What follows belongs to an exercise in optimizing a design on an open flow for small area and a short achievable clock period; a production flow would make more cautious choices.
RTL that was checked went through simulation tests only; none was proved equivalent to the original.
Some runs may be left out. An edit can pass the tests and still lose a function that they never use.
Only the layout flow was run in runs 1 to 3 and 8; the RTL was not checked for function there.

## flow/design.v in outline (module list and top-level ports)
// module signed_Mult32_3_Y21_final_4: 6 lines
// module mult32_tree: 3266 lines
// module mult32_split: 17 lines
// module mult32exact: 11 lines
// module ff_mult32appx: 44 lines
module ff_mult32appx(clk, aa, bb, yy1, yy2);
  // ...
==> flow/run.sh <==
#!/bin/bash
# synth_recipe.tcl (not shown) runs the flow's synth.tcl, then flattens the netlist and writes it again
# the make line also repeats each setting of config.mk as NAME=value (left out here)
make -C /OpenROAD-flow-scripts/flow DESIGN_CONFIG=/design/flow/config.mk WORK_HOME=/design/flow/orfs CLKGATE_MAP_FILE= SYNTH_SCRIPT=/design/flow/synth_recipe.tcl finish
==> flow/config.mk <==
export PLATFORM = sky130hd
export DESIGN_NAME = ff_mult32appx
export DESIGN_NICKNAME = ff_mult32appx
export VERILOG_FILES = /design/flow/design.v
export SDC_FILE = /design/flow/constraint.sdc
export NUM_CORES = 4
export LEC_CHECK = 0
export ABC_CLOCK_PERIOD_IN_PS = 3300
export CAP_MARGIN = 20
export CORE_MARGIN = 2
export CORE_UTILIZATION = 50
export SETUP_SLACK_MARGIN = 4.8
export SLEW_MARGIN = 20
==> flow/constraint.sdc <==
create_clock -name core_clock -period 8.0 [get_ports {clk}]
set_input_delay 1.6000 -clock core_clock [delete_from_list [all_inputs] [get_ports {clk}]]
set_output_delay 1.6000 -clock core_clock [all_outputs]
set_load 0.01 [all_outputs]
**Run 1: metal layers overlaid**

Scale: 1.5 px per um. Only two layers are drawn.
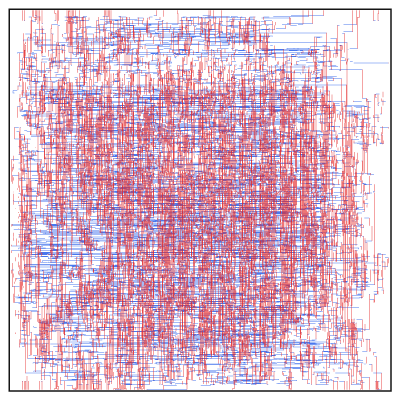
| layer | colour | wire length |
|---|---|---|
| metal 1 | blue | 43.9 mm |
| metal 2 | red | 52.1 mm |
final WL: 126000 um
Total GRT Usage: 38.5%
vias: 27100
drt wl/cell: 28.8 um

**Run 1: gate-type map**

Scale: 2 px per um.
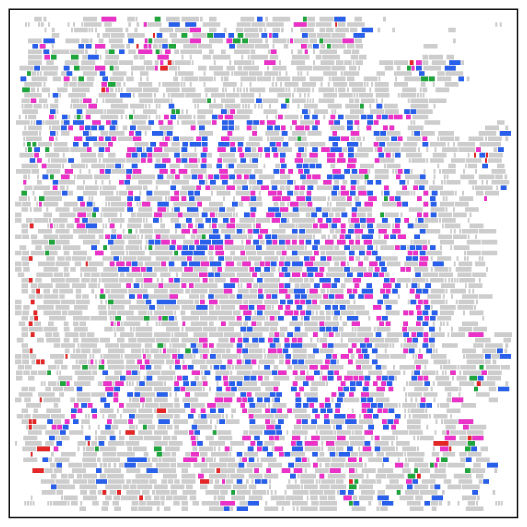
| family | colour | cells |
|---|---|---|
| AND and OR gates | green | 81 |
| NOR gates | red | 45 |
| inverting AOI/OAI gates | magenta | 567 |
| XOR/XNOR gates | blue | 604 |
multi-input combinational area share: 62.0%
Final Non-Filler Cells: 4375
commonest non-fill, non-tap cell in the layout: inv_1

**Run 1: metal 1**

Scale: 2 px per um. Supply wires on this layer in grey.
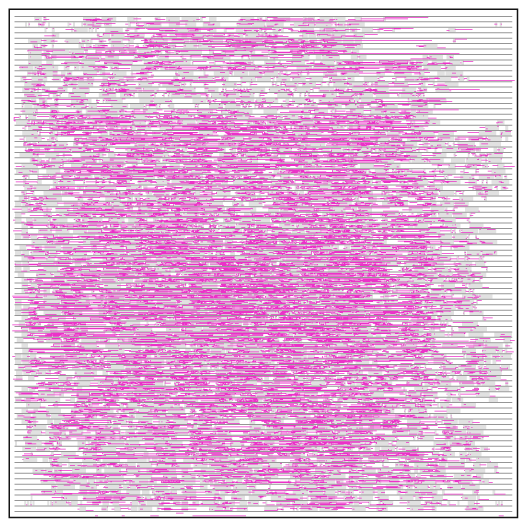
share of all routed wire: 35%
longest straight run: 65.3 um
met1 Usage GRT: 46.8%

==> summary.md, run 1 <==
| Metric | Value |
|---|---|
| Status | finished clean |
| Xor/xnor share of the synthesized area | 17.0% |
| Cell variety after synth | 54 |
| Total iterations of the first detailed-routing run | 9 |
| Worst path arrival time | 5510 ps |
| Worst Setup End Kind | flop |
| Via/cell ratio | 6.19 |
| Number of flops mapped to enable cells by yosys | 0 |
| Clock sinks | 239 |
| Htree depth | 1 |
| Filler cells | 4634 |
| Hold Path Class | flop to flop |
| Diodes inserted | 0 |
| Port Buffers | 161 |
| CTS Root Cell | clkbuf_16 |
| Slew Viols, Final | 0 |
| Critical path class | flop to flop |
| Least-Margin Pin Slew | 773 ps |
| Ratio of final minimum period to clock period | 63.0% |
| Flops & latches, synth | 239 |
| Synth Warn # | 1 |
| Mapped Cells | 3244 |
| 1st-iter DRT viols | 3853 |
| Clk_skew | 79.8 ps |
| Cell area after synthesis | 0.0311 sq mm |
| Largest net degree at the start of global routing | 51 |
| R2R setup slack | 2960 ps |
| Tightest hold margin | 528 ps |
| Most used DFF post-synth | dfxtp_1 |
| Met2 Routed Length | 52100 um |
| Count of final hold-check violations | 0 |
| Crit-path max FO | 5 |
| Routability cong. | 0.942 |
| Critical path launch point type | flop |
| Post-synthesis simple-gate area fraction | 4.11% |
| Clock period minus worst slack | 5040 ps |
| Post-synth ARST share | 0% |
| Initial Utilization | 50.5% |
| Global-route wire length before repair | 181000 um |
| Met3 WL | 19100 um |
| Hold Path Stages | 1 |
| Vias in the first global route | 28500 |
| IO Count | 193 |
| Die X | 253 um |
| Multiplexer share of the synthesized area | 0.165% |
| CTS tree | yes |
| Initial antenna violation count | 1 |
| Area growth syn-to-layout | 34.3% |
| Cts hold-fix bufs | 0 |
| Clock Latency Late Sink | 640 ps |
| Nets | 4211 |
| Highest Signal Layer | met5 |
| Fraction of layout cells with a size suffix above 1 | 33.9% |
| Mean post-synth cell area | 9.59 sq um |
| Antenna Nets Post-Route | 0 |
| Final setup viols | 0 |
| Adder-Cell Fraction of Synth Area | 37.0% |
| Fin worst setup slack | 2960 ps |
| Sequential fraction of the synthesis area | 15.4% |
| Compound-Gate Fraction of Synth Area | 14.8% |
| Max Fclk | 198 MHz |
| Chip height | 253 um |
| Core area | 0.0616 sq mm |
| Drt drc | 0 |
| Setup TNS | 0 ps |
| Bufs on Longest Clock Path | 3 |
| Worst-case reg-to-reg path depth | 15 |
==> run 1: Yosys cell counts, drive strengths merged (7+ instances only) <==
master  instances  area [sq um]
and2           49           307
and3           15          93.8
clkbuf        252           946
a21o           19           144
nand2         100           378
nor4           16           106
a22o           31           272
inv           568          2130
nor2           13          48.8
a21oi          39           199
ha            145          1810
buf            78           470
o21ai          16          87.6
a22oi         496          3720
xor2          186          1630
nand2b          9          56.3
dfxtp         239          4780
a31oi           7          43.8
and3b          13           114
xnor2         418          3660
fa            485          9710
nor2b          11          68.8
==> run 1: layout make-up <==
class | count | area [sq um] | area share [%]
Sequential cell | 239 | 5060 | 12.1
Inverter | 570 | 2210 | 5.30
Tap cell | 837 | 1050 | 2.51
Multi-Input combinational cell | 2135 | 25900 | 62.0
Clock inverter | 20 | 244 | 0.584
Timing Repair Buffer | 541 | 6540 | 15.7
Timing Repair inverter | 1 | 8.76 | 0.0210
Clock buffer | 32 | 746 | 1.79
==> run 1: cell families after synthesis <==
family	count (synthesis)
AOI/OAI and AO/OA	622
muxes	5
DFF	239
and+or+nand+nor	243
buffers and inverters	900
adders and majority gates	630
other	1
xor gates and xnor gates	604
==> run 1: layout by cell type (no fill, tap or decap), types with 22 or more instances in the layout <==
master,count
ha_4,61
and2_1,39
fa_2,150
fa_1,335
dfxtp_2,22
buf_4,152
ha_1,76
a21oi_1,22
buf_2,45
xnor2_2,49
buf_6,102
conb_1,31
xor2_1,169
a22oi_2,141
nand2_1,72
a22o_1,31
a22oi_1,355
buf_12,82
inv_2,72
inv_1,488
xnor2_1,368
clkdlybuf4s50_1,101
clkbuf_16,36
dfxtp_4,66
dfxtp_1,151
==> run 1: repair_timing <==
item                                    CTS  global route
resized for setup                       875           309
endpoints found under the setup margin  175           169
pin swaps                               169           200
gates cloned                             24             8
buffers inserted                        207            58
==> run 1: worst max-delay path, stage by stage (launching register included) <==
cell and delay, ps:
dfxtp_4 490, buf_12 200, a22oi_1 90, xnor2_1 270
fa_2 550, fa_2 540, inv_1 50, fa_2 510
inv_1 50, fa_1 470, fa_2 380, fa_1 550
ha_4 150, inv_2 30, fa_2 510, inv_1 40
==> run 1: per-stage QoR <==
stage	cells	util, %	cell area (sq um)
6_report	4375	67.8	41800
5_1_grt	4375	67.8	41800
3_5_place_dp	4026	55.0	33900
4_1_cts	4309	64.7	39900
2_1_floorplan	3274	-	33000
3_3_place_gp	4026	55.0	33900
==> run 1: per-layer routing <==
metal  global-route usage [%]  vias to the layer above
li1                         -                    10800
met5                    0.154                        -
met4                     23.8                        8
met3                     16.6                      750
met1                     46.8                    13300
met2                     56.2                     2181
## Run 2: large edit since run 1, in outline
flow/design.v: 3344 -> 2408 lines; modules unchanged: 1
  mult32_low: new, 530 lines
  mult32_tree: edited, 3266 -> 1125 lines
  mult32exact: edited, 11 -> 699 lines
  ff_mult32appx: edited, 44 -> 48 lines
  removed: mult32_split
==> module ff_mult32appx as of run 2 <==
module ff_mult32appx(clk, aa, bb, yy1, yy2);
  input clk;
  input [31:0] aa;
  input [31:0] bb;
  output [63:0] yy1, yy2;
  wire [33:0] bx = {1'b0, bb, 1'b0};
  wire [16:0] e1_d, e2_d, en_d;
  genvar j;
  generate for (j = 0; j < 16; j = j + 1) begin : g_enc
    wire hi = bx[2*j+2], mi = bx[2*j+1], lo = bx[2*j];
    assign e1_d[j] = mi ^ lo;
    assign e2_d[j] = (hi & ~mi & ~lo) | (~hi & mi & lo);
    assign en_d[j] = hi;
  end endgenerate
  assign e1_d[16] = bb[31];
  assign e2_d[16] = 1'b0;
  assign en_d[16] = 1'b0;
  wire [68:0] cs_d;
  mult32_low u_low (.aa(aa), .e1_d(e1_d[5:0]), .e2_d(e2_d[5:0]), .en_d(en_d[5:0]), .cs(cs_d));
  reg [31:0] a1;
  reg [16:6] e1, e2, en;
  reg [68:0] cs;
  reg za, zb, b1one;
  always @(posedge clk) begin
    a1 <= aa;
    e1 <= e1_d[16:6];
    e2 <= e2_d[16:6];
    en <= en_d[16:6];
    cs <= cs_d;
    za <= ~|aa;
    zb <= ~|bb;
    b1one <= (bb == 32'd1);
  end
  wire [63:0] g_d;
  wire [63:0] p_d;
  mult32_tree u_tree (.a1(a1), .e1(e1), .e2(e2), .en(en), .cs(cs), .g(g_d), .p(p_d));
  wire [63:0] y1_d;
  signed_Mult32_3_Y21_final_4 u_appx (.a(a1), .zero(za | zb), .one(b1one), .y(y1_d));
  reg  [63:0] g;
  reg  [63:0] p;
  reg [63:0] yy1;
  always @(posedge clk) begin
    g <= g_d;
    p <= p_d;
    yy1 <= y1_d;
  end
  mult32exact u_add (.g(g), .p(p), .y(yy2));
endmodule
--- a/flow/config.mk
+++ b/flow/config.mk
@@ -6,8 +6,7 @@
 export NUM_CORES = 4
 export LEC_CHECK = 0
-export ABC_CLOCK_PERIOD_IN_PS = 3300
 export CAP_MARGIN = 20
 export CORE_MARGIN = 2
-export CORE_UTILIZATION = 50
-export SETUP_SLACK_MARGIN = 4.8
+export CORE_UTILIZATION = 40
+export SETUP_SLACK_MARGIN = 3.6
 export SLEW_MARGIN = 20
==> summary.md, run 2 <==
| Metric | Value |
|---|---|
| Status | finished clean |
| CP cell instances | ha_4, nand4_1, buf_6, a211o_1, a211o_1, a21oi_4, buf_12, o21ai_4, a21boi_4, buf_6, nor4_2, a2111oi_2, buf_2 |
| Final setup viols | 0 |
| Antenna Nets Post-Route | 0 |
| Hold Path Class | flop to flop |
| Largest area contributor in the netlist | fa_1 |
| Post-synthesis simple-gate area fraction | 8.65% |
| Max Fclk | 208 MHz |
| Area growth syn-to-layout | 20.4% |
| Critical path class | flop to primary output |
| Flops & latches, synth | 278 |
| Routability cong. | 0.877 |
| Mapped Cells | 4208 |
| Core Util, Final | 48.4% |
| Most used DFF post-synth | dfxtp_1 |
| Global-route wire length before repair | 192000 um |
| Number of flops mapped to enable cells by yosys | 0 |
| Via/cell ratio | 5.91 |
| Filler cells | 8279 |
| Post-synth ARST share | 0% |
| Tightest hold margin | 326 ps |
| Die X | 304 um |
| Nets | 4847 |
| Htree depth | 1 |
| Worst-case reg-to-reg path depth | 12 |
| Adder-Cell Fraction of Synth Area | 32.5% |
| Multi-input logic area | 0.0278 sq mm |
| Vias in the first global route | 30400 |
| Core area | 0.0896 sq mm |
| Multiplexer share of the synthesized area | 0.0591% |
| Top delay family on crit path | compound AO/OA/AOI/OAI gates |
| 1st-iter DRT viols | 3476 |
| Clk_skew | 29.2 ps |
| R2R setup slack | 3700 ps |
| Dominant cells by area after synthesis | fa_1, dfxtp_1, a22oi_1 |
| Chip height | 304 um |
| Top cells by count, synth | inv_1, fa_1, clkbuf_1 |
| Met3 WL | 14400 um |
| Initial Utilization | 40.2% |
| Drt drc | 0 |
| Initial antenna violation count | 2 |
| Crit-path max FO | 4 |
| Diodes inserted | 0 |
| Slew Viols, Final | 0 |
| Cell variety after synth | 74 |
| Fraction of layout cells with a size suffix above 1 | 16.1% |
| Met2 Routed Length | 57700 um |
| IO Count | 193 |
| Ratio of final minimum period to clock period | 60.2% |
| FF/Latch Area | 0.00571 sq mm |
| Synth Warn # | 1 |
| Worst Setup End Kind | primary output |
| Synth top area share | 26.4% |
| Worst path arrival time | 3220 ps |
| Critical Path Stages | 13 |
| Cell area after synthesis | 0.0360 sq mm |
| Commonest non-fill, non-tap cell in the layout | inv_1 |
| Fin worst setup slack | 3180 ps |
| Sequential fraction of the synthesis area | 15.5% |
| Bufs on Longest Clock Path | 3 |
| Hold Path Stages | 0 |
| Buf/Inv on CP | 4 |
| Max incr delay on CP | 370 ps |
| Port Buffers | 161 |
| Clock sinks | 278 |
| Largest net degree at the start of global routing | 82 |
| Count leader, synth | inv_1 |
-- run 2: cells by family (layout without fill, tap and decap cells) --
| family | Yosys count | in the layout |
|---|---|---|
| AO/OA/AOI/OAI | 1145 | 1145 |
| buffers and inverters | 1058 | 1044 |
| adder cells (fa/ha/maj) | 668 | 668 |
| AND/OR/NAND/NOR | 646 | 650 |
| XOR/XNOR | 410 | 410 |
| flip-flops | 278 | 278 |
| multiplexers | 2 | 2 |
| other | 1 | 31 |
-- run 2: metal layers --
metal,vias up,global-route usage (%)
met5,-,0
li1,14100,-
met3,311,4.85
met4,4,8.04
met2,1926,41.2
met1,15600,37.4
-- run 2: stage by stage --
step	cells	area (sq um)
after floorplan	4238	36700
after global placement	5200	38300
after detailed placement	5200	38300
after CTS	5339	41700
after global routing	5404	43400
final	5404	43400
-- run 2: repair_timing --
action,in CTS,in global routing
setup endpoints to repair,157,89
gates cloned,23,11
setup buffers,63,54
gates resized for setup,521,287
pin swaps,71,71
-- run 2: final cells by class --
cell class | instances | area share (%)
clock inverter | 21 | 0.522
sequential | 278 | 13.2
timing repair buffer | 417 | 11.9
clock buffer | 32 | 1.82
inverter | 574 | 5.02
multi-input combinational | 2906 | 64.2
tap | 1176 | 3.39
-- run 2: worst register-to-register path: stages (launching register included) --
cell and delay, ps:
dfxtp_4 470, buf_4 290, a22oi_1 120, xnor2_1 200, fa_1 500, fa_1 430, fa_1 490, inv_1 50
fa_1 440, fa_1 490, inv_1 50, fa_1 390, ha_1 280
**Run 2: gate-type map**

Scale: 1.5 px per um.
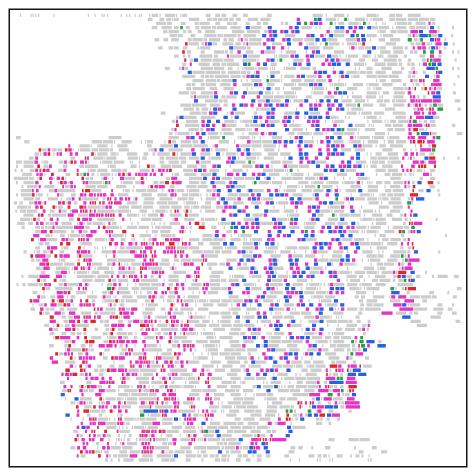
| family | colour | cells |
|---|---|---|
| NOR gates | red | 289 |
| inverting AOI/OAI gates | magenta | 1008 |
| XOR/XNOR gates | blue | 410 |
| AND and OR gates | green | 63 |
Final Non-Filler Cells: 5404
multi-input combinational area share: 64.2%

**Run 2: metal layers overlaid**

Scale: 1 px per um. Only two layers are drawn.
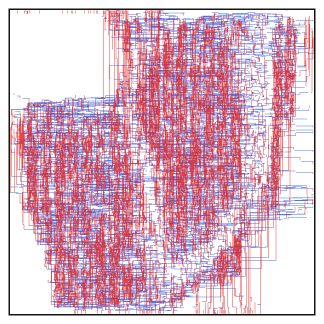
| layer | colour | wire length |
|---|---|---|
| metal 2 | red | 57.7 mm |
| metal 1 | blue | 52.6 mm |
Total GRT Usage: 26.5%
vias: 31900
drt wl/cell: 24.0 um
final WL: 130000 um

**Run 2: clock wiring as the flow saved it**

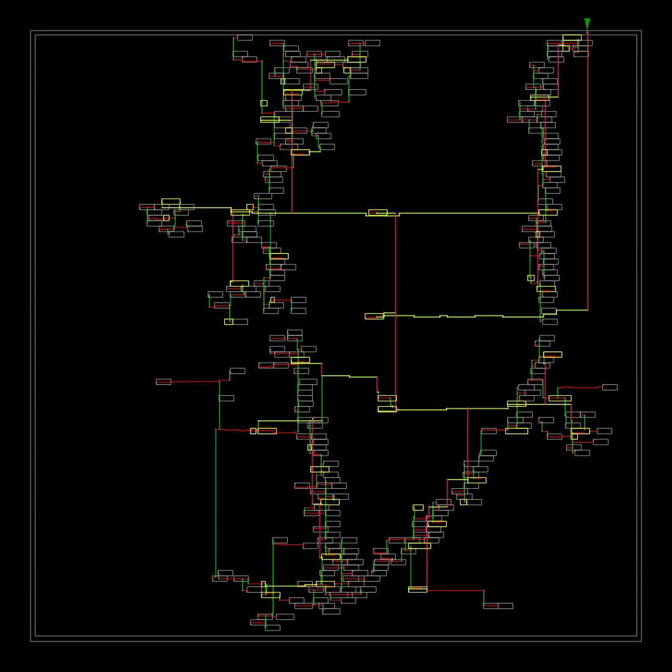
seq_cells: 278
# clk buffers: 32
CTS Buf Count: 30

==> run 3: too many edits to list; what changed since run 2 <==
flow/design.v: 2408 -> 2253 lines; modules unchanged: 1
  mult32_low: edited, 530 -> 749 lines
  mult32_tree: edited, 1125 -> 1157 lines
  mult32exact: edited, 699 -> 287 lines
  ff_mult32appx: edited, 48 -> 54 lines
==> module ff_mult32appx as of run 3 <==
module ff_mult32appx(clk, aa, bb, yy1, yy2);
  input clk;
  input [31:0] aa;
  input [31:0] bb;
  output [63:0] yy1, yy2;
  wire [33:0] bx = {1'b0, bb, 1'b0};
  wire [16:0] e1_d, e2_d, en_d;
  genvar j;
  generate for (j = 0; j < 16; j = j + 1) begin : g_enc
    wire hi = bx[2*j+2], mi = bx[2*j+1], lo = bx[2*j];
    assign e1_d[j] = mi ^ lo;
    assign e2_d[j] = (hi & ~mi & ~lo) | (~hi & mi & lo);
    assign en_d[j] = hi;
  end endgenerate
  assign e1_d[16] = bb[31];
  assign e2_d[16] = 1'b0;
  assign en_d[16] = 1'b0;
  wire [102:0] cs_d;
  mult32_low u_low (.aa(aa), .e1_d(e1_d[7:0]), .e2_d(e2_d[7:0]), .en_d(en_d), .cs(cs_d));
  reg [31:0] a1;
  reg [16:8] e1, e2, en;
  reg [102:0] cs;
  reg za, zb, b1one;
  always @(posedge clk) begin
    a1 <= aa;
    e1 <= e1_d[16:8];
    e2 <= e2_d[16:8];
    en <= en_d[16:8];
    cs <= cs_d;
    za <= ~|aa;
    zb <= ~|bb;
    b1one <= (bb == 32'd1);
  end
  wire [63:0] s0_d;
  wire [63:0] pp_d;
  wire [31:0] bg_d;
  wire [31:0] bp_d;
  mult32_tree u_tree (.a1(a1), .e1(e1), .e2(e2), .en(en), .cs(cs), .s0(s0_d), .pp(pp_d), .bg(bg_d), .bp(bp_d));
  wire [63:0] y1_d;
  signed_Mult32_3_Y21_final_4 u_appx (.a(a1), .zero(za | zb), .one(b1one), .y(y1_d));
  reg  [63:0] s0;
  reg  [63:0] pp;
  reg  [31:0] bg;
  reg  [31:0] bp;
  reg [63:0] yy1;
  always @(posedge clk) begin
    s0 <= s0_d;
    pp <= pp_d;
    bg <= bg_d;
    bp <= bp_d;
    yy1 <= y1_d;
  end
  mult32exact u_add (.s0(s0), .pp(pp), .bg(bg), .bp(bp), .y(yy2));
endmodule
--- a/flow/config.mk
+++ b/flow/config.mk
@@ -9,4 +9,4 @@
 export CORE_MARGIN = 2
 export CORE_UTILIZATION = 40
-export SETUP_SLACK_MARGIN = 3.6
+export SETUP_SLACK_MARGIN = 4.0
 export SLEW_MARGIN = 20
==> summary.md, run 3 <==
| Metric | Value |
|---|---|
| Routability cong. | 0.894 |
| Global-route wire length before repair | 226000 um |
| CTS Root Cell | clkbuf_16 |
| Count leader, synth | inv_1 |
| Area growth syn-to-layout | 33.9% |
| Largest area contributor in the netlist | fa_1 |
| Cell area after synthesis | 0.0370 sq mm |
| Clk_skew | 38.4 ps |
| Htree depth | 2 |
| Critical path launch point type | flop |
| Via/cell ratio | 6.22 |
| Ratio of final minimum period to clock period | 56.6% |
| IO Count | 193 |
| Fraction of layout cells with a size suffix above 1 | 28.7% |
| Antenna Nets Post-Route | 0 |
| Least-Margin Pin Slew | 764 ps |
| R2R setup slack | 3720 ps |
| Synth Warn # | 1 |
| Max Fclk | 221 MHz |
| Flops & latches, synth | 320 |
| Worst-case reg-to-reg path depth | 17 |
| Chip height | 308 um |
| Crit-path max FO | 4 |
| Status | finished clean |
| Initial Utilization | 40.3% |
| Number of flops mapped to enable cells by yosys | 0 |
| Slew Viols, Final | 0 |
| Vias in the first global route | 34800 |
| Clock period minus worst slack | 4530 ps |
| Nets | 5251 |
| 1st-iter DRT viols | 5219 |
| Bufs on Longest Clock Path | 3 |
| Port Buffers | 161 |
| Cell area after placement | 0.0395 sq mm |
| Drt wl/cell | 27.4 um |
| Critical path class | flop to primary output |
| Drt drc | 0 |
| Clock sinks | 320 |
-- run 3: cell types whose count changed after synthesis, moves of 32 or more --
cell / before / now
a211oi_1: 59 / 27
a21oi_1: 204 / 386
a221oi_1: 27 / 107
a22oi_1: 351 / 299
buf_1: 63 / 100
dfxtp_1: 278 / 320
ha_1: 100 / 141
inv_1: 570 / 666
maj3_1: 93 / 24
nand2_1: 211 / 140
nor2_1: 148 / 318
nor2b_1: 94 / 25
o22ai_1: 156 / 216
-- run 3: worst max-delay path, cell delays in order (launching register included) --
cell	delay, ps
dfxtp_4	360
a21oi_1	290
o211ai_1	180
a21oi_2	430
a21oi_4	170
nand2b_4	210
a21bo_4	260
ha_4	160
xor2_1	130
buf_2	130
-- run 3: timing repair --
action,4_1_cts,5_1_grt
endpoints found under the setup margin,189,141
buffers inserted,189,80
gates cloned,67,8
pin swaps,197,212
hold buffers,0,0
gates resized for setup,1076,415
-- run 3: cells by family (layout without fill, tap and decap cells) --
kind of cell / Yosys count / after routing / share of synthesized area (%)
buffers and inverters: 1194 / 1344 / 12.5
flip-flops: 320 / 320 / 17.3
XOR/XNOR: 353 / 353 / 8.36
multiplexers: 1 / 1 / 0.0271
adder cells (fa/ha/maj): 664 / 664 / 32.4
other: 1 / 31 / 0.0101
AND/OR/NAND/NOR: 612 / 618 / 7.21
AO/OA/AOI/OAI: 1245 / 1245 / 22.1
-- run 3: cell type report --
class                   count  area [sq um]
fillers                  7803         42100
multi-input cells        2912         29300
repair buffers            602          8210
flip-flops and latches    320          6620
inverters                 670          2590
well taps                1186          1480
clock buffers              57          1180
clock inverters            15           186
-- run 3: routing by layer --
metal | vias up | global-route usage [%]
met5 | - | 0
met4 | 4 | 18.4
met3 | 822 | 10.5
met2 | 2853 | 46.6
met1 | 17400 | 40.0
li1 | 14800 | -
-- run 3: metrics by stage --
stage          instances  util (%)
3_3_place_gp        5345      43.1
2_1_floorplan       4420         -
6_report            5762      54.0
4_1_cts             5674      51.5
5_1_grt             5762      54.0
3_5_place_dp        5346      43.1
**Run 3: clock wiring as the flow saved it**

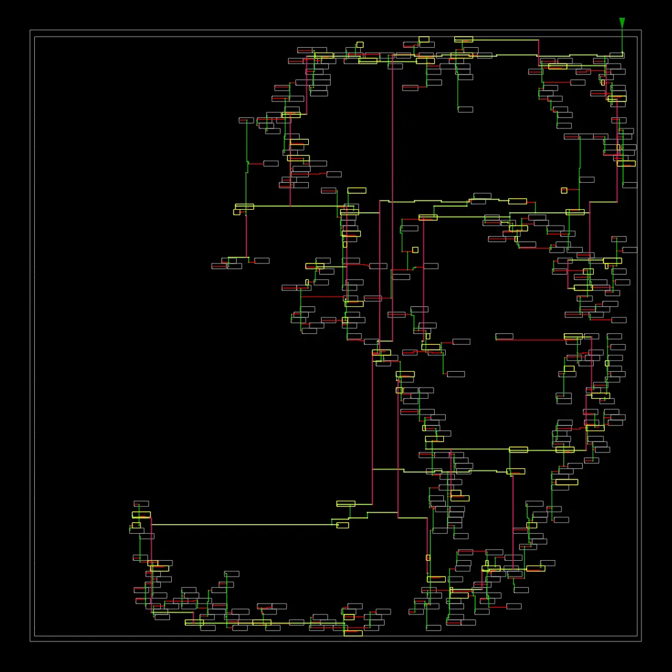
seq_cells: 320
CTS Buf Count: 40

**Run 3: metal layers overlaid**

Scale: 1 px per um. Only two layers are drawn.
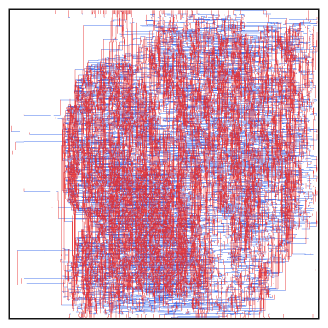
| layer | colour | wire length |
|---|---|---|
| metal 2 | red | 65.9 mm |
| metal 1 | blue | 57.7 mm |
vias: 35800
Total GRT Usage: 31.5%

**Run 3: sequential cells coloured by netlist name**

Scale: 2 px per um. Other sequential cells in the stronger grey, the rest of the logic in the fainter grey.
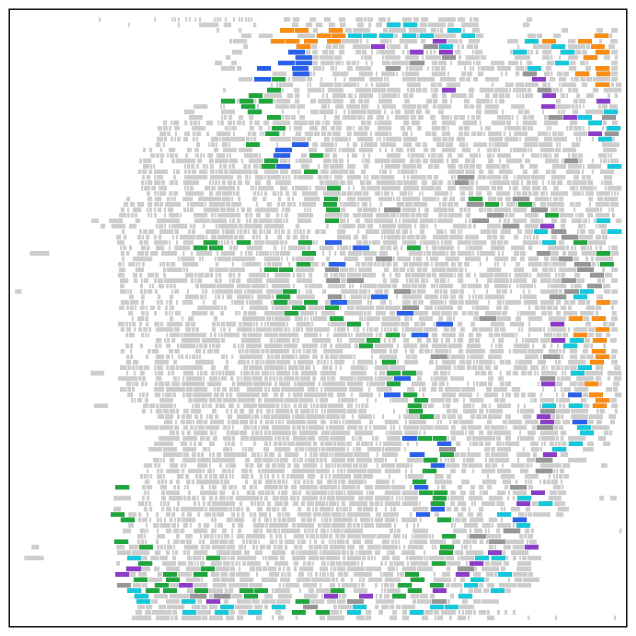
| name in the netlist | colour | flops |
|---|---|---|
| a1 | blue | 32 |
| cs | green | 103 |
| s0 | cyan | 64 |
| yy1 | orange | 33 |
| bg | purple | 31 |
not coloured: 57
Core Util, Final: 54.0%
FF/Latch Area: 0.00662 sq mm

==> run 4: too many edits to list; what changed since run 3 <==
flow/design.v: 2253 -> 2143 lines; modules unchanged: 2
  mult32_tree: edited, 1157 -> 1221 lines
  mult32exact: edited, 287 -> 113 lines
  ff_mult32appx: edited, 54 -> 54 lines
==> module mult32exact as of run 4 <==
module mult32exact(s0, pp, bg, bp, y);
  input [63:0] s0;
  input [63:0] pp;
  input [15:0] bg;
  input [15:0] bp;
  output [63:0] y;
  wire xg0_1 = bg[1] | (bp[1] & bg[0]);
  wire xp0_1 = bp[1] & bp[0];
  wire xg0_2 = bg[2] | (bp[2] & bg[1]);
  wire xp0_2 = bp[2] & bp[1];
  wire xg0_3 = bg[3] | (bp[3] & bg[2]);
  wire xp0_3 = bp[3] & bp[2];
  wire xg0_4 = bg[4] | (bp[4] & bg[3]);
  wire xp0_4 = bp[4] & bp[3];
  wire xg0_5 = bg[5] | (bp[5] & bg[4]);
  wire xp0_5 = bp[5] & bp[4];
  wire xg0_6 = bg[6] | (bp[6] & bg[5]);
  wire xp0_6 = bp[6] & bp[5];
  wire xg0_7 = bg[7] | (bp[7] & bg[6]);
  wire xp0_7 = bp[7] & bp[6];
  wire xg0_8 = bg[8] | (bp[8] & bg[7]);
  wire xp0_8 = bp[8] & bp[7];
  wire xg0_9 = bg[9] | (bp[9] & bg[8]);
  wire xp0_9 = bp[9] & bp[8];
  wire xg0_10 = bg[10] | (bp[10] & bg[9]);
  wire xp0_10 = bp[10] & bp[9];
  wire xg0_11 = bg[11] | (bp[11] & bg[10]);
  wire xp0_11 = bp[11] & bp[10];
  wire xg0_12 = bg[12] | (bp[12] & bg[11]);
  wire xp0_12 = bp[12] & bp[11];
  wire xg0_13 = bg[13] | (bp[13] & bg[12]);
  wire xp0_13 = bp[13] & bp[12];
  wire xg0_14 = bg[14] | (bp[14] & bg[13]);
  wire xp0_14 = bp[14] & bp[13];
  wire xg1_2 = xg0_2 | (xp0_2 & bg[0]);
  wire xp1_2 = xp0_2 & bp[0];
  wire xg1_3 = xg0_3 | (xp0_3 & xg0_1);
  wire xp1_3 = xp0_3 & xp0_1;
  wire xg1_4 = xg0_4 | (xp0_4 & xg0_2);
  wire xp1_4 = xp0_4 & xp0_2;
  wire xg1_5 = xg0_5 | (xp0_5 & xg0_3);
  wire xp1_5 = xp0_5 & xp0_3;
  wire xg1_6 = xg0_6 | (xp0_6 & xg0_4);
  wire xp1_6 = xp0_6 & xp0_4;
  wire xg1_7 = xg0_7 | (xp0_7 & xg0_5);
  wire xp1_7 = xp0_7 & xp0_5;
  wire xg1_8 = xg0_8 | (xp0_8 & xg0_6);
  wire xp1_8 = xp0_8 & xp0_6;
  wire xg1_9 = xg0_9 | (xp0_9 & xg0_7);
  wire xp1_9 = xp0_9 & xp0_7;
  wire xg1_10 = xg0_10 | (xp0_10 & xg0_8);
  wire xp1_10 = xp0_10 & xp0_8;
  wire xg1_11 = xg0_11 | (xp0_11 & xg0_9);
  wire xp1_11 = xp0_11 & xp0_9;
  wire xg1_12 = xg0_12 | (xp0_12 & xg0_10);
  wire xp1_12 = xp0_12 & xp0_10;
  wire xg1_13 = xg0_13 | (xp0_13 & xg0_11);
  wire xp1_13 = xp0_13 & xp0_11;
  wire xg1_14 = xg0_14 | (xp0_14 & xg0_12);
  wire xp1_14 = xp0_14 & xp0_12;
  wire xg2_4 = xg1_4 | (xp1_4 & bg[0]);
  wire xp2_4 = xp1_4 & bp[0];
  wire xg2_5 = xg1_5 | (xp1_5 & xg0_1);
  wire xp2_5 = xp1_5 & xp0_1;
  wire xg2_6 = xg1_6 | (xp1_6 & xg1_2);
  wire xp2_6 = xp1_6 & xp1_2;
  wire xg2_7 = xg1_7 | (xp1_7 & xg1_3);
  wire xp2_7 = xp1_7 & xp1_3;
  wire xg2_8 = xg1_8 | (xp1_8 & xg1_4);
  wire xp2_8 = xp1_8 & xp1_4;
  wire xg2_9 = xg1_9 | (xp1_9 & xg1_5);
  wire xp2_9 = xp1_9 & xp1_5;
  wire xg2_10 = xg1_10 | (xp1_10 & xg1_6);
  wire xp2_10 = xp1_10 & xp1_6;
  wire xg2_11 = xg1_11 | (xp1_11 & xg1_7);
  wire xp2_11 = xp1_11 & xp1_7;
  wire xg2_12 = xg1_12 | (xp1_12 & xg1_8);
  wire xp2_12 = xp1_12 & xp1_8;
  wire xg2_13 = xg1_13 | (xp1_13 & xg1_9);
  wire xp2_13 = xp1_13 & xp1_9;
  wire xg2_14 = xg1_14 | (xp1_14 & xg1_10);
  wire xp2_14 = xp1_14 & xp1_10;
  wire xg3_8 = xg2_8 | (xp2_8 & bg[0]);
  wire xp3_8 = xp2_8 & bp[0];
  wire xg3_9 = xg2_9 | (xp2_9 & xg0_1);
  wire xp3_9 = xp2_9 & xp0_1;
  wire xg3_10 = xg2_10 | (xp2_10 & xg1_2);
  wire xp3_10 = xp2_10 & xp1_2;
  wire xg3_11 = xg2_11 | (xp2_11 & xg1_3);
  wire xp3_11 = xp2_11 & xp1_3;
  wire xg3_12 = xg2_12 | (xp2_12 & xg2_4);
  wire xp3_12 = xp2_12 & xp2_4;
  wire xg3_13 = xg2_13 | (xp2_13 & xg2_5);
  wire xp3_13 = xp2_13 & xp2_5;
  wire xg3_14 = xg2_14 | (xp2_14 & xg2_6);
  wire xp3_14 = xp2_14 & xp2_6;
  assign y[3:0] = s0[3:0];
  assign y[7:4] = s0[7:4] ^ ({4{bg[0]}} & pp[7:4]);
  assign y[11:8] = s0[11:8] ^ ({4{xg0_1}} & pp[11:8]);
  assign y[15:12] = s0[15:12] ^ ({4{xg1_2}} & pp[15:12]);
  assign y[19:16] = s0[19:16] ^ ({4{xg1_3}} & pp[19:16]);
  assign y[23:20] = s0[23:20] ^ ({4{xg2_4}} & pp[23:20]);
  assign y[27:24] = s0[27:24] ^ ({4{xg2_5}} & pp[27:24]);
  assign y[31:28] = s0[31:28] ^ ({4{xg2_6}} & pp[31:28]);
  assign y[35:32] = s0[35:32] ^ ({4{xg2_7}} & pp[35:32]);
  assign y[39:36] = s0[39:36] ^ ({4{xg3_8}} & pp[39:36]);
  assign y[43:40] = s0[43:40] ^ ({4{xg3_9}} & pp[43:40]);
  assign y[47:44] = s0[47:44] ^ ({4{xg3_10}} & pp[47:44]);
  assign y[51:48] = s0[51:48] ^ ({4{xg3_11}} & pp[51:48]);
  assign y[55:52] = s0[55:52] ^ ({4{xg3_12}} & pp[55:52]);
  assign y[59:56] = s0[59:56] ^ ({4{xg3_13}} & pp[59:56]);
  assign y[63:60] = s0[63:60] ^ ({4{xg3_14}} & pp[63:60]);
endmodule
==> module ff_mult32appx as of run 4 <==
module ff_mult32appx(clk, aa, bb, yy1, yy2);
  input clk;
  input [31:0] aa;
  input [31:0] bb;
  output [63:0] yy1, yy2;
  wire [33:0] bx = {1'b0, bb, 1'b0};
  wire [16:0] e1_d, e2_d, en_d;
  genvar j;
  generate for (j = 0; j < 16; j = j + 1) begin : g_enc
    wire hi = bx[2*j+2], mi = bx[2*j+1], lo = bx[2*j];
    assign e1_d[j] = mi ^ lo;
    assign e2_d[j] = (hi & ~mi & ~lo) | (~hi & mi & lo);
    assign en_d[j] = hi;
  end endgenerate
  assign e1_d[16] = bb[31];
  assign e2_d[16] = 1'b0;
  assign en_d[16] = 1'b0;
  wire [102:0] cs_d;
  mult32_low u_low (.aa(aa), .e1_d(e1_d[7:0]), .e2_d(e2_d[7:0]), .en_d(en_d), .cs(cs_d));
  reg [31:0] a1;
  reg [16:8] e1, e2, en;
  reg [102:0] cs;
  reg za, zb, b1one;
  always @(posedge clk) begin
    a1 <= aa;
    e1 <= e1_d[16:8];
    e2 <= e2_d[16:8];
    en <= en_d[16:8];
    cs <= cs_d;
    za <= ~|aa;
    zb <= ~|bb;
    b1one <= (bb == 32'd1);
  end
  wire [63:0] s0_d;
  wire [63:0] pp_d;
  wire [15:0] bg_d;
  wire [15:0] bp_d;
  mult32_tree u_tree (.a1(a1), .e1(e1), .e2(e2), .en(en), .cs(cs), .s0(s0_d), .pp(pp_d), .bg(bg_d), .bp(bp_d));
  wire [63:0] y1_d;
  signed_Mult32_3_Y21_final_4 u_appx (.a(a1), .zero(za | zb), .one(b1one), .y(y1_d));
  reg  [63:0] s0;
  reg  [63:0] pp;
  reg  [15:0] bg;
  reg  [15:0] bp;
  reg [63:0] yy1;
  always @(posedge clk) begin
    s0 <= s0_d;
    pp <= pp_d;
    bg <= bg_d;
    bp <= bp_d;
    yy1 <= y1_d;
  end
  mult32exact u_add (.s0(s0), .pp(pp), .bg(bg), .bp(bp), .y(yy2));
endmodule
--- a/flow/config.mk
+++ b/flow/config.mk
@@ -11,2 +11,3 @@
 export SETUP_SLACK_MARGIN = 4.0
 export SLEW_MARGIN = 20
+export TNS_END_PERCENT = 10
==> summary.md, run 4 <==
| Metric | Value |
|---|---|
| Status | finished clean |
| Worst-case reg-to-reg path depth | 14 |
| Dominant cells by area after synthesis | fa_1, dfxtp_1, a21oi_1 |
| Buf/Inv on CP | 3 |
| Cell variety after synth | 58 |
| Most used DFF post-synth | dfxtp_1 |
| Initial antenna violation count | 10 |
| Setup TNS | 0 ps |
| Initial Utilization | 40.4% |
| Clk_skew | 43.9 ps |
| Top cells by count, synth | inv_1, a21oi_1, fa_1 |
| Cell area after placement | 0.0404 sq mm |
| Count leader, synth | inv_1 |
| Max-cap viol count | 0 |
| Core area | 0.0952 sq mm |
| Die X | 314 um |
| Fraction of layout cells with a size suffix above 1 | 20.2% |
| Max-slew headroom | 44.0% |
| Die ar. | 0.0987 sq mm |
| Mapped Cells | 4572 |
| Max Fclk | 231 MHz |
| Max reg flops | 103 |
| Most frequent cells in the layout | inv_1, a21oi_1, fa_1 |
| Clock period minus worst slack | 4320 ps |
| Commonest non-fill, non-tap cell in the layout | inv_1 |
| Tightest hold margin | 449 ps |
| Antenna Nets Post-Route | 0 |
| Slew Viols, Final | 0 |
| Synth top area share | 25.2% |
| Mean post-synth cell area | 8.41 sq um |
| Clock Latency Late Sink | 640 ps |
| Nets | 5313 |
| Xor/xnor share of the synthesized area | 9.02% |
| Worst EP required | 8520 ps |
| Max incr delay on CP | 560 ps |
| Top delay family on crit path | adder cells |
| Worst path arrival time | 4850 ps |
| Largest net degree at the start of global routing | 109 |
| Flops & latches, synth | 318 |
| Fin area | 0.0489 sq mm |
| Via/cell ratio | 6.16 |
| CTS Buf Count | 39 |
| Count of final hold-check violations | 0 |
| Most frequent CP cell | fa_1 |
| Largest area contributor in the netlist | fa_1 |
| Row count | 113 |
| CTS Root Cell | clkbuf_16 |
| Routability cong. | 0.878 |
| RSZ-0062 raised after global routing | true |
| Critical Path Stages | 14 |
| Sequential fraction of the synthesis area | 16.5% |
| Area growth syn-to-layout | 27.0% |
| Crit-path max FO | 8 |
| Adder-Cell Fraction of Synth Area | 31.1% |
| Least-Margin Pin Slew | 835 ps |
| Ratio of final minimum period to clock period | 54.0% |
| Synth Warn # | 1 |
| Post-synth ARST share | 0% |
| Drt drc | 0 |
| Port Buffers | 161 |
| Chip height | 314 um |
| Worst Setup End Kind | flop |
| Clock sinks | 318 |
| Critical path launch point type | flop |
| Critical path class | flop to flop |
| Global-route wire length before repair | 214000 um |
| Cell area after synthesis | 0.0385 sq mm |
| Post-DP HPWL | 86700 um |
| CP cell instances | buf_12, a22oi_2, xnor2_2, fa_1, inv_1, fa_1, fa_2, fa_1, fa_1, inv_2, ha_4, fa_2, a21o_1, a21o_1 |
| Gr ovfl total | 0 |
| Total iterations of the first detailed-routing run | 7 |
| Vias in the first global route | 33100 |
| Final setup viols | 0 |
| Largest family of logic cells by synthesized area | adder cells |
| Compound-Gate Fraction of Synth Area | 24.2% |
| Bufs on Longest Clock Path | 3 |
| Htree depth | 2 |
| CTS clk-pin slew, worst paths | 60 ps |
| Hold Path Class | flop to flop |
| Hold Path Stages | 1 |
| Filler cells | 8577 |
| Multiplexer share of the synthesized area | 0.0553% |
| Slowest cell on crit path | fa_1 |
| Post-synthesis simple-gate area fraction | 7.60% |
| R2R setup slack | 3680 ps |
| CTS tree | yes |
| IO Count | 193 |
| Multi-input logic area | 0.0295 sq mm |
| 1st-iter DRT viols | 5549 |
| Number of flops mapped to enable cells by yosys | 0 |
[run 4: through the flow]
stage	utilization, %	instances	worst slack [ps]
after floorplan	-	4602	3560
after global routing	51.3	5936	3570
after detailed placement	42.4	5563	1890
final	51.3	5940	3680
after global placement	42.4	5563	1860
after CTS	47.7	5778	3640
[run 4: per-layer routing]
layer / track usage (%) / up-vias / part of all wire (%)
met4: 11.6 / 10 / 6.5
li1: - / 15500 / -
met2: 42.9 / 2757 / 42
met5: 0 / - / 0.036
met1: 38.6 / 17600 / 38
met3: 7.25 / 669 / 13
[run 4: cells by family after synthesis]
kind of cell	Yosys count
adders and majority gates	679
buffers and inverters	1121
AOI/OAI and AO/OA	1426
DFF	318
muxes	2
xor gates and xnor gates	396
and+or+nand+nor	629
other	1
[run 4: cell type report]
cell class              instances  area share, %
multi-input cells            3168           60.3
clock inverters                22          0.517
well taps                    1265           3.24
clock buffers                  49           2.16
diodes                          6         0.0307
flip-flops and latches        318           13.4
repair inverters                1         0.0102
repair buffers                544           15.8
inverters                     567           4.59
[run 4: timing repair]
item | CTS | global route
gates cloned | 46 | 43
resized for setup | 576 | 399
setup buffers | 98 | 113
hold buffers | 0 | 0
pin swaps | 63 | 133
endpoints found under the setup margin | 188 | 161
[run 4: worst register-to-register path, cell delays in order (launching register included)]
cell and delay (ps):
dfxtp_4 360, buf_12 140, a22oi_2 220, xnor2_2 110
fa_1 540, inv_1 50, fa_1 470, fa_2 400
fa_1 490, fa_1 560, inv_2 50, ha_4 160
fa_2 360, a21o_1 160, a21o_1 170
**Run 4: sequential cells coloured by netlist name**

Scale: 2 px per um. Other sequential cells in the stronger grey, the rest of the logic in the fainter grey.
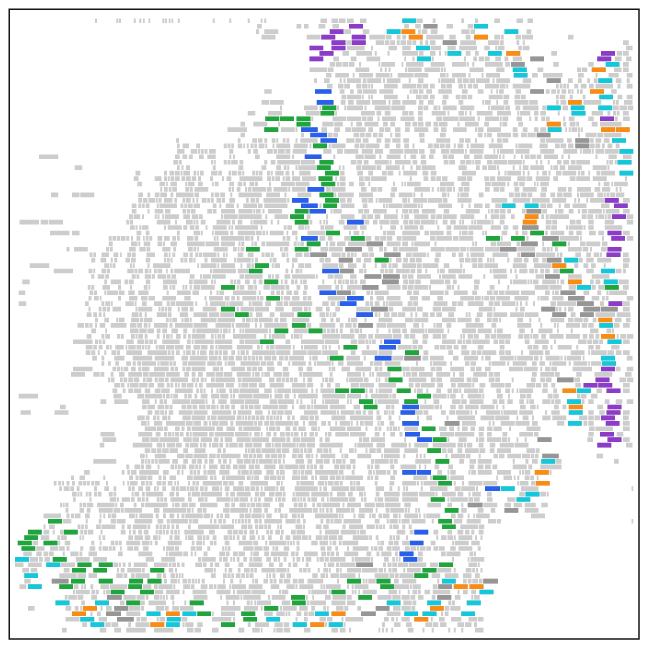
| name in the netlist | colour | flops |
|---|---|---|
| yy1 | purple | 33 |
| s0 | cyan | 64 |
| pp | orange | 30 |
| a1 | blue | 32 |
| cs | green | 103 |
not coloured: 56
FF/Latch Area: 0.00655 sq mm
Seq area share: 13.4%
Core Util, Final: 51.3%

**Run 4: gate-type map**

Scale: 1.5 px per um.
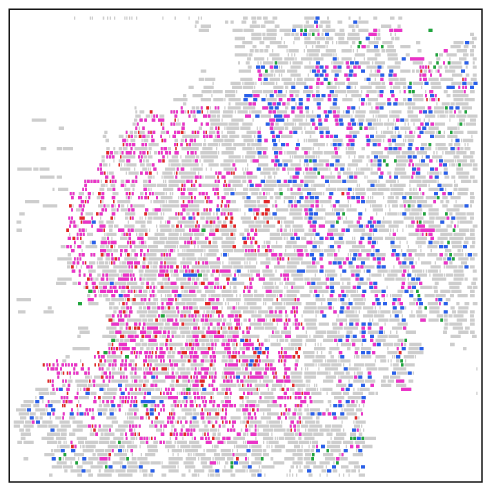
| family | colour | cells |
|---|---|---|
| NOR gates | red | 295 |
| AND and OR gates | green | 76 |
| XOR/XNOR gates | blue | 396 |
| inverting AOI/OAI gates | magenta | 1273 |
Final Non-Filler Cells: 5940
multi-input combinational area share: 60.3%

**Run 4: metal layers overlaid**

Scale: 1 px per um. Only two layers are drawn.
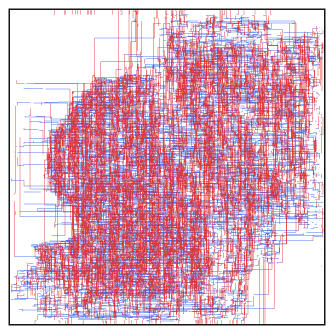
| layer | colour | wire length |
|---|---|---|
| metal 1 | blue | 59.3 mm |
| metal 2 | red | 66.6 mm |
final WL: 157000 um
drt wl/cell: 26.5 um
Total GRT Usage: 28.4%
vias: 36600

==> run 5: changes to the inputs <==
--- a/flow/config.mk
+++ b/flow/config.mk
@@ -12,2 +12 @@
 export SLEW_MARGIN = 20
-export TNS_END_PERCENT = 10
==> summary.md, run 5 <==
| Metric | Value |
|---|---|
| Status | finished clean |
| Area growth syn-to-layout | 34.5% |
| Worst EP required | 8500 ps |
| Buf/Inv on CP | 3 |
| Gr ovfl total | 0 |
| Max incr delay on CP | 540 ps |
| Htree depth | 2 |
| CTS clk-pin slew, worst paths | 60 ps |
| Total iterations of the first detailed-routing run | 12 |
| Critical Path Stages | 14 |
| Pre-CTS worst setup slack | 1960 ps |
| Hold Path Class | flop to flop |
| Final setup viols | 0 |
| IO Count | 193 |
| Cell variety after synth | 58 |
| Max Fclk | 232 MHz |
| 1st-iter DRT viols | 6339 |
| Drt drc | 0 |
| Post-DP HPWL | 88200 um |
| Initial antenna violation count | 9 |
| Slew Viols, Final | 0 |
| RSZ-0062 raised after global routing | true |
| CP cell instances | a22oi_2, xor2_2, fa_1, fa_1, inv_2, fa_2, inv_2, fa_1, fa_1, inv_2, ha_4, fa_2, a21o_1, a21o_1 |
| Row count | 113 |
| CTS Root Cell | clkbuf_16 |
| CTS tree | yes |
| Crit-path max FO | 19 |
| Clock period minus worst slack | 4320 ps |
| Bufs on Longest Clock Path | 3 |
| Cts hold-fix bufs | 0 |
| Mean post-synth cell area | 8.41 sq um |
| Top cells by count, synth | inv_1, a21oi_1, fa_1 |
| Drt wl/cell | 28.4 um |
| Top delay family on crit path | adder cells |
| Ratio of final minimum period to clock period | 54.0% |
| Antenna Nets Post-Route | 0 |
| Vias in the first global route | 36000 |
| Clock sinks | 318 |
| Clk_skew | 22.3 ps |
| Worst-case reg-to-reg path depth | 14 |
| Setup TNS | 0 ps |
| Via/cell ratio | 6.32 |
| Most frequent cells in the layout | inv_1, a21oi_1, fa_1 |
| Least-Margin Pin Slew | 1050 ps |
| Dominant cells by area after synthesis | fa_1, dfxtp_1, a21oi_1 |
| Cell area after synthesis | 0.0385 sq mm |
| Total GRT Usage | 31.1% |
| Worst path arrival time | 4820 ps |
| Initial Utilization | 40.4% |
| Hold Path Stages | 1 |
| Commonest non-fill, non-tap cell in the layout | inv_1 |
| Largest net degree at the start of global routing | 67 |
| Die X | 314 um |
| R2R setup slack | 3680 ps |
| Clock Latency Late Sink | 620 ps |
| Critical path launch point type | flop |
| Core area | 0.0952 sq mm |
| Max reg flops | 103 |
| Most used DFF post-synth | dfxtp_1 |
| Nets | 5395 |
| Count leader, synth | inv_1 |
| Max-cap viol count | 0 |
| Fin worst setup slack | 3680 ps |
| Global-route wire length before repair | 233000 um |
| Port Buffers | 161 |
| Die ar. | 0.0987 sq mm |
| Sequential fraction of the synthesis area | 16.5% |
| Chip height | 314 um |
| Most frequent CP cell | fa_1 |
| Largest area contributor in the netlist | fa_1 |
| Number of flops mapped to enable cells by yosys | 0 |
| Post-synth ARST share | 0% |
| Synth Warn # | 1 |
| Slowest cell on crit path | dfxtp_4 |
| Worst Setup End Kind | flop |
| Mapped Cells | 4572 |
| Fraction of layout cells with a size suffix above 1 | 29.1% |
| Synth top area share | 25.2% |
| Count of final hold-check violations | 0 |
| Final WL | 171000 um |
| Flops & latches, synth | 318 |
| Critical path class | flop to flop |
| Vias | 38100 |
| Max-slew headroom | 29.6% |
| Routability cong. | 0.882 |
[run 5: cell counts after synthesis]
Identical to the previous run, type by type.
[run 5: per-layer routing]
layer  global-route usage (%)  share of wire, %
met1                     39.8                36
met2                     46.3                41
met3                     10.3                15
met4                     17.0               7.7
met5                        0              0.14
[run 5: cell type report]
class	count	area, sq um
fillers	8113	43400
multi-input cells	3169	31000
repair buffers	624	8920
flip-flops and latches	318	6560
inverters	567	2240
well taps	1265	1580
clock buffers	51	1130
clock inverters	23	332
diodes	2	5.00
[run 5: kinds of logic (layout without fill, tap and decap cells)]
family	Yosys count	count (layout)	share of synthesized area, %
mux	2	2	0.0553
fa+ha+maj	679	679	31.1
xor+xnor	396	396	9.02
buf+inv	1121	1265	11.5
flops	318	318	16.5
other cells	1	33	0.00975
simple gates	629	635	7.60
compound gates	1426	1426	24.2
[run 5: repair_timing]
item	CTS	global route
endpoints found under the setup margin	193	129
buffers inserted	176	91
cloned	72	35
resized for setup	971	456
pin swaps	162	228
hold endpoints to repair	0	0
[run 5: worst reg2reg max path, cell delays in order, from the launching register on]
cell and delay [ps]:
dfxtp_4 540, a22oi_2 120, xor2_2 200, fa_1 530
fa_1 540, inv_2 50, fa_2 360, inv_2 60
fa_1 410, fa_1 500, inv_2 50, ha_4 150
fa_2 340, a21o_1 190, a21o_1 140
[run 5: per-stage QoR]
stage                     hold WS (ps)  cell area, sq um  std cells
after CTS                          471             48500       5891
after detailed placement           449             40800       5569
after global routing               490             51800       6019
after floorplan                    420             40100       4602
final                              463             51800       6019
after global placement             443             40800       5569
**Run 5: clock wiring as the flow saved it**

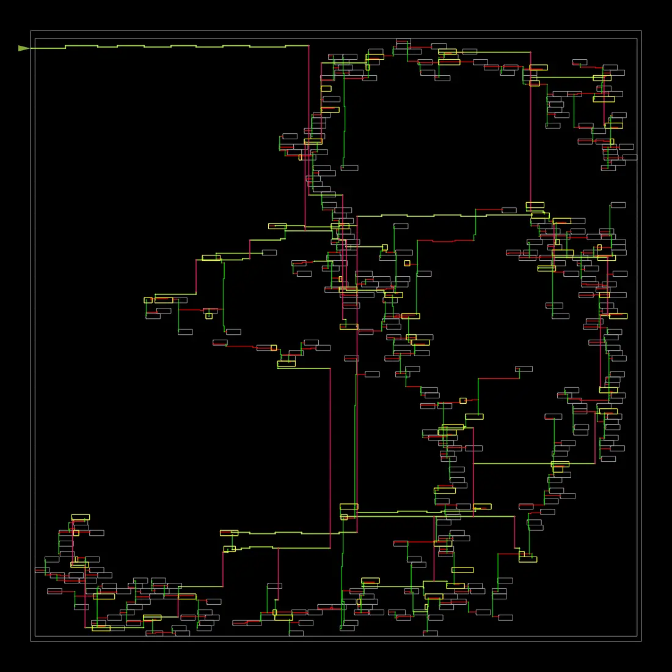
CTS Buf Count: 41

**Run 5: sequential cells coloured by netlist name**

Scale: 2 px per um. Other sequential cells in the stronger grey, the rest of the logic in the fainter grey.
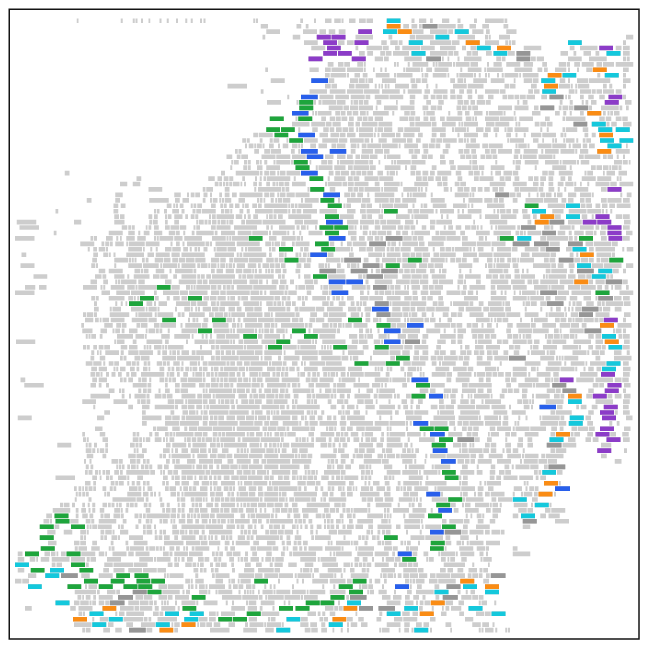
| name in the netlist | colour | flops |
|---|---|---|
| cs | green | 103 |
| a1 | blue | 32 |
| yy1 | purple | 33 |
| pp | orange | 30 |
| s0 | cyan | 64 |
FF/Latch Area: 0.00656 sq mm
Seq area share: 12.7%
Core Util, Final: 54.4%

**Run 5: gate-type map**

Scale: 1.5 px per um.
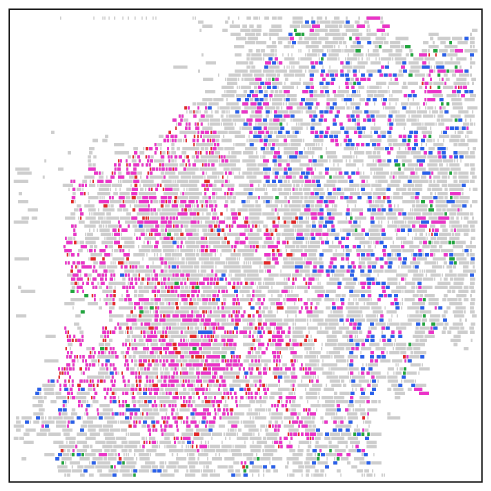
| family | colour | cells |
|---|---|---|
| XOR/XNOR gates | blue | 396 |
| NOR gates | red | 294 |
| inverting AOI/OAI gates | magenta | 1273 |
| AND and OR gates | green | 78 |
Final Non-Filler Cells: 6019
multi-input combinational area share: 59.9%

==> run 6: changes to the inputs <==
--- a/flow/config.mk
+++ b/flow/config.mk
@@ -12 +12,2 @@
 export SLEW_MARGIN = 20
+export TNS_END_PERCENT = 2
==> summary.md, run 6 <==
| Metric | Value |
|---|---|
| Status | finished clean |
| Synth top area share | 25.2% |
| Count of final hold-check violations | 0 |
| Routability cong. | 0.890 |
| Clock sinks | 318 |
| Most used DFF post-synth | dfxtp_1 |
| Largest area contributor in the netlist | fa_1 |
| RSZ-0062 raised after global routing | true |
| Largest net degree at the start of global routing | 118 |
| Worst-case reg-to-reg path depth | 14 |
| Tightest hold margin | 447 ps |
| Bufs on Longest Clock Path | 3 |
| Top cells by count, synth | inv_1, a21oi_1, fa_1 |
| Sequential fraction of the synthesis area | 16.5% |
| Die ar. | 0.0987 sq mm |
| CTS tree | yes |
| Max-cap viol count | 0 |
| Row count | 113 |
| Dominant cells by area after synthesis | fa_1, dfxtp_1, a21oi_1 |
| Nets | 5182 |
| Initial Utilization | 40.4% |
| Port Buffers | 161 |
| Area growth syn-to-layout | 18.4% |
| Htree depth | 2 |
| Commonest non-fill, non-tap cell in the layout | inv_1 |
| Filler cells | 9036 |
| Setup TNS | 0 ps |
| Global-route wire length before repair | 205000 um |
| Hold Path Stages | 1 |
| Max-slew headroom | 37.0% |
| Most frequent cells in the layout | inv_1, a21oi_1, fa_1 |
| Post-DP HPWL | 88300 um |
| Critical path class | input port to flop |
| Initial antenna violation count | 7 |
| Gr ovfl total | 0 |
| 1st-iter DRT viols | 4546 |
| Synth Warn # | 1 |
| Vias in the first global route | 32400 |
| Fraction of layout cells with a size suffix above 1 | 13.1% |
| CTS clk-pin slew, worst paths | 60 ps |
| Hold Path Class | flop to flop |
| CTS Buf Count | 41 |
| Worst EP required | 8490 ps |
run 6: metrics by stage:
| stage | util (%) | cell area, sq um |
|---|---|---|
| finish | 47.9 | 45500 |
| global route | 47.9 | 45500 |
| CTS | 46.4 | 44200 |
| detailed placement | 42.5 | 40400 |
| global placement | 42.5 | 40400 |
| floorplan | - | 38900 |
run 6: logic make-up (layout without fill, tap and decap cells):
logic type               after synthesis  count (layout)  synth area share, %
buffers and inverters               1121            1054                 11.5
multiplexers                           2               2               0.0553
AO/OA/AOI/OAI                       1426            1426                 24.2
XOR/XNOR                             396             396                 9.02
other                                  1              33              0.00975
adder cells (fa/ha/maj)              679             679                 31.1
flip-flops                           318             318                 16.5
AND/OR/NAND/NOR                      629             634                 7.60
run 6: layer usage:
| layer | up-vias | global-route usage (%) | routed length [um] |
|---|---|---|---|
| li1 | 15300 | - | - |
| met1 | 16900 | 37.6 | 57900 |
| met2 | 2213 | 41.1 | 62400 |
| met3 | 394 | 6.05 | 17100 |
| met4 | 10 | 8.17 | 6340 |
| met5 | - | 0 | 60 |
run 6: area by class of cell:
| type | count | area (sq um) | share of cell area [%] |
|---|---|---|---|
| inverter | 567 | 2200 | 4.84 |
| clock buffer | 52 | 1150 | 2.52 |
| antenna | 2 | 5.00 | 0.0110 |
| sequential | 318 | 6540 | 14.4 |
| clock inverter | 23 | 253 | 0.555 |
| tap | 1265 | 1580 | 3.47 |
| multi-input combinational | 3168 | 28500 | 62.5 |
| timing repair buffer | 412 | 5350 | 11.7 |
run 6: timing repair:
action                                  in CTS  in global routing
endpoints found under the setup margin     185                164
endpoints found under the hold margin        0                  0
pin swaps                                   39                 24
gates cloned                                22                 31
resized for setup                          412                168
buffers inserted                            75                 27
run 6: critical path, cell delays in order:
cell,delay (ps)
dlygate4sd2_1,390
clkinvlp_4,350
buf_4,270
nor2_1,130
a21oi_1,60
o22ai_1,140
a21oi_1,100
fa_1,510
fa_2,380
inv_2,60
fa_1,400
inv_1,100
fa_1,400
**Run 6: sequential cells coloured by netlist name**

Scale: 2 px per um. Other sequential cells in the stronger grey, the rest of the logic in the fainter grey.
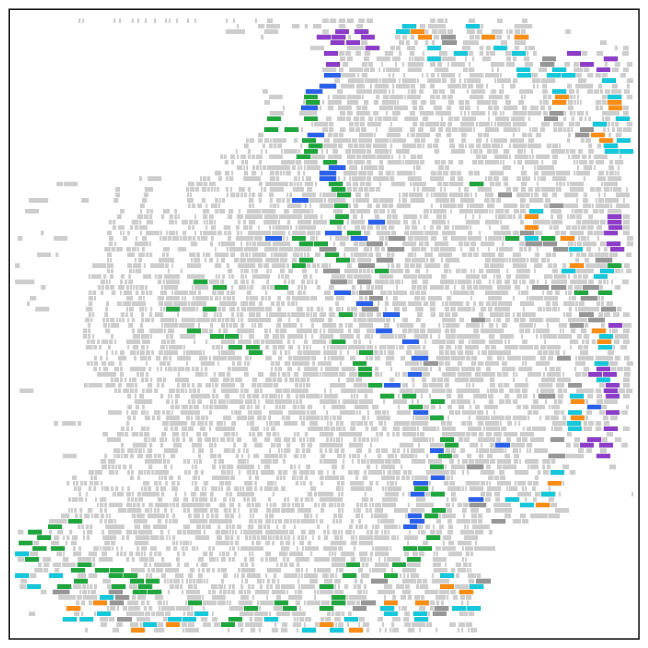
| name in the netlist | colour | flops |
|---|---|---|
| cs | green | 103 |
| s0 | cyan | 64 |
| pp | orange | 30 |
| a1 | blue | 32 |
| yy1 | purple | 33 |
FF/Latch Area: 0.00654 sq mm
Seq area share: 14.4%
Core Util, Final: 47.9%

**Run 6: clock wiring as the flow saved it**

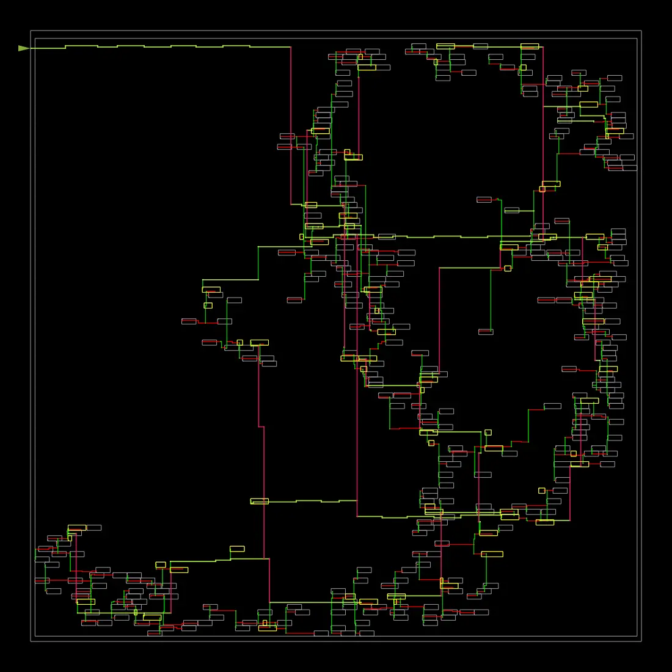
seq_cells: 318
Clock Latency Late Sink: 620 ps
clk_skew: 28.3 ps

**Run 6: metal layers overlaid**

Scale: 1 px per um. Only two layers are drawn.
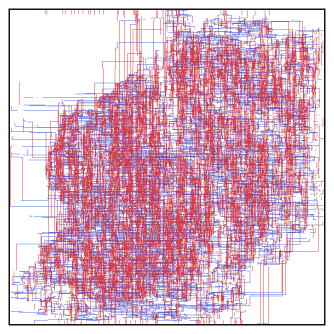
| layer | colour | wire length |
|---|---|---|
| metal 2 | red | 62.4 mm |
| metal 1 | blue | 57.9 mm |
final WL: 144000 um
vias: 34800
Total GRT Usage: 26.8%
drt wl/cell: 24.8 um

==> run 7: changes to the inputs <==
--- a/flow/config.mk
+++ b/flow/config.mk
@@ -9,3 +9,3 @@
 export CORE_MARGIN = 2
-export CORE_UTILIZATION = 40
+export CORE_UTILIZATION = 50
 export SETUP_SLACK_MARGIN = 4.0
==> summary.md, run 7 <==
| Metric | Value |
|---|---|
| Status | finished clean |
| Number of flops mapped to enable cells by yosys | 0 |
| Buf/Inv on CP | 6 |
| RSZ-0062 raised after global routing | true |
| Htree depth | 2 |
| Commonest non-fill, non-tap cell in the layout | inv_1 |
| Row count | 101 |
| Largest net degree at the start of global routing | 115 |
| IO Count | 193 |
| Dominant cells by area after synthesis | fa_1, dfxtp_1, a21oi_1 |
| Flops & latches, synth | 318 |
| Nets | 5181 |
| Most used DFF post-synth | dfxtp_1 |
| Max-slew headroom | 29.4% |
| Vias | 35400 |
| Count leader, synth | inv_1 |
| Largest area contributor in the netlist | fa_1 |
| Critical path launch point type | input port |
| Drt wl/cell | 26.5 um |
| Chip height | 281 um |
| Fin area | 0.0452 sq mm |
| Fraction of layout cells with a size suffix above 1 | 13.4% |
| Total GRT Usage | 34.1% |
| Ratio of final minimum period to clock period | 55.7% |
| Clk_skew | 27.9 ps |
| Most frequent cells in the layout | inv_1, a21oi_1, fa_1 |
| Top cells by count, synth | inv_1, a21oi_1, fa_1 |
| Max incr delay on CP | 490 ps |
| Routability cong. | 0.915 |
| DP Cell Count | 5332 |
| CTS clk-pin slew, worst paths | 60 ps |
| Gr ovfl total | 0 |
| Port Buffers | 161 |
| Total iterations of the first detailed-routing run | 9 |
| Post-synth ARST share | 0% |
| Slew Viols, Final | 0 |
| Critical Path Stages | 14 |
| Setup TNS | 0 ps |
| Worst-case reg-to-reg path depth | 13 |
| Vias in the first global route | 32600 |
| Crit-path max FO | 15 |
| Filler cells | 6851 |
| Area growth syn-to-layout | 17.6% |
| Initial antenna violation count | 6 |
| Global-route wire length before repair | 206000 um |
| Top delay family on crit path | adder cells |
| Final setup viols | 0 |
| Least-Margin Pin Slew | 1050 ps |
| 1st-iter DRT viols | 5037 |
| Hold Path Class | flop to flop |
| Antenna Nets Post-Route | 0 |
| Most frequent CP cell | fa_1 |
| Die X | 281 um |
| Worst path arrival time | 4920 ps |
| Tightest hold margin | 459 ps |
| Initial Utilization | 50.6% |
| Final WL | 148000 um |
## run 7: cell types whose count changed in the layout (fill, tap and decap cells not counted), moves of 5 or more
cell / previous run / this run
buf_6: 16 / 26
dlygate4sd2_1: 32 / 14
o31ai_1: 85 / 79
and2_4: 7 / 12
fa_2: 41 / 47
dlymetal6s2s_1: 4 / 9
o21ai_0: 52 / 47
bufbuf_16: 19 / 7
fa_1: 443 / 437
clkdlybuf4s50_1: 83 / 95
buf_12: 62 / 54
## run 7: logic make-up (layout without fill, tap and decap cells)
group | Yosys count | after routing | share of synthesized area (%)
and+or+nand+nor | 629 | 638 | 7.60
AOI/OAI and AO/OA | 1426 | 1426 | 24.2
other | 1 | 36 | 0.00975
muxes | 2 | 2 | 0.0553
DFF | 318 | 318 | 16.5
buffers and inverters | 1121 | 1048 | 11.5
xor gates and xnor gates | 396 | 396 | 9.02
adders and majority gates | 679 | 679 | 31.1
## run 7: what timing repair did
item	4_1_cts	5_1_grt
pin swaps	24	37
hold buffers	0	0
gates cloned	11	38
gates resized for setup	353	234
buffers inserted	56	59
endpoints found under the setup margin	196	162
## run 7: layer usage
metal / up-vias / track usage [%] / share of wire [%]
li1: 15300 / - / -
met1: 17100 / 46.2 / 38
met2: 2476 / 52.8 / 44
met3: 561 / 7.02 / 12
met4: 0 / 15.1 / 6.2
met5: - / 0 / 0
## run 7: stage by stage
step                worst slack [ps]  utilization, %
finish                          3550            59.5
detailed placement              2190            52.7
global route                    3510            59.5
global placement                2150            52.7
floorplan                       3560               -
CTS                             3580            56.8
## run 7: layout make-up
type	count	area [sq um]	share of cell area, %
multi-input combinational	3172	28600	63.3
timing repair buffer	409	5170	11.4
clock buffer	52	1090	2.42
sequential	318	6550	14.5
inverter	567	2200	4.87
tap	1030	1290	2.85
antenna	5	12.5	0.0277
clock inverter	20	287	0.633
**Run 7: clock wiring as the flow saved it**

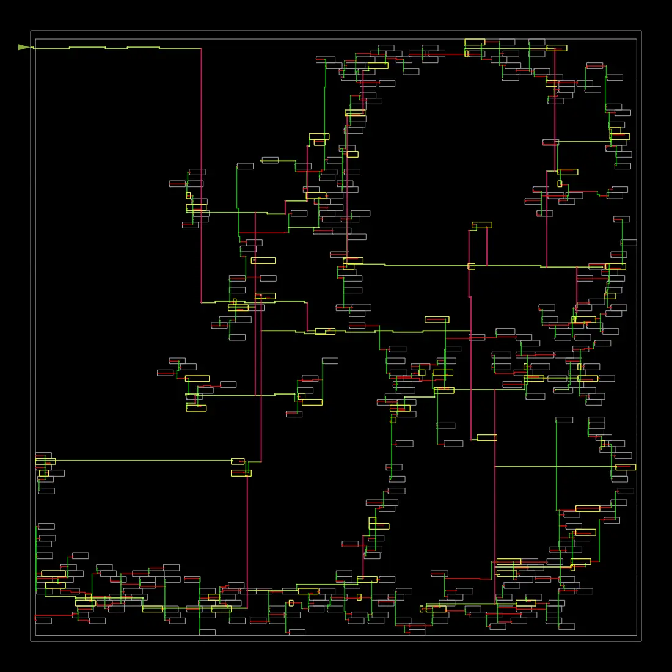
clock sinks: 318
Clock Latency Late Sink: 600 ps
CTS Buf Count: 39

**Run 7: sequential cells coloured by netlist name**

Scale: 2 px per um. Other sequential cells in the stronger grey, the rest of the logic in the fainter grey.
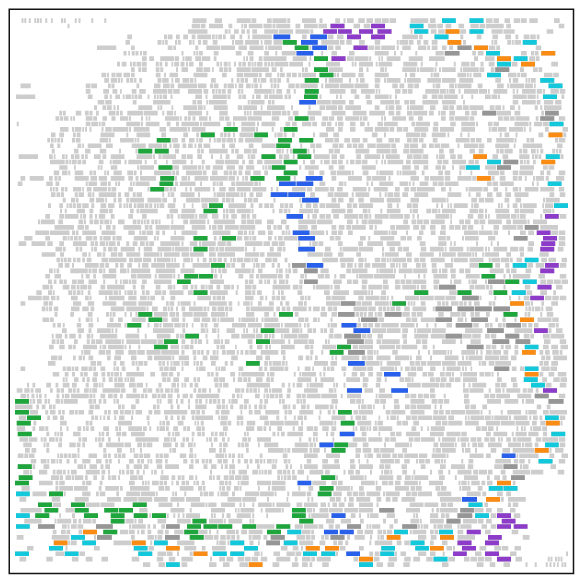
| name in the netlist | colour | flops |
|---|---|---|
| a1 | blue | 32 |
| yy1 | purple | 33 |
| s0 | cyan | 64 |
| pp | orange | 30 |
| cs | green | 103 |
Core Util, Final: 59.5%
FF/Latch Area: 0.00655 sq mm

**Run 7: gate-type map**

Scale: 1.5 px per um.
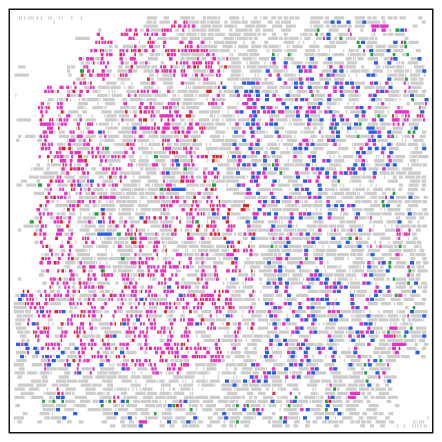
| family | colour | cells |
|---|---|---|
| XOR/XNOR gates | blue | 396 |
| AND and OR gates | green | 80 |
| NOR gates | red | 295 |
| inverting AOI/OAI gates | magenta | 1273 |
multi-input combinational area share: 63.3%
Final Non-Filler Cells: 5573

## Run 8: large edit since run 7, in outline
flow/design.v: 2143 -> 2151 lines; modules unchanged: 3
  mult32_tree: edited, 1221 -> 1223 lines
  ff_mult32appx: edited, 54 -> 60 lines
==> module ff_mult32appx as of run 8 <==
module ff_mult32appx(clk, aa, bb, yy1, yy2);
  input clk;
  input [31:0] aa;
  input [31:0] bb;
  output [63:0] yy1, yy2;
  wire [33:0] bx = {1'b0, bb, 1'b0};
  wire [16:0] e1_d, e2_d, en_d;
  genvar j;
  generate for (j = 0; j < 16; j = j + 1) begin : g_enc
    wire hi = bx[2*j+2], mi = bx[2*j+1], lo = bx[2*j];
    assign e1_d[j] = mi ^ lo;
    assign e2_d[j] = (hi & ~mi & ~lo) | (~hi & mi & lo);
    assign en_d[j] = hi;
  end endgenerate
  assign e1_d[16] = bb[31];
  assign e2_d[16] = 1'b0;
  assign en_d[16] = 1'b0;
  wire [102:0] cs_d;
  mult32_low u_low (.aa(aa), .e1_d(e1_d[7:0]), .e2_d(e2_d[7:0]), .en_d(en_d), .cs(cs_d));
  reg [31:0] a1;
  reg [16:8] e1, e2, en;
  reg [31:0] a1n;
  reg [16:8] e1n, e2n, enn;
  reg [102:0] cs;
  reg za, zb, b1one;
  always @(posedge clk) begin
    a1 <= aa;
    e1 <= e1_d[16:8];
    e2 <= e2_d[16:8];
    en <= en_d[16:8];
    a1n <= ~aa;
    e1n <= ~e1_d[16:8];
    e2n <= ~e2_d[16:8];
    enn <= ~en_d[16:8];
    cs <= cs_d;
    za <= ~|aa;
    zb <= ~|bb;
    b1one <= (bb == 32'd1);
  end
  wire [63:0] s0_d;
  wire [63:0] pp_d;
  wire [15:0] bg_d;
  wire [15:0] bp_d;
  mult32_tree u_tree (.a1(a1), .e1(e1), .e2(e2), .en(en), .a1n(a1n), .e1n(e1n), .e2n(e2n), .enn(enn), .cs(cs), .s0(s0_d), .pp(pp_d), .bg(bg_d), .bp(bp_d));
  wire [63:0] y1_d;
  signed_Mult32_3_Y21_final_4 u_appx (.a(a1), .zero(za | zb), .one(b1one), .y(y1_d));
  reg  [63:0] s0;
  reg  [63:0] pp;
  reg  [15:0] bg;
  reg  [15:0] bp;
  reg [63:0] yy1;
  always @(posedge clk) begin
    s0 <= s0_d;
    pp <= pp_d;
    bg <= bg_d;
    bp <= bp_d;
    yy1 <= y1_d;
  end
  mult32exact u_add (.s0(s0), .pp(pp), .bg(bg), .bp(bp), .y(yy2));
endmodule
--- a/flow/config.mk
+++ b/flow/config.mk
@@ -8,6 +8,5 @@
 export CAP_MARGIN = 20
 export CORE_MARGIN = 2
-export CORE_UTILIZATION = 50
+export CORE_UTILIZATION = 40
 export SETUP_SLACK_MARGIN = 4.0
 export SLEW_MARGIN = 20
-export TNS_END_PERCENT = 2
==> summary.md, run 8 <==
| Metric | Value |
|---|---|
| Vias in the first global route | 37100 |
| Clock period minus worst slack | 4360 ps |
| Synth top area share | 24.6% |
| Initial antenna violation count | 8 |
| Max-slew headroom | 43.6% |
| Core area | 0.0980 sq mm |
| Fin area | 0.0533 sq mm |
| Max reg flops | 102 |
| Largest net degree at the start of global routing | 89 |
| Total iterations of the first detailed-routing run | 14 |
| Mean post-synth cell area | 8.30 sq um |
| Global-route wire length before repair | 246000 um |
| Least-Margin Pin Slew | 845 ps |
| CTS tree | yes |
| R2R setup slack | 3640 ps |
| Hold Path Stages | 1 |
| Worst-case reg-to-reg path depth | 15 |
| Bufs on Longest Clock Path | 3 |
| Adder-Cell Fraction of Synth Area | 28.6% |
| Post-synthesis simple-gate area fraction | 7.68% |
| Dominant cells by area after synthesis | fa_1, dfxtp_1, a21oi_1 |
| Ratio of final minimum period to clock period | 54.6% |
| Top cells by count, synth | inv_1, a21oi_1, fa_1 |
| Cell area after placement | 0.0415 sq mm |
| Setup TNS | 0 ps |
| Cell area after synthesis | 0.0393 sq mm |
| Worst EP required | 8480 ps |
| CTS Buf Count | 40 |
| Largest area contributor in the netlist | fa_1 |
| CTS clk-pin slew, worst paths | 60 ps |
| Status | finished clean |
| Area growth syn-to-layout | 35.6% |
| IO Count | 193 |
| Clock Latency Late Sink | 620 ps |
| Hold Path Class | flop to flop |
| Via/cell ratio | 6.41 |
| Worst path arrival time | 4850 ps |
| Drt drc | 0 |
| Total GRT Usage | 32.0% |
| Nets | 5593 |
| Xor/xnor share of the synthesized area | 8.66% |
| Commonest non-fill, non-tap cell in the layout | inv_1 |
| Max-cap viol count | 0 |
| Slew Viols, Final | 0 |
| Mapped Cells | 4741 |
| 1st-iter DRT viols | 6579 |
| Clock sinks | 366 |
| Die X | 318 um |
| Multiplexer share of the synthesized area | 0% |
| Htree depth | 2 |
| CTS Root Cell | clkbuf_16 |
| Compound-Gate Fraction of Synth Area | 24.7% |
| Count of final hold-check violations | 0 |
| Max Fclk | 229 MHz |
run 8: cell count changes after synthesis, moves of 37 or more:
cell	before	now
xor2_1	195	158
dfxtp_1	318	366
a21oi_1	492	572
maj3_1	70	1
nor2b_1	78	16
clkbuf_1	349	403
a22oi_1	296	89
buf_2	62	23
inv_1	559	623
nor2_1	178	288
o22ai_1	211	396
run 8: metal layers:
| layer | global-route usage, % | share of wire (%) | vias up |
|---|---|---|---|
| met3 | 10.8 | 16 | 1018 |
| met1 | 42.2 | 36 | 19200 |
| met4 | 15.9 | 7.3 | 8 |
| met2 | 46.8 | 41 | 3436 |
| met5 | 0 | 0.061 | - |
| li1 | - | - | 16300 |
run 8: cell type report:
cell class | instances | area [sq um]
diodes | 1 | 2.50
clock buffers | 49 | 1120
clock inverters | 22 | 282
fillers | 8239 | 44700
inverters | 629 | 2610
multi-input cells | 3230 | 31300
flip-flops and latches | 366 | 7530
well taps | 1287 | 1610
repair buffers | 649 | 8870
repair inverters | 3 | 25.0
run 8: stage by stage:
stage	cells	utilization [%]	setup slack (ps)	hold WS, ps
final	6236	54.4	3640	459
after global routing	6236	54.4	3540	463
after CTS	6127	51.0	3670	461
after detailed placement	5743	42.3	2250	447
after global placement	5743	42.3	2290	444
after floorplan	4771	-	3550	420
run 8: timing repair:
| action | CTS | global route |
|---|---|---|
| setup endpoints to repair | 181 | 136 |
| hold buffers | 0 | 0 |
| pin swaps | 193 | 252 |
| resized for setup | 1106 | 563 |
| gates cloned | 71 | 23 |
| setup buffers | 242 | 85 |
run 8: critical path, cell delays in order, from the launching register on:
cell	delay, ps
dfxtp_2	350
clkinvlp_4	190
buf_4	190
o22ai_2	150
xnor2_1	160
fa_1	430
inv_1	80
fa_1	450
fa_2	370
fa_2	460
fa_1	500
inv_2	40
ha_4	150
fa_2	360
a21o_1	190
a21o_1	170
run 8: logic make-up (layout without fill, tap and decap cells):
group                    after synthesis  after routing
AND/OR/NAND/NOR                      680            686
adder cells (fa/ha/maj)              610            610
AO/OA/AOI/OAI                       1514           1514
buffers and inverters               1181           1352
other                                  1             32
XOR/XNOR                             389            389
flip-flops                           366            366
**Run 8: sequential cells coloured by netlist name**

Scale: 2 px per um. Other sequential cells in the stronger grey, the rest of the logic in the fainter grey.
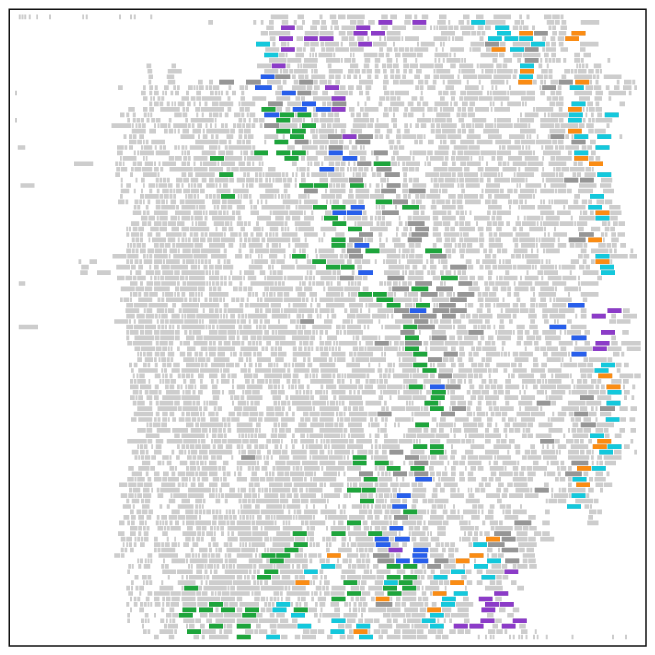
| name in the netlist | colour | flops |
|---|---|---|
| pp | orange | 30 |
| a1 | blue | 32 |
| cs | green | 102 |
| s0 | cyan | 64 |
| yy1 | purple | 33 |
not coloured: 105
Core Util, Final: 54.4%
FF/Latch Area: 0.00753 sq mm
Seq area share: 14.1%

**Run 8: metal 1**

Scale: 2 px per um. Supply wires on this layer in grey.
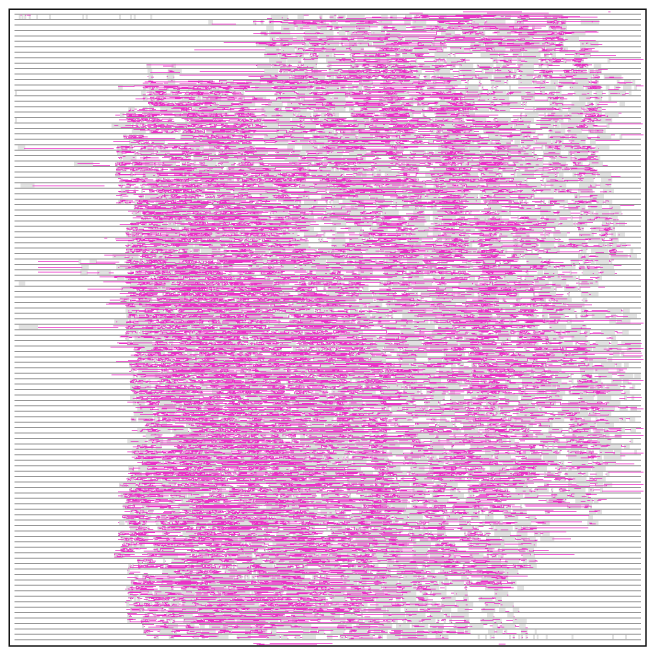
share of all routed wire: 36%
nets with wire on the layer: 5213
wire length on this layer: 63.7 mm
main direction: horizontal
vias: 40000
final WL: 175000 um

**Run 8: gate-type map**

Scale: 1.5 px per um.
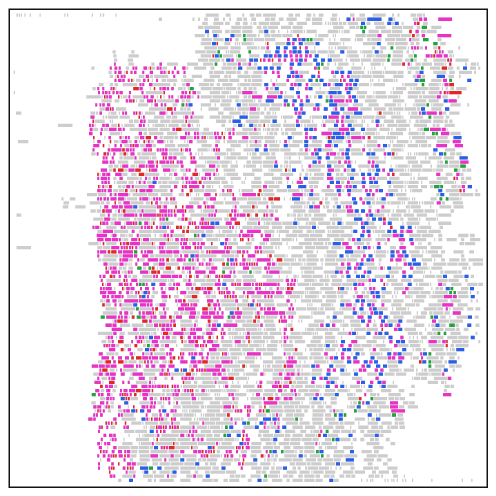
| family | colour | cells |
|---|---|---|
| inverting AOI/OAI gates | magenta | 1330 |
| NOR gates | red | 339 |
| AND and OR gates | green | 91 |
| XOR/XNOR gates | blue | 389 |
Final Non-Filler Cells: 6236
multi-input combinational area share: 58.7%

--- run 9: outline of the changes from run 8 ---
flow/design.v: 2151 -> 2005 lines; modules unchanged: 1
  mult32_low: edited, 749 -> 941 lines
  mult32_tree: edited, 1223 -> 960 lines
  mult32exact: edited, 113 -> 38 lines
  ff_mult32appx: edited, 60 -> 60 lines
==> module mult32exact as of run 9 <==
module mult32exact(ylo, cl, s0, pp, bg, bp, y);
  input [23:0] ylo;
  input cl;
  input [39:0] s0;
  input [39:0] pp;
  input [5:0] bg;
  input [5:0] bp;
  output [63:0] y;
  wire xg0_1 = bg[0] | (bp[0] & cl);
  wire xp0_1 = bp[0] & 1'b0;
  wire xg0_2 = bg[1] | (bp[1] & bg[0]);
  wire xp0_2 = bp[1] & bp[0];
  wire xg0_3 = bg[2] | (bp[2] & bg[1]);
  wire xp0_3 = bp[2] & bp[1];
  wire xg0_4 = bg[3] | (bp[3] & bg[2]);
  wire xp0_4 = bp[3] & bp[2];
  wire xg0_5 = bg[4] | (bp[4] & bg[3]);
  wire xp0_5 = bp[4] & bp[3];
  wire xg1_2 = xg0_2 | (xp0_2 & cl);
  wire xp1_2 = xp0_2 & 1'b0;
  wire xg1_3 = xg0_3 | (xp0_3 & xg0_1);
  wire xp1_3 = xp0_3 & xp0_1;
  wire xg1_4 = xg0_4 | (xp0_4 & xg0_2);
  wire xp1_4 = xp0_4 & xp0_2;
  wire xg1_5 = xg0_5 | (xp0_5 & xg0_3);
  wire xp1_5 = xp0_5 & xp0_3;
  wire xg2_4 = xg1_4 | (xp1_4 & cl);
  wire xp2_4 = xp1_4 & 1'b0;
  wire xg2_5 = xg1_5 | (xp1_5 & xg0_1);
  wire xp2_5 = xp1_5 & xp0_1;
  assign y[23:0] = ylo;
  assign y[29:24] = s0[5:0] ^ ({6{cl}} & pp[5:0]);
  assign y[35:30] = s0[11:6] ^ ({6{xg0_1}} & pp[11:6]);
  assign y[42:36] = s0[18:12] ^ ({7{xg1_2}} & pp[18:12]);
  assign y[49:43] = s0[25:19] ^ ({7{xg1_3}} & pp[25:19]);
  assign y[56:50] = s0[32:26] ^ ({7{xg2_4}} & pp[32:26]);
  assign y[63:57] = s0[39:33] ^ ({7{xg2_5}} & pp[39:33]);
endmodule
==> module ff_mult32appx as of run 9 <==
module ff_mult32appx(clk, aa, bb, yy1, yy2);
  input clk;
  input [31:0] aa;
  input [31:0] bb;
  output [63:0] yy1, yy2;
  wire [33:0] bx = {1'b0, bb, 1'b0};
  wire [16:0] e1_d, e2_d, en_d;
  genvar j;
  generate for (j = 0; j < 16; j = j + 1) begin : g_enc
    wire hi = bx[2*j+2], mi = bx[2*j+1], lo = bx[2*j];
    assign e1_d[j] = mi ^ lo;
    assign e2_d[j] = (hi & ~mi & ~lo) | (~hi & mi & lo);
    assign en_d[j] = hi;
  end endgenerate
  assign e1_d[16] = bb[31];
  assign e2_d[16] = 1'b0;
  assign en_d[16] = 1'b0;
  wire [208:0] cs_d;
  mult32_low u_low (.aa(aa), .bb(bb), .e1_d(e1_d[11:0]), .e2_d(e2_d[11:0]), .en_d(en_d), .cs(cs_d));
  reg [31:0] a1;
  reg [16:12] e1, e2, en;
  reg [208:0] cs;
  reg za, zb, b1one;
  always @(posedge clk) begin
    a1 <= aa;
    e1 <= e1_d[16:12];
    e2 <= e2_d[16:12];
    en <= en_d[16:12];
    cs <= cs_d;
    za <= ~|aa;
    zb <= ~|bb;
    b1one <= (bb == 32'd1);
  end
  wire [23:0] ylo_d;
  wire cl_d;
  wire [39:0] s0_d;
  wire [39:0] pp_d;
  wire [5:0] bg_d;
  wire [5:0] bp_d;
  mult32_tree u_tree (.a1(a1), .e1(e1), .e2(e2), .en(en), .cs(cs), .ylo(ylo_d), .cl(cl_d), .s0(s0_d), .pp(pp_d), .bg(bg_d), .bp(bp_d));
  wire [63:0] y1_d;
  signed_Mult32_3_Y21_final_4 u_appx (.a(a1), .zero(za | zb), .one(b1one), .y(y1_d));
  reg  [23:0] ylo;
  reg  cl;
  reg  [39:0] s0;
  reg  [39:0] pp;
  reg  [5:0] bg;
  reg  [5:0] bp;
  reg [63:0] yy1;
  always @(posedge clk) begin
    ylo <= ylo_d;
    cl <= cl_d;
    s0 <= s0_d;
    pp <= pp_d;
    bg <= bg_d;
    bp <= bp_d;
    yy1 <= y1_d;
  end
  mult32exact u_add (.ylo(ylo), .cl(cl), .s0(s0), .pp(pp), .bg(bg), .bp(bp), .y(yy2));
endmodule
--- a/flow/config.mk
+++ b/flow/config.mk
@@ -9,4 +9,5 @@
 export CORE_MARGIN = 2
 export CORE_UTILIZATION = 40
-export SETUP_SLACK_MARGIN = 4.0
+export SETUP_SLACK_MARGIN = 4.4
 export SLEW_MARGIN = 20
+export TNS_END_PERCENT = 5
==> summary.md, run 9 <==
| Metric | Value |
|---|---|
| CTS clk-pin slew, worst paths | 60 ps |
| Cell area after synthesis | 0.0416 sq mm |
| IO Count | 193 |
| Fraction of layout cells with a size suffix above 1 | 14.3% |
| Flops & latches, synth | 392 |
| Total GRT Usage | 29.2% |
| Max incr delay on CP | 540 ps |
| Final Non-Filler Cells | 6467 |
| Synth top area share | 22.8% |
| Antenna Nets Post-Route | 0 |
| Htree depth | 2 |
| CTS tree | yes |
| Slowest cell on crit path | fa_2 |
| R2R setup slack | 3810 ps |
| Die X | 327 um |
| Max reg flops | 209 |
| Crit-path max FO | 8 |
| Largest area contributor in the netlist | fa_1 |
| Commonest non-fill, non-tap cell in the layout | nand2_1 |
| Status | finished clean |
| Worst Setup End Kind | flop |
| Port Buffers | 161 |
| Initial Utilization | 40.3% |
| Number of flops mapped to enable cells by yosys | 0 |
| Worst EP required | 8530 ps |
| Dominant cells by area after synthesis | fa_1, dfxtp_1, a21oi_1 |
| Cell variety after synth | 61 |
| RSZ-0062 raised after global routing | true |
| Via/cell ratio | 6.08 |
| Cts hold-fix bufs | 0 |
| Mapped Cells | 5128 |
| Most frequent cells in the layout | nand2_1, a21oi_1, inv_1 |
| Total iterations of the first detailed-routing run | 8 |
| Setup TNS | 0 ps |
| Count leader, synth | a21oi_1 |
| Top cells by count, synth | a21oi_1, nand2_1, fa_1 |
| Area growth syn-to-layout | 21.0% |
| Die ar. | 0.107 sq mm |
| Count of final hold-check violations | 0 |
| Max Fclk | 239 MHz |
| Core area | 0.103 sq mm |
| Post-DP HPWL | 100000 um |
| Fin area | 0.0504 sq mm |
| Mean post-synth cell area | 8.12 sq um |
| Routability cong. | 0.907 |
| Worst-case reg-to-reg path depth | 16 |
| Nets | 5711 |
| Ratio of final minimum period to clock period | 52.4% |
| Bufs on Longest Clock Path | 3 |
| Global-route wire length before repair | 239000 um |
| Sequential fraction of the synthesis area | 18.8% |
| Least-Margin Pin Slew | 1130 ps |
| Most used DFF post-synth | dfxtp_1 |
| Critical path class | flop to flop |
| Drt drc | 0 |
| Max-slew headroom | 23.8% |
| Final setup viols | 0 |
| Diodes inserted | 0 |
| Chip height | 327 um |
| Row count | 118 |
| Largest net degree at the start of global routing | 95 |
| Hold Path Class | flop to flop |
| Clock period minus worst slack | 4190 ps |
| Max-cap viol count | 0 |
| Critical path launch point type | flop |
| Post-synth ARST share | 0% |
| Slew Viols, Final | 0 |
| DP Cell Count | 6175 |
| Vias in the first global route | 36600 |
| CTS Root Cell | clkbuf_16 |
| Most frequent CP cell | fa_2 |
| Hold Path Stages | 1 |
| Initial antenna violation count | 6 |
| Tightest hold margin | 447 ps |
| 1st-iter DRT viols | 5518 |
| Gr ovfl total | 0 |
| Drt wl/cell | 25.1 um |
| CP cell instances | buf_12, a22oi_2, xnor2_2, fa_2, inv_2, fa_2, fa_1, fa_1, inv_2, ha_4, fa_2, a21o_1, a21oi_2, o21bai_1, a21oi_1, xnor2_1 |
| Synth Warn # | 1 |
| Cell area after placement | 0.0433 sq mm |
| Worst path arrival time | 4720 ps |
[run 9: per-layer routing]
| layer | GRT usage, % | vias to the layer above | wire [um] |
|---|---|---|---|
| li1 | - | 17300 | - |
| met1 | 40.6 | 18900 | 65600 |
| met2 | 42.7 | 2622 | 67700 |
| met3 | 8.19 | 553 | 20900 |
| met4 | 11.6 | 4 | 8360 |
| met5 | 0 | - | 23 |
[run 9: through the flow]
| stage | setup WS [ps] |
|---|---|
| after CTS | 3830 |
| after global routing | 3670 |
| final | 3810 |
| after global placement | 2180 |
| after floorplan | 3870 |
| after detailed placement | 2100 |
[run 9: final cells by class]
cell class | count | area, sq um
Fill cell | 9581 | 53000
Multi-Input combinational cell | 3679 | 30800
Sequential cell | 392 | 7940
Timing Repair Buffer | 458 | 6480
Inverter | 475 | 1880
Tap cell | 1380 | 1730
Clock buffer | 56 | 1240
Clock inverter | 26 | 285
Timing Repair inverter | 1 | 5.00
[run 9: repair_timing]
action                     in CTS  in global routing
resized for setup             509                138
buffers inserted               91                 43
gates cloned                   63                 13
setup endpoints to repair     258                211
pin swaps                      59                 81
[run 9: kinds of logic (layout without fill, tap and decap cells)]
kind of cell / after synthesis / in the layout / share of synthesized area (%)
mux: 2 / 2 / 0.0511
compound gates: 1582 / 1582 / 24.5
flops: 392 / 392 / 18.8
buf+inv: 1096 / 1016 / 10.2
fa+ha+maj: 732 / 732 / 29.7
xor+xnor: 271 / 271 / 5.70
simple gates: 1052 / 1061 / 11.0
other cells: 1 / 31 / 0.00900
[run 9: critical path, delay by kind of cell, from the launching register on]
| family | cells | cell delay, ps |
|---|---|---|
| adder cells (fa/ha/maj) | 6 | 2410 |
| AO/OA/AOI/OAI | 5 | 800 |
| flip-flops | 1 | 370 |
| XOR/XNOR | 2 | 250 |
| buffers and inverters | 3 | 240 |
**Run 9: metal 1**

Scale: 1.5 px per um. Supply wires on this layer in grey.
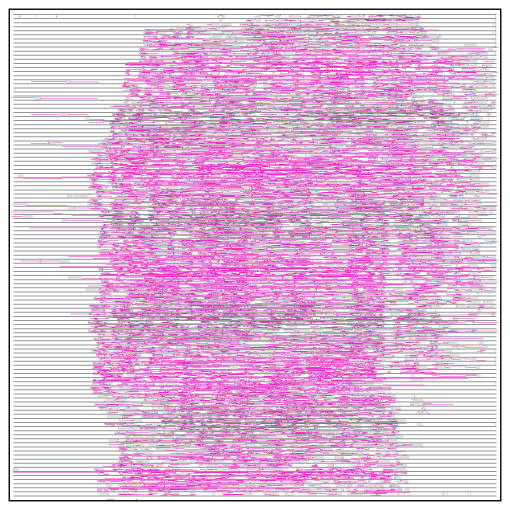
longest straight run: 89.2 um
share of all routed wire: 40%
nets with wire on the layer: 5260
main direction: horizontal
final WL: 163000 um
vias: 39300
met1 Usage GRT: 40.6%

**Run 9: clock wiring as the flow saved it**

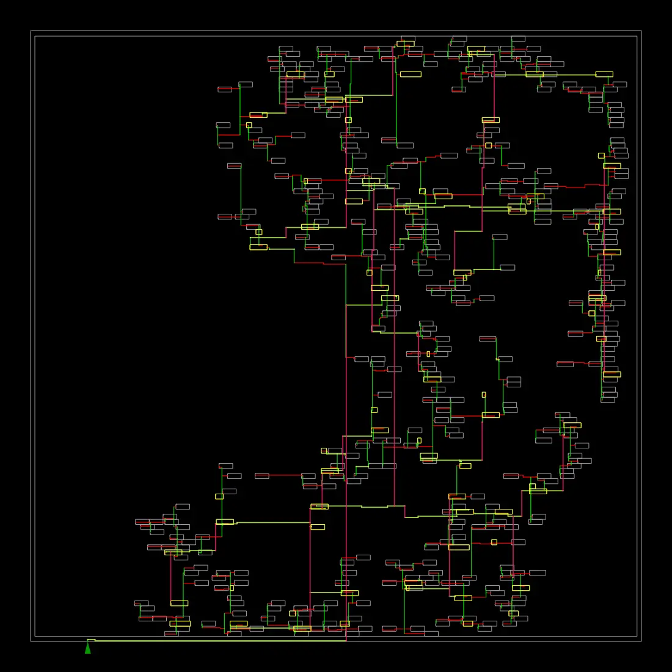
clk_skew: 47.3 ps
clock sinks: 392
CTS Buf Count: 45
Clock Latency Late Sink: 630 ps

**Run 9: sequential cells coloured by netlist name**

Scale: 2 px per um. Other sequential cells in the stronger grey, the rest of the logic in the fainter grey.
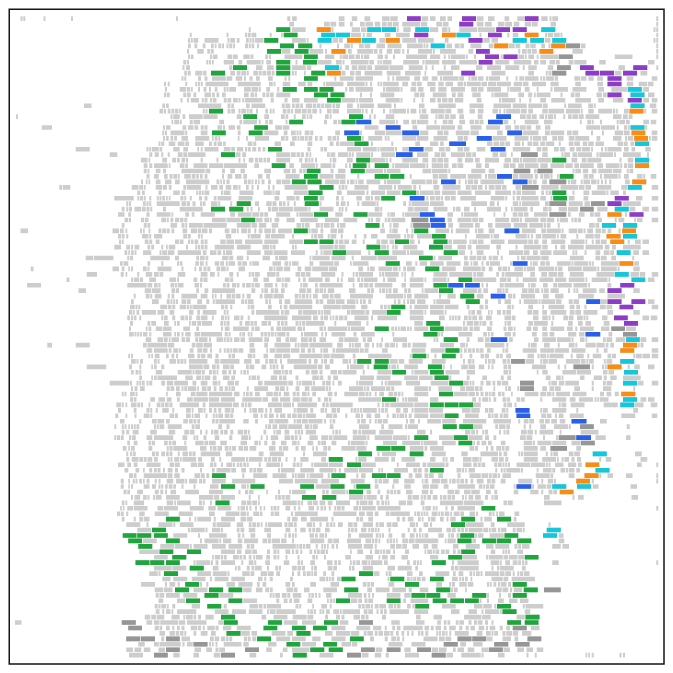
| name in the netlist | colour | flops |
|---|---|---|
| yy1 | purple | 33 |
| cs | green | 209 |
| pp | orange | 28 |
| a1 | blue | 32 |
| s0 | cyan | 40 |
Core Util, Final: 48.7%
Seq area share: 15.8%

==> run 10: changes to the inputs <==
--- a/flow/config.mk
+++ b/flow/config.mk
@@ -10,3 +10,3 @@
 export CORE_UTILIZATION = 40
-export SETUP_SLACK_MARGIN = 4.4
+export SETUP_SLACK_MARGIN = 4.0
 export SLEW_MARGIN = 20
==> summary.md, run 10 <==
| Metric | Value |
|---|---|
| Worst Setup End Kind | flop |
| Clock period minus worst slack | 4280 ps |
| Tightest hold margin | 454 ps |
| Chip height | 327 um |
| Ratio of final minimum period to clock period | 53.5% |
| Port Buffers | 161 |
| Commonest non-fill, non-tap cell in the layout | nand2_1 |
| R2R setup slack | 3810 ps |
| Die X | 327 um |
| Post-DP HPWL | 99900 um |
| Max-slew headroom | 31.9% |
| Crit-path max FO | 57 |
| Htree depth | 2 |
| Routability cong. | 0.903 |
| Antenna Nets Post-Route | 0 |
| Synth top area share | 22.8% |
| RSZ-0062 raised after global routing | true |
| Clk_skew | 49.5 ps |
| Sequential fraction of the synthesis area | 18.8% |
| Largest net degree at the start of global routing | 103 |
| Most frequent cells in the layout | nand2_1, a21oi_1, inv_1 |
| Via/cell ratio | 5.93 |
| Most used DFF post-synth | dfxtp_1 |
| Setup TNS | 0 ps |
| 1st-iter DRT viols | 4618 |
| Total GRT Usage | 26.8% |
| IO Count | 193 |
| Status | finished clean |
| Initial antenna violation count | 9 |
| Critical path launch point type | input port |
| Row count | 118 |
| Cell variety after synth | 61 |
| Mapped Cells | 5128 |
| Area growth syn-to-layout | 12.5% |
| Max reg flops | 209 |
| Clock sinks | 392 |
| Hold Path Class | flop to flop |
| Total iterations of the first detailed-routing run | 6 |
| Die ar. | 0.107 sq mm |
| Largest area contributor in the netlist | fa_1 |
| Least-Margin Pin Slew | 1010 ps |
| Dominant cells by area after synthesis | fa_1, dfxtp_1, a21oi_1 |
| Initial Utilization | 40.3% |
| Number of flops mapped to enable cells by yosys | 0 |
| Core area | 0.103 sq mm |
| Hold Path Stages | 1 |
| Synth Warn # | 1 |
| Final setup viols | 0 |
| Fraction of layout cells with a size suffix above 1 | 10.2% |
| Nets | 5577 |
| Final Non-Filler Cells | 6330 |
| Critical path class | input port to flop |
| Drt wl/cell | 23.5 um |
| Gr ovfl total | 0 |
| Max-cap viol count | 0 |
| Worst path arrival time | 4740 ps |
| Top cells by count, synth | a21oi_1, nand2_1, fa_1 |
| Slew Viols, Final | 0 |
| Flops & latches, synth | 392 |
| Count of final hold-check violations | 0 |
| CTS clk-pin slew, worst paths | 50 ps |
| Bufs on Longest Clock Path | 3 |
| Worst EP required | 8470 ps |
| CTS Root Cell | clkbuf_16 |
-- run 10: cell counts after synthesis --
No cell type changed its count.
-- run 10: metal layers --
| layer | global-route usage, % | vias to the layer above | share of wire [%] |
|---|---|---|---|
| met1 | 38.9 | 18300 | 43 |
| met5 | 0 | - | 0.035 |
| met4 | 7.69 | 8 | 3.0 |
| met3 | 6.25 | 245 | 11 |
| met2 | 39.5 | 2069 | 43 |
| li1 | - | 17000 | - |
-- run 10: final cells by class --
class	instances	area (sq um)	share of cell area, %
multi-input cells	3674	30300	64.7
clock inverters	18	214	0.457
repair inverters	1	5.00	0.0107
diodes	3	7.51	0.0160
inverters	475	1850	3.95
clock buffers	59	1260	2.69
repair buffers	328	3530	7.53
well taps	1380	1730	3.69
flip-flops and latches	392	7930	16.9
-- run 10: per-stage QoR --
| step | worst slack, ps | instance area [sq um] |
|---|---|---|
| global route | 3630 | 46800 |
| floorplan | 3870 | 42600 |
| global placement | 2340 | 43400 |
| detailed placement | 2330 | 43400 |
| finish | 3720 | 46800 |
| CTS | 3730 | 45800 |
-- run 10: worst max-delay path, stage by stage --
cell,delay [ps]
buf_6,340
buf_16,300
xor2_1,140
and2_1,270
a221oi_2,510
fa_1,540
fa_1,580
fa_1,440
-- run 10: kinds of logic after synthesis --
group	share of synthesized area, %
buf+inv	10.2
other cells	0.00900
simple gates	11.0
compound gates	24.5
mux	0.0511
flops	18.8
fa+ha+maj	29.7
xor+xnor	5.70
-- run 10: what timing repair did --
item | 4_1_cts | 5_1_grt
pin swaps | 15 | 49
hold buffers | 0 | 0
buffers inserted | 27 | 26
hold endpoints to repair | 0 | 0
resized for setup | 235 | 172
setup endpoints to repair | 218 | 138
gates cloned | 10 | 8
**Run 10: metal 1**

Scale: 1.5 px per um. Supply wires on this layer in grey.
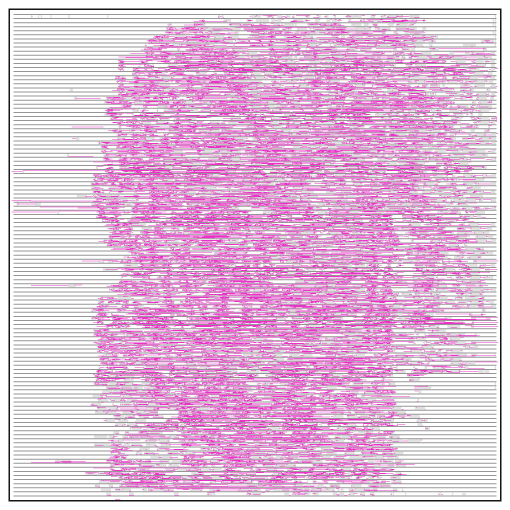
longest straight run: 95.2 um
wire length on this layer: 64.1 mm
main direction: horizontal
vias: 37500
met1 Usage GRT: 38.9%
final WL: 149000 um

**Run 10: sequential cells coloured by netlist name**

Scale: 2 px per um. Other sequential cells in the stronger grey, the rest of the logic in the fainter grey.
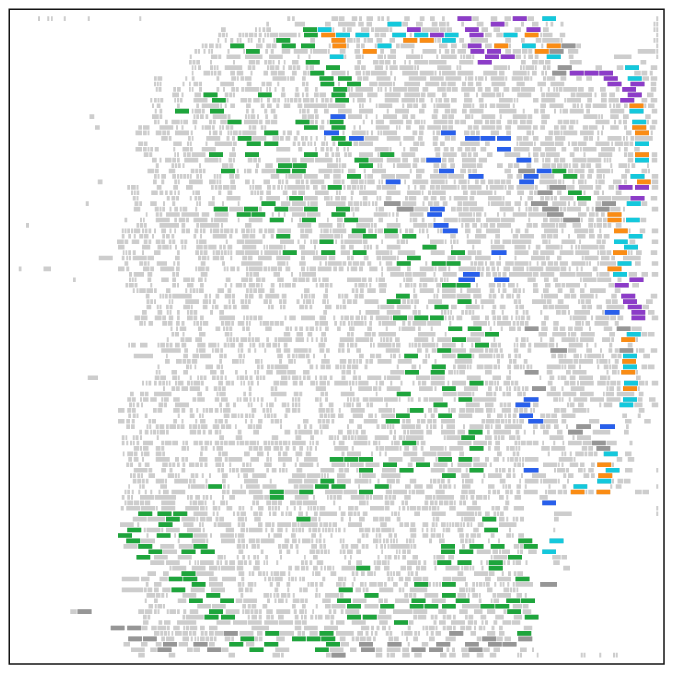
| name in the netlist | colour | flops |
|---|---|---|
| s0 | cyan | 40 |
| pp | orange | 28 |
| a1 | blue | 32 |
| yy1 | purple | 33 |
| cs | green | 209 |
FF/Latch Area: 0.00793 sq mm
Core Util, Final: 45.3%

**Run 10: clock wiring as the flow saved it**

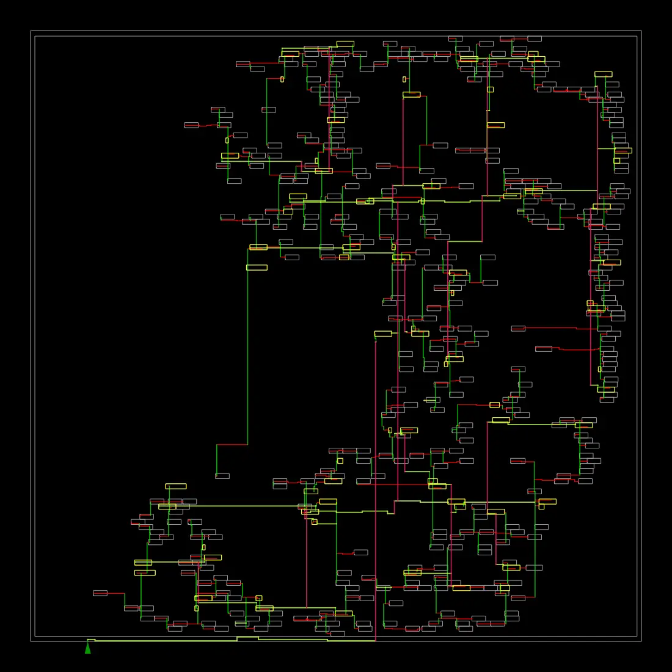
Clock Latency Late Sink: 640 ps
CTS Buf Count: 46
seq_cells: 392

==> run 11: changes to the inputs <==
--- a/flow/config.mk
+++ b/flow/config.mk
@@ -12,2 +12,2 @@
 export SLEW_MARGIN = 20
-export TNS_END_PERCENT = 5
+export TNS_END_PERCENT = 25
==> summary.md, run 11 <==
| Metric | Value |
|---|---|
| Max-cap viol count | 0 |
| Slew Viols, Final | 0 |
| Port Buffers | 161 |
| Antenna Nets Post-Route | 0 |
| Max Fclk | 242 MHz |
| Count of final hold-check violations | 0 |
| Critical path class | flop to flop |
| Via/cell ratio | 5.98 |
| Core Util, Final | 46.2% |
| Count leader, synth | a21oi_1 |
| Die X | 327 um |
| IO Count | 193 |
| Max-slew headroom | 17.8% |
| Clock Latency Late Sink | 630 ps |
| Mapped Cells | 5128 |
| Worst Setup End Kind | flop |
| Cell area after synthesis | 0.0416 sq mm |
| Buf/Inv on CP | 2 |
| Critical path launch point type | flop |
| Final setup viols | 0 |
| CTS Root Cell | clkbuf_16 |
| Mean post-synth cell area | 8.12 sq um |
| Synth top area share | 22.8% |
| Die ar. | 0.107 sq mm |
| Ratio of final minimum period to clock period | 51.7% |
| Hold Path Stages | 1 |
| Cts hold-fix bufs | 0 |
| Critical Path Stages | 11 |
| Bufs on Longest Clock Path | 3 |
| Setup TNS | 0 ps |
| Chip height | 327 um |
| RSZ-0062 raised after global routing | true |
| Gr ovfl total | 0 |
| Vias in the first global route | 34900 |
| Dominant cells by area after synthesis | fa_1, dfxtp_1, a21oi_1 |
| Synth Warn # | 1 |
| Tightest hold margin | 444 ps |
| Core area | 0.103 sq mm |
| Clock sinks | 392 |
| Max reg flops | 209 |
| DP Cell Count | 6177 |
| Worst-case reg-to-reg path depth | 11 |
| Drt drc | 0 |
| Least-Margin Pin Slew | 1220 ps |
| CTS clk-pin slew, worst paths | 60 ps |
| Max incr delay on CP | 970 ps |
| Slowest cell on crit path | o21ai_0 |
| Fraction of layout cells with a size suffix above 1 | 12.3% |
| Clock period minus worst slack | 4140 ps |
| Flops & latches, synth | 392 |
| Worst EP required | 8380 ps |
| Cell variety after synth | 61 |
| R2R setup slack | 3860 ps |
| CTS Buf Count | 47 |
| Routability cong. | 0.913 |
| Status | finished clean |
| Post-synth ARST share | 0% |
| Largest area contributor in the netlist | fa_1 |
| Number of flops mapped to enable cells by yosys | 0 |
| Initial Utilization | 40.3% |
| Top cells by count, synth | a21oi_1, nand2_1, fa_1 |
-- run 11: cell counts after synthesis --
No cell type changed its count.
-- run 11: final cells by class --
| class | instances | area, sq um |
|---|---|---|
| fill | 9902 | 55600 |
| multi-input combinational | 3674 | 30700 |
| sequential | 392 | 7940 |
| timing repair buffer | 352 | 3830 |
| inverter | 475 | 1850 |
| tap | 1380 | 1730 |
| clock buffer | 65 | 1380 |
| clock inverter | 23 | 380 |
| timing repair inverter | 1 | 5.00 |
| antenna | 2 | 5.00 |
-- run 11: what timing repair did --
item / in CTS / in global routing
gates resized for setup: 344 / 162
setup buffers: 50 / 29
gates cloned: 15 / 3
endpoints found under the setup margin: 202 / 117
pin swaps: 46 / 68
-- run 11: layer usage --
layer / vias to the layer above / part of all wire, % / track usage, %
li1: 17000 / - / -
met1: 18300 / 42 / 39.9
met4: 8 / 3.9 / 9.44
met3: 360 / 12 / 6.61
met5: - / 0.038 / 0
met2: 2352 / 42 / 39.3
-- run 11: cell families after synthesis --
group                    share of synthesized area, %
AO/OA/AOI/OAI                                    24.5
buffers and inverters                            10.2
AND/OR/NAND/NOR                                  11.0
adder cells (fa/ha/maj)                          29.7
flip-flops                                       18.8
XOR/XNOR                                         5.70
multiplexers                                   0.0511
other                                         0.00900
-- run 11: per-stage QoR --
step	area, sq um	worst slack (ps)
2_1_floorplan	42900	3900
3_3_place_gp	43400	2500
3_5_place_dp	43400	2450
4_1_cts	46800	3820
5_1_grt	47800	3700
6_report	47800	3860
**Run 11: metal layers overlaid**

Scale: 1 px per um. Only two layers are drawn.
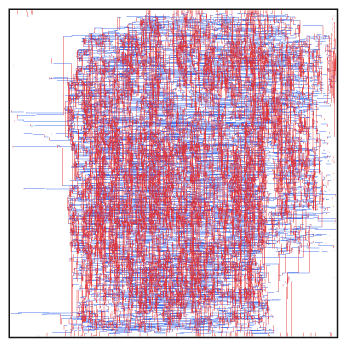
| layer | colour | wire length |
|---|---|---|
| metal 2 | red | 62.6 mm |
| metal 1 | blue | 63.8 mm |
drt wl/cell: 23.6 um
vias: 38000
Total GRT Usage: 27.4%
final WL: 150000 um

**Run 11: metal 1**

Scale: 1.5 px per um. Supply wires on this layer in grey.
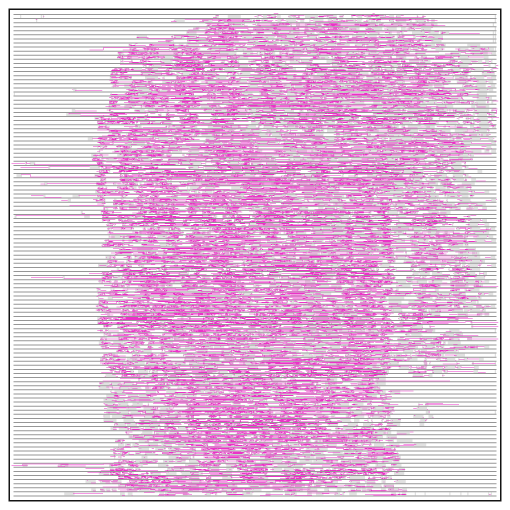
wire length on this layer: 63.8 mm
longest straight run: 72.0 um
share of all routed wire: 42%
met1 Usage GRT: 39.9%

**Run 11: gate-type map**

Scale: 1.5 px per um.
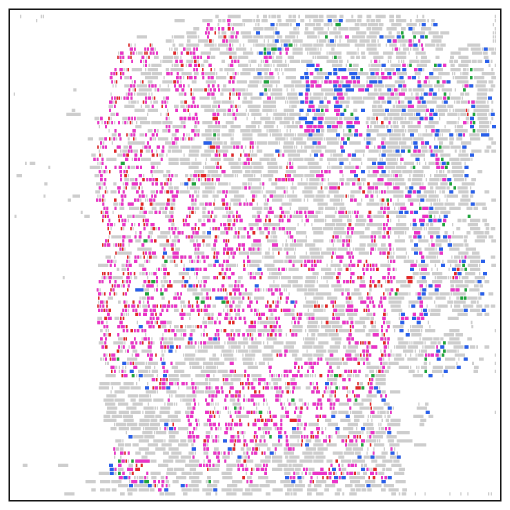
| family | colour | cells |
|---|---|---|
| NOR gates | red | 431 |
| XOR/XNOR gates | blue | 271 |
| inverting AOI/OAI gates | magenta | 1460 |
| AND and OR gates | green | 84 |
Final Non-Filler Cells: 6364
multi-input combinational area share: 64.2%
commonest non-fill, non-tap cell in the layout: nand2_1

==> run 12: changes to the inputs <==
--- a/flow/config.mk
+++ b/flow/config.mk
@@ -12,2 +12,2 @@
 export SLEW_MARGIN = 20
-export TNS_END_PERCENT = 25
+export TNS_END_PERCENT = 10
==> summary.md, run 12 <==
| Metric | Value |
|---|---|
| Status | finished clean |
| Cell variety after synth | 61 |
| Largest net degree at the start of global routing | 120 |
| Most frequent CP cell | fa_1 |
| Clk_skew | 31.3 ps |
| 1st-iter DRT viols | 4564 |
| Fraction of layout cells with a size suffix above 1 | 11.5% |
| Commonest non-fill, non-tap cell in the layout | nand2_1 |
| Count leader, synth | a21oi_1 |
| Initial antenna violation count | 7 |
| Htree depth | 2 |
| Top delay family on crit path | adder cells |
| Worst EP required | 8500 ps |
| Chip height | 327 um |
| Bufs on Longest Clock Path | 3 |
| Cell area after placement | 0.0434 sq mm |
| Max-cap viol count | 0 |
| CTS tree | yes |
| CTS clk-pin slew, worst paths | 70 ps |
| CTS Root Cell | clkbuf_16 |
| Synth Warn # | 1 |
| CTS Buf Count | 46 |
| Fin area | 0.0471 sq mm |
| IO Count | 193 |
| Setup TNS | 0 ps |
| Gr ovfl total | 0 |
| Most frequent cells in the layout | nand2_1, a21oi_1, inv_1 |
| FF/Latch Area | 0.00794 sq mm |
| Worst path arrival time | 4690 ps |
| Area growth syn-to-layout | 13.1% |
| Via/cell ratio | 5.92 |
| Worst-case reg-to-reg path depth | 16 |
| Filler cells | 10100 |
| Max Fclk | 239 MHz |
| Total iterations of the first detailed-routing run | 7 |
| Max incr delay on CP | 550 ps |
| Final setup viols | 0 |
| Global-route wire length before repair | 224000 um |
| Multi-input logic area | 0.0306 sq mm |
| Drt drc | 0 |
| Routability cong. | 0.916 |
| Mapped Cells | 5128 |
| Cts hold-fix bufs | 0 |
| Count of final hold-check violations | 0 |
| Sequential fraction of the synthesis area | 18.8% |
| Initial Utilization | 40.3% |
| Ratio of final minimum period to clock period | 52.3% |
| Synth top area share | 22.8% |
| Critical path class | input port to flop |
| Port Buffers | 161 |
| Die X | 327 um |
| Critical path launch point type | input port |
| Worst Setup End Kind | flop |
| Hold Path Class | flop to flop |
| Critical Path Stages | 10 |
| CP cell instances | buf_2, buf_4, nor2b_1, nand2_1, o311a_1, o22ai_1, fa_1, fa_1, inv_1, fa_1 |
| Slew Viols, Final | 0 |
| Die ar. | 0.107 sq mm |
| Number of flops mapped to enable cells by yosys | 0 |
| Least-Margin Pin Slew | 1100 ps |
| Row count | 118 |
| Flops & latches, synth | 392 |
| Max-slew headroom | 26.2% |
| Dominant cells by area after synthesis | fa_1, dfxtp_1, a21oi_1 |
| Hold Path Stages | 1 |
| Most used DFF post-synth | dfxtp_1 |
| Max reg flops | 209 |
| Post-synth ARST share | 0% |
| R2R setup slack | 3830 ps |
| RSZ-0062 raised after global routing | true |
| Slowest cell on crit path | fa_1 |
| Clock sinks | 392 |
| Largest area contributor in the netlist | fa_1 |
| Clock period minus worst slack | 4180 ps |
==> run 12: cell counts after synthesis <==
Identical to the previous run, type by type.
==> run 12: kinds of logic (layout without fill, tap and decap cells) <==
kind of cell    count (synthesis)  count (layout)  synth area share [%]
fa+ha+maj                     732             732                  29.7
other cells                     1              33               0.00900
flops                         392             392                  18.8
compound gates               1582            1582                  24.5
simple gates                 1052            1056                  11.0
buf+inv                      1096             899                  10.2
xor+xnor                      271             271                  5.70
mux                             2               2                0.0511
==> run 12: routing by layer <==
| metal | up-vias | track usage (%) | part of all wire [%] |
|---|---|---|---|
| li1 | 17000 | - | - |
| met1 | 18200 | 39.4 | 43 |
| met2 | 2032 | 38.9 | 42 |
| met3 | 299 | 7.18 | 12 |
| met4 | 6 | 9.07 | 3.6 |
| met5 | - | 0 | 0.028 |
==> run 12: stage by stage <==
stage          setup slack, ps  instances  hold WS, ps
2_1_floorplan             3880       5158          420
3_5_place_dp              2340       6179          447
4_1_cts                   3820       6327          458
5_1_grt                   3700       6347          480
3_3_place_gp              2380       6179          440
6_report                  3820       6347          450
==> run 12: final cells by class <==
| cell class | count | area share (%) |
|---|---|---|
| clock buffer | 61 | 2.76 |
| multi-input combinational | 3674 | 64.9 |
| timing repair buffer | 338 | 7.34 |
| timing repair inverter | 1 | 0.0106 |
| sequential | 392 | 16.9 |
| tap | 1380 | 3.67 |
| antenna | 2 | 0.0106 |
| inverter | 475 | 3.89 |
| clock inverter | 24 | 0.590 |
==> run 12: worst reg2reg max path, delay by kind of cell (launching register included) <==
kind / cells / cell delay (ps)
xor+xnor: 2 / 290
fa+ha+maj: 6 / 2380
flops: 1 / 420
buf+inv: 3 / 320
compound gates: 5 / 700
==> run 12: what timing repair did <==
action / 4_1_cts / 5_1_grt
setup endpoints to repair: 216 / 138
gates cloned: 12 / 3
resized for setup: 317 / 133
pin swaps: 50 / 58
buffers inserted: 51 / 15
endpoints found under the hold margin: 0 / 0
**Run 12: metal 1**

Scale: 1.5 px per um. Supply wires on this layer in grey.
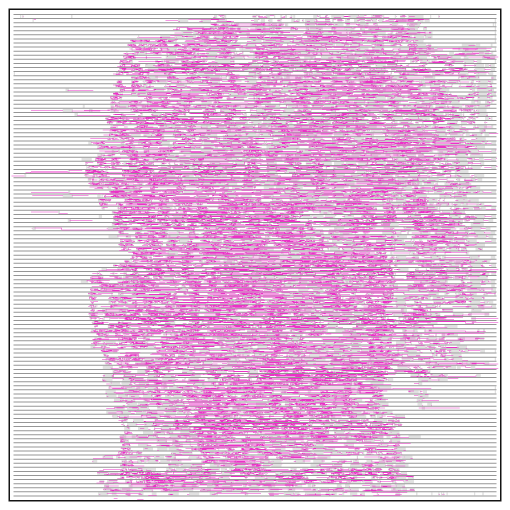
longest straight run: 113 um
nets with wire on the layer: 5118
main direction: horizontal
share of all routed wire: 43%
final WL: 149000 um
met1 Usage GRT: 39.4%
vias: 37500

**Run 12: metal layers overlaid**

Scale: 1 px per um. Only two layers are drawn.
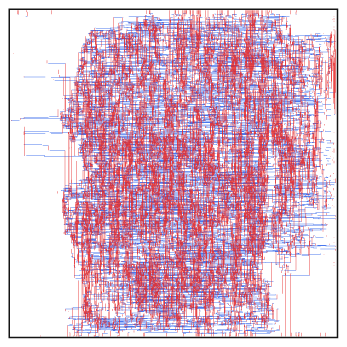
| layer | colour | wire length |
|---|---|---|
| metal 2 | red | 62.1 mm |
| metal 1 | blue | 64.1 mm |
Total GRT Usage: 27.2%
drt wl/cell: 23.4 um

**Run 12: gate-type map**

Scale: 1.5 px per um.
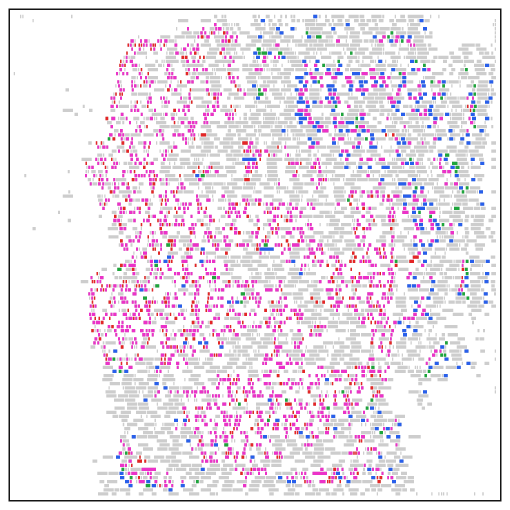
| family | colour | cells |
|---|---|---|
| NOR gates | red | 431 |
| AND and OR gates | green | 84 |
| inverting AOI/OAI gates | magenta | 1460 |
| XOR/XNOR gates | blue | 271 |
Final Non-Filler Cells: 6347
multi-input combinational area share: 64.9%


==> layout pictures side by side <==
Sequential cells coloured by netlist name.
shot_01.png
Scale: 3 px per um. Other sequential cells in the stronger grey, the rest of the logic in the fainter grey.
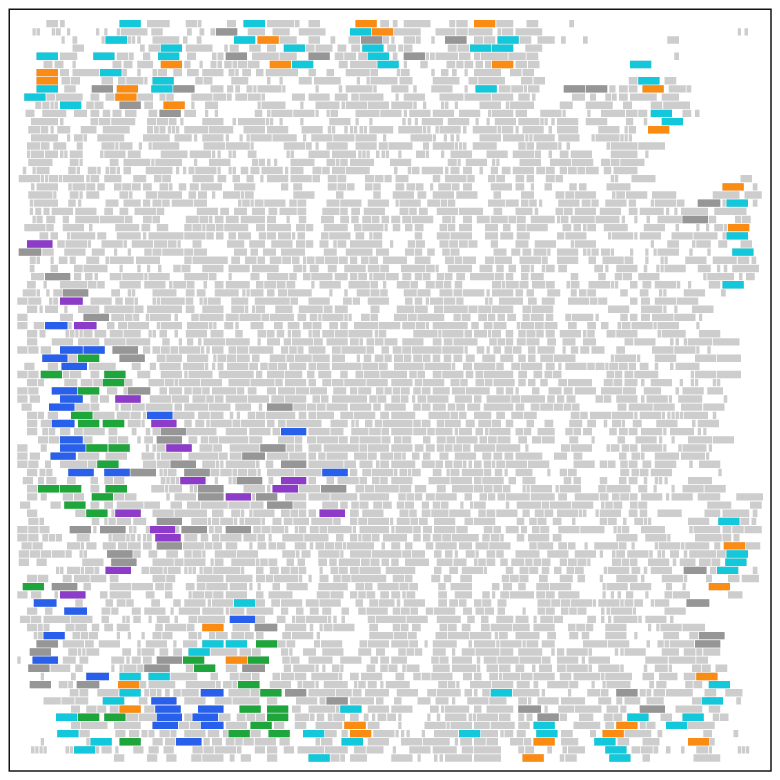
shot_02.png
Scale: 2 px per um. Other sequential cells in the stronger grey, the rest of the logic in the fainter grey.
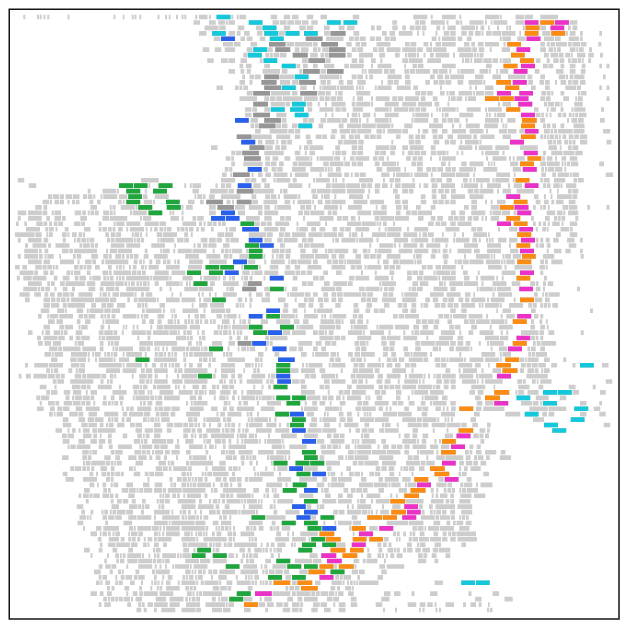
shot_03.png
Scale: 2 px per um. Other sequential cells in the stronger grey, the rest of the logic in the fainter grey.
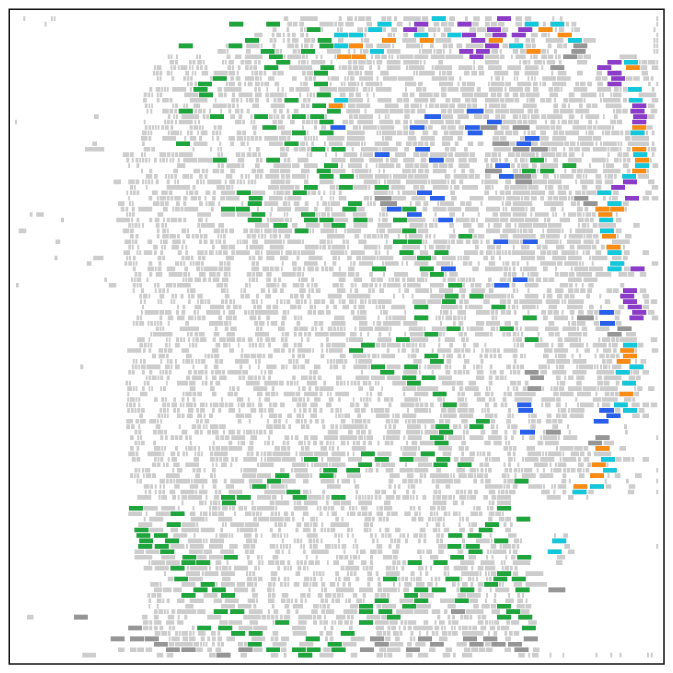
Run 11 is shot_03.png.
Run 2 is shot_02.png.
Run 1 is shot_01.png.
Of these, most sequential cells: shot_03.png

Key to shot_03.png:
| name in the netlist | colour | flops |
|---|---|---|
| s0 | cyan | 40 |
| pp | orange | 28 |
| yy1 | purple | 33 |
| a1 | blue | 32 |
| cs | green | 209 |


==> gallery <==
Metal 1.
Scale: 2 px per um. Supply wires on this layer in grey.
(a)
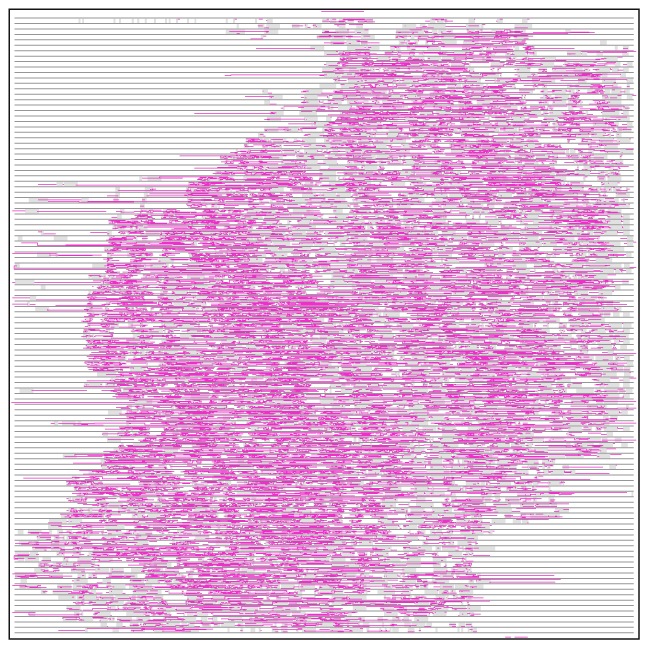
(b)
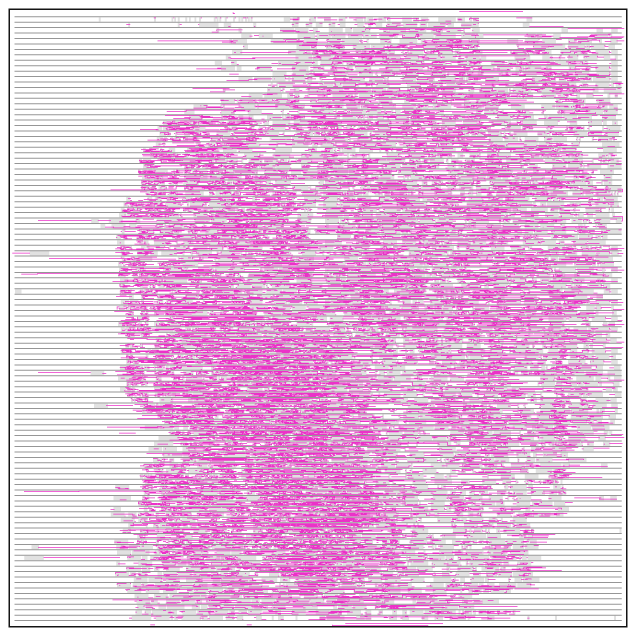
(c)
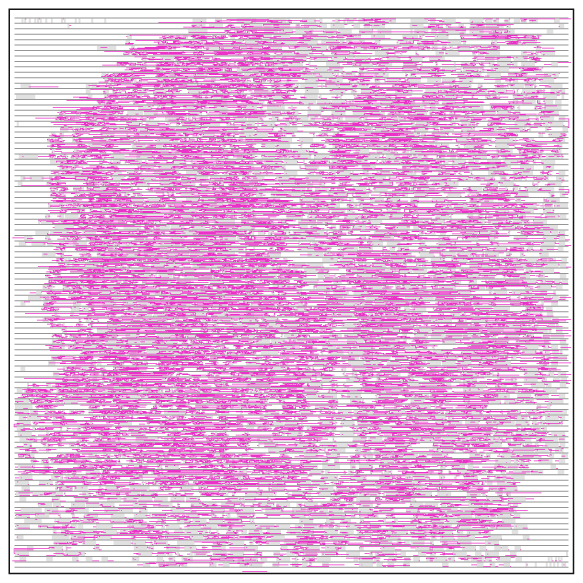
- (b) = run 3
- (c) = run 7
- (a) = run 6
- smallest die: (c)

Key to (c):
main direction: horizontal
nets with wire on the layer: 4748
share of all routed wire: 38%
wire length on this layer: 55.6 mm
longest straight run: 52.9 um

-- port drivers added, routing unchanged --
The flow's constraints put no driver on any port. The routed layouts listed below were extracted and timed again, unchanged, in two steps.
Step 1 assumes that a clkbuf_16 drives the clock port and a buf_2 every other input.
Step 2 times the ports against the registers' clock, not the clock port: input delays grow and output delays shrink by t, the midpoint of the rising clock arrivals with the driver on.
Slacks: ideal / step 1 / step 2; pairs: ideal / step 1.
run | shift t [ns] | setup WS [ns] | hold WS [ns] | cell pins on the clock port's net
run 1 | 0.673 | 2.960 / 2.960 / 2.960 | 0.528 / 0.528 / 0.528 | 1
run 2 | 0.658 | 3.182 / 3.111 / 2.930 | 0.326 / 0.326 / 0.326 | 1
run 3 | 0.663 | 3.474 / 3.401 / 3.004 | 0.460 / 0.460 / 0.460 | 1
run 4 | 0.684 | 3.679 / 3.619 / 3.006 | 0.449 / 0.449 / 0.449 | 1
run 5 | 0.679 | 3.681 / 3.547 / 2.868 | 0.463 / 0.463 / 0.463 | 1
run 6 | 0.680 | 3.585 / 3.601 / 2.945 | 0.447 / 0.447 / 0.447 | 1
run 7 | 0.657 | 3.546 / 3.538 / 2.895 | 0.459 / 0.459 / 0.459 | 1
run 8 | 0.671 | 3.635 / 3.635 / 2.982 | 0.459 / 0.459 / 0.459 | 1
run 9 | 0.689 | 3.811 / 3.811 / 3.171 | 0.447 / 0.447 / 0.447 | 1
run 10 | 0.682 | 3.721 / 3.742 / 3.067 | 0.454 / 0.454 / 0.454 | 1
run 11 | 0.691 | 3.860 / 3.811 / 3.213 | 0.444 / 0.444 / 0.444 | 1
run 12 | 0.679 | 3.816 / 3.827 / 3.155 | 0.450 / 0.450 / 0.450 | 1
After both steps setup and hold are still met in every run listed. For run 5, which loses most, drivers alone change the setup slack by -0.134 ns; drivers and shift together by -0.813 ns.
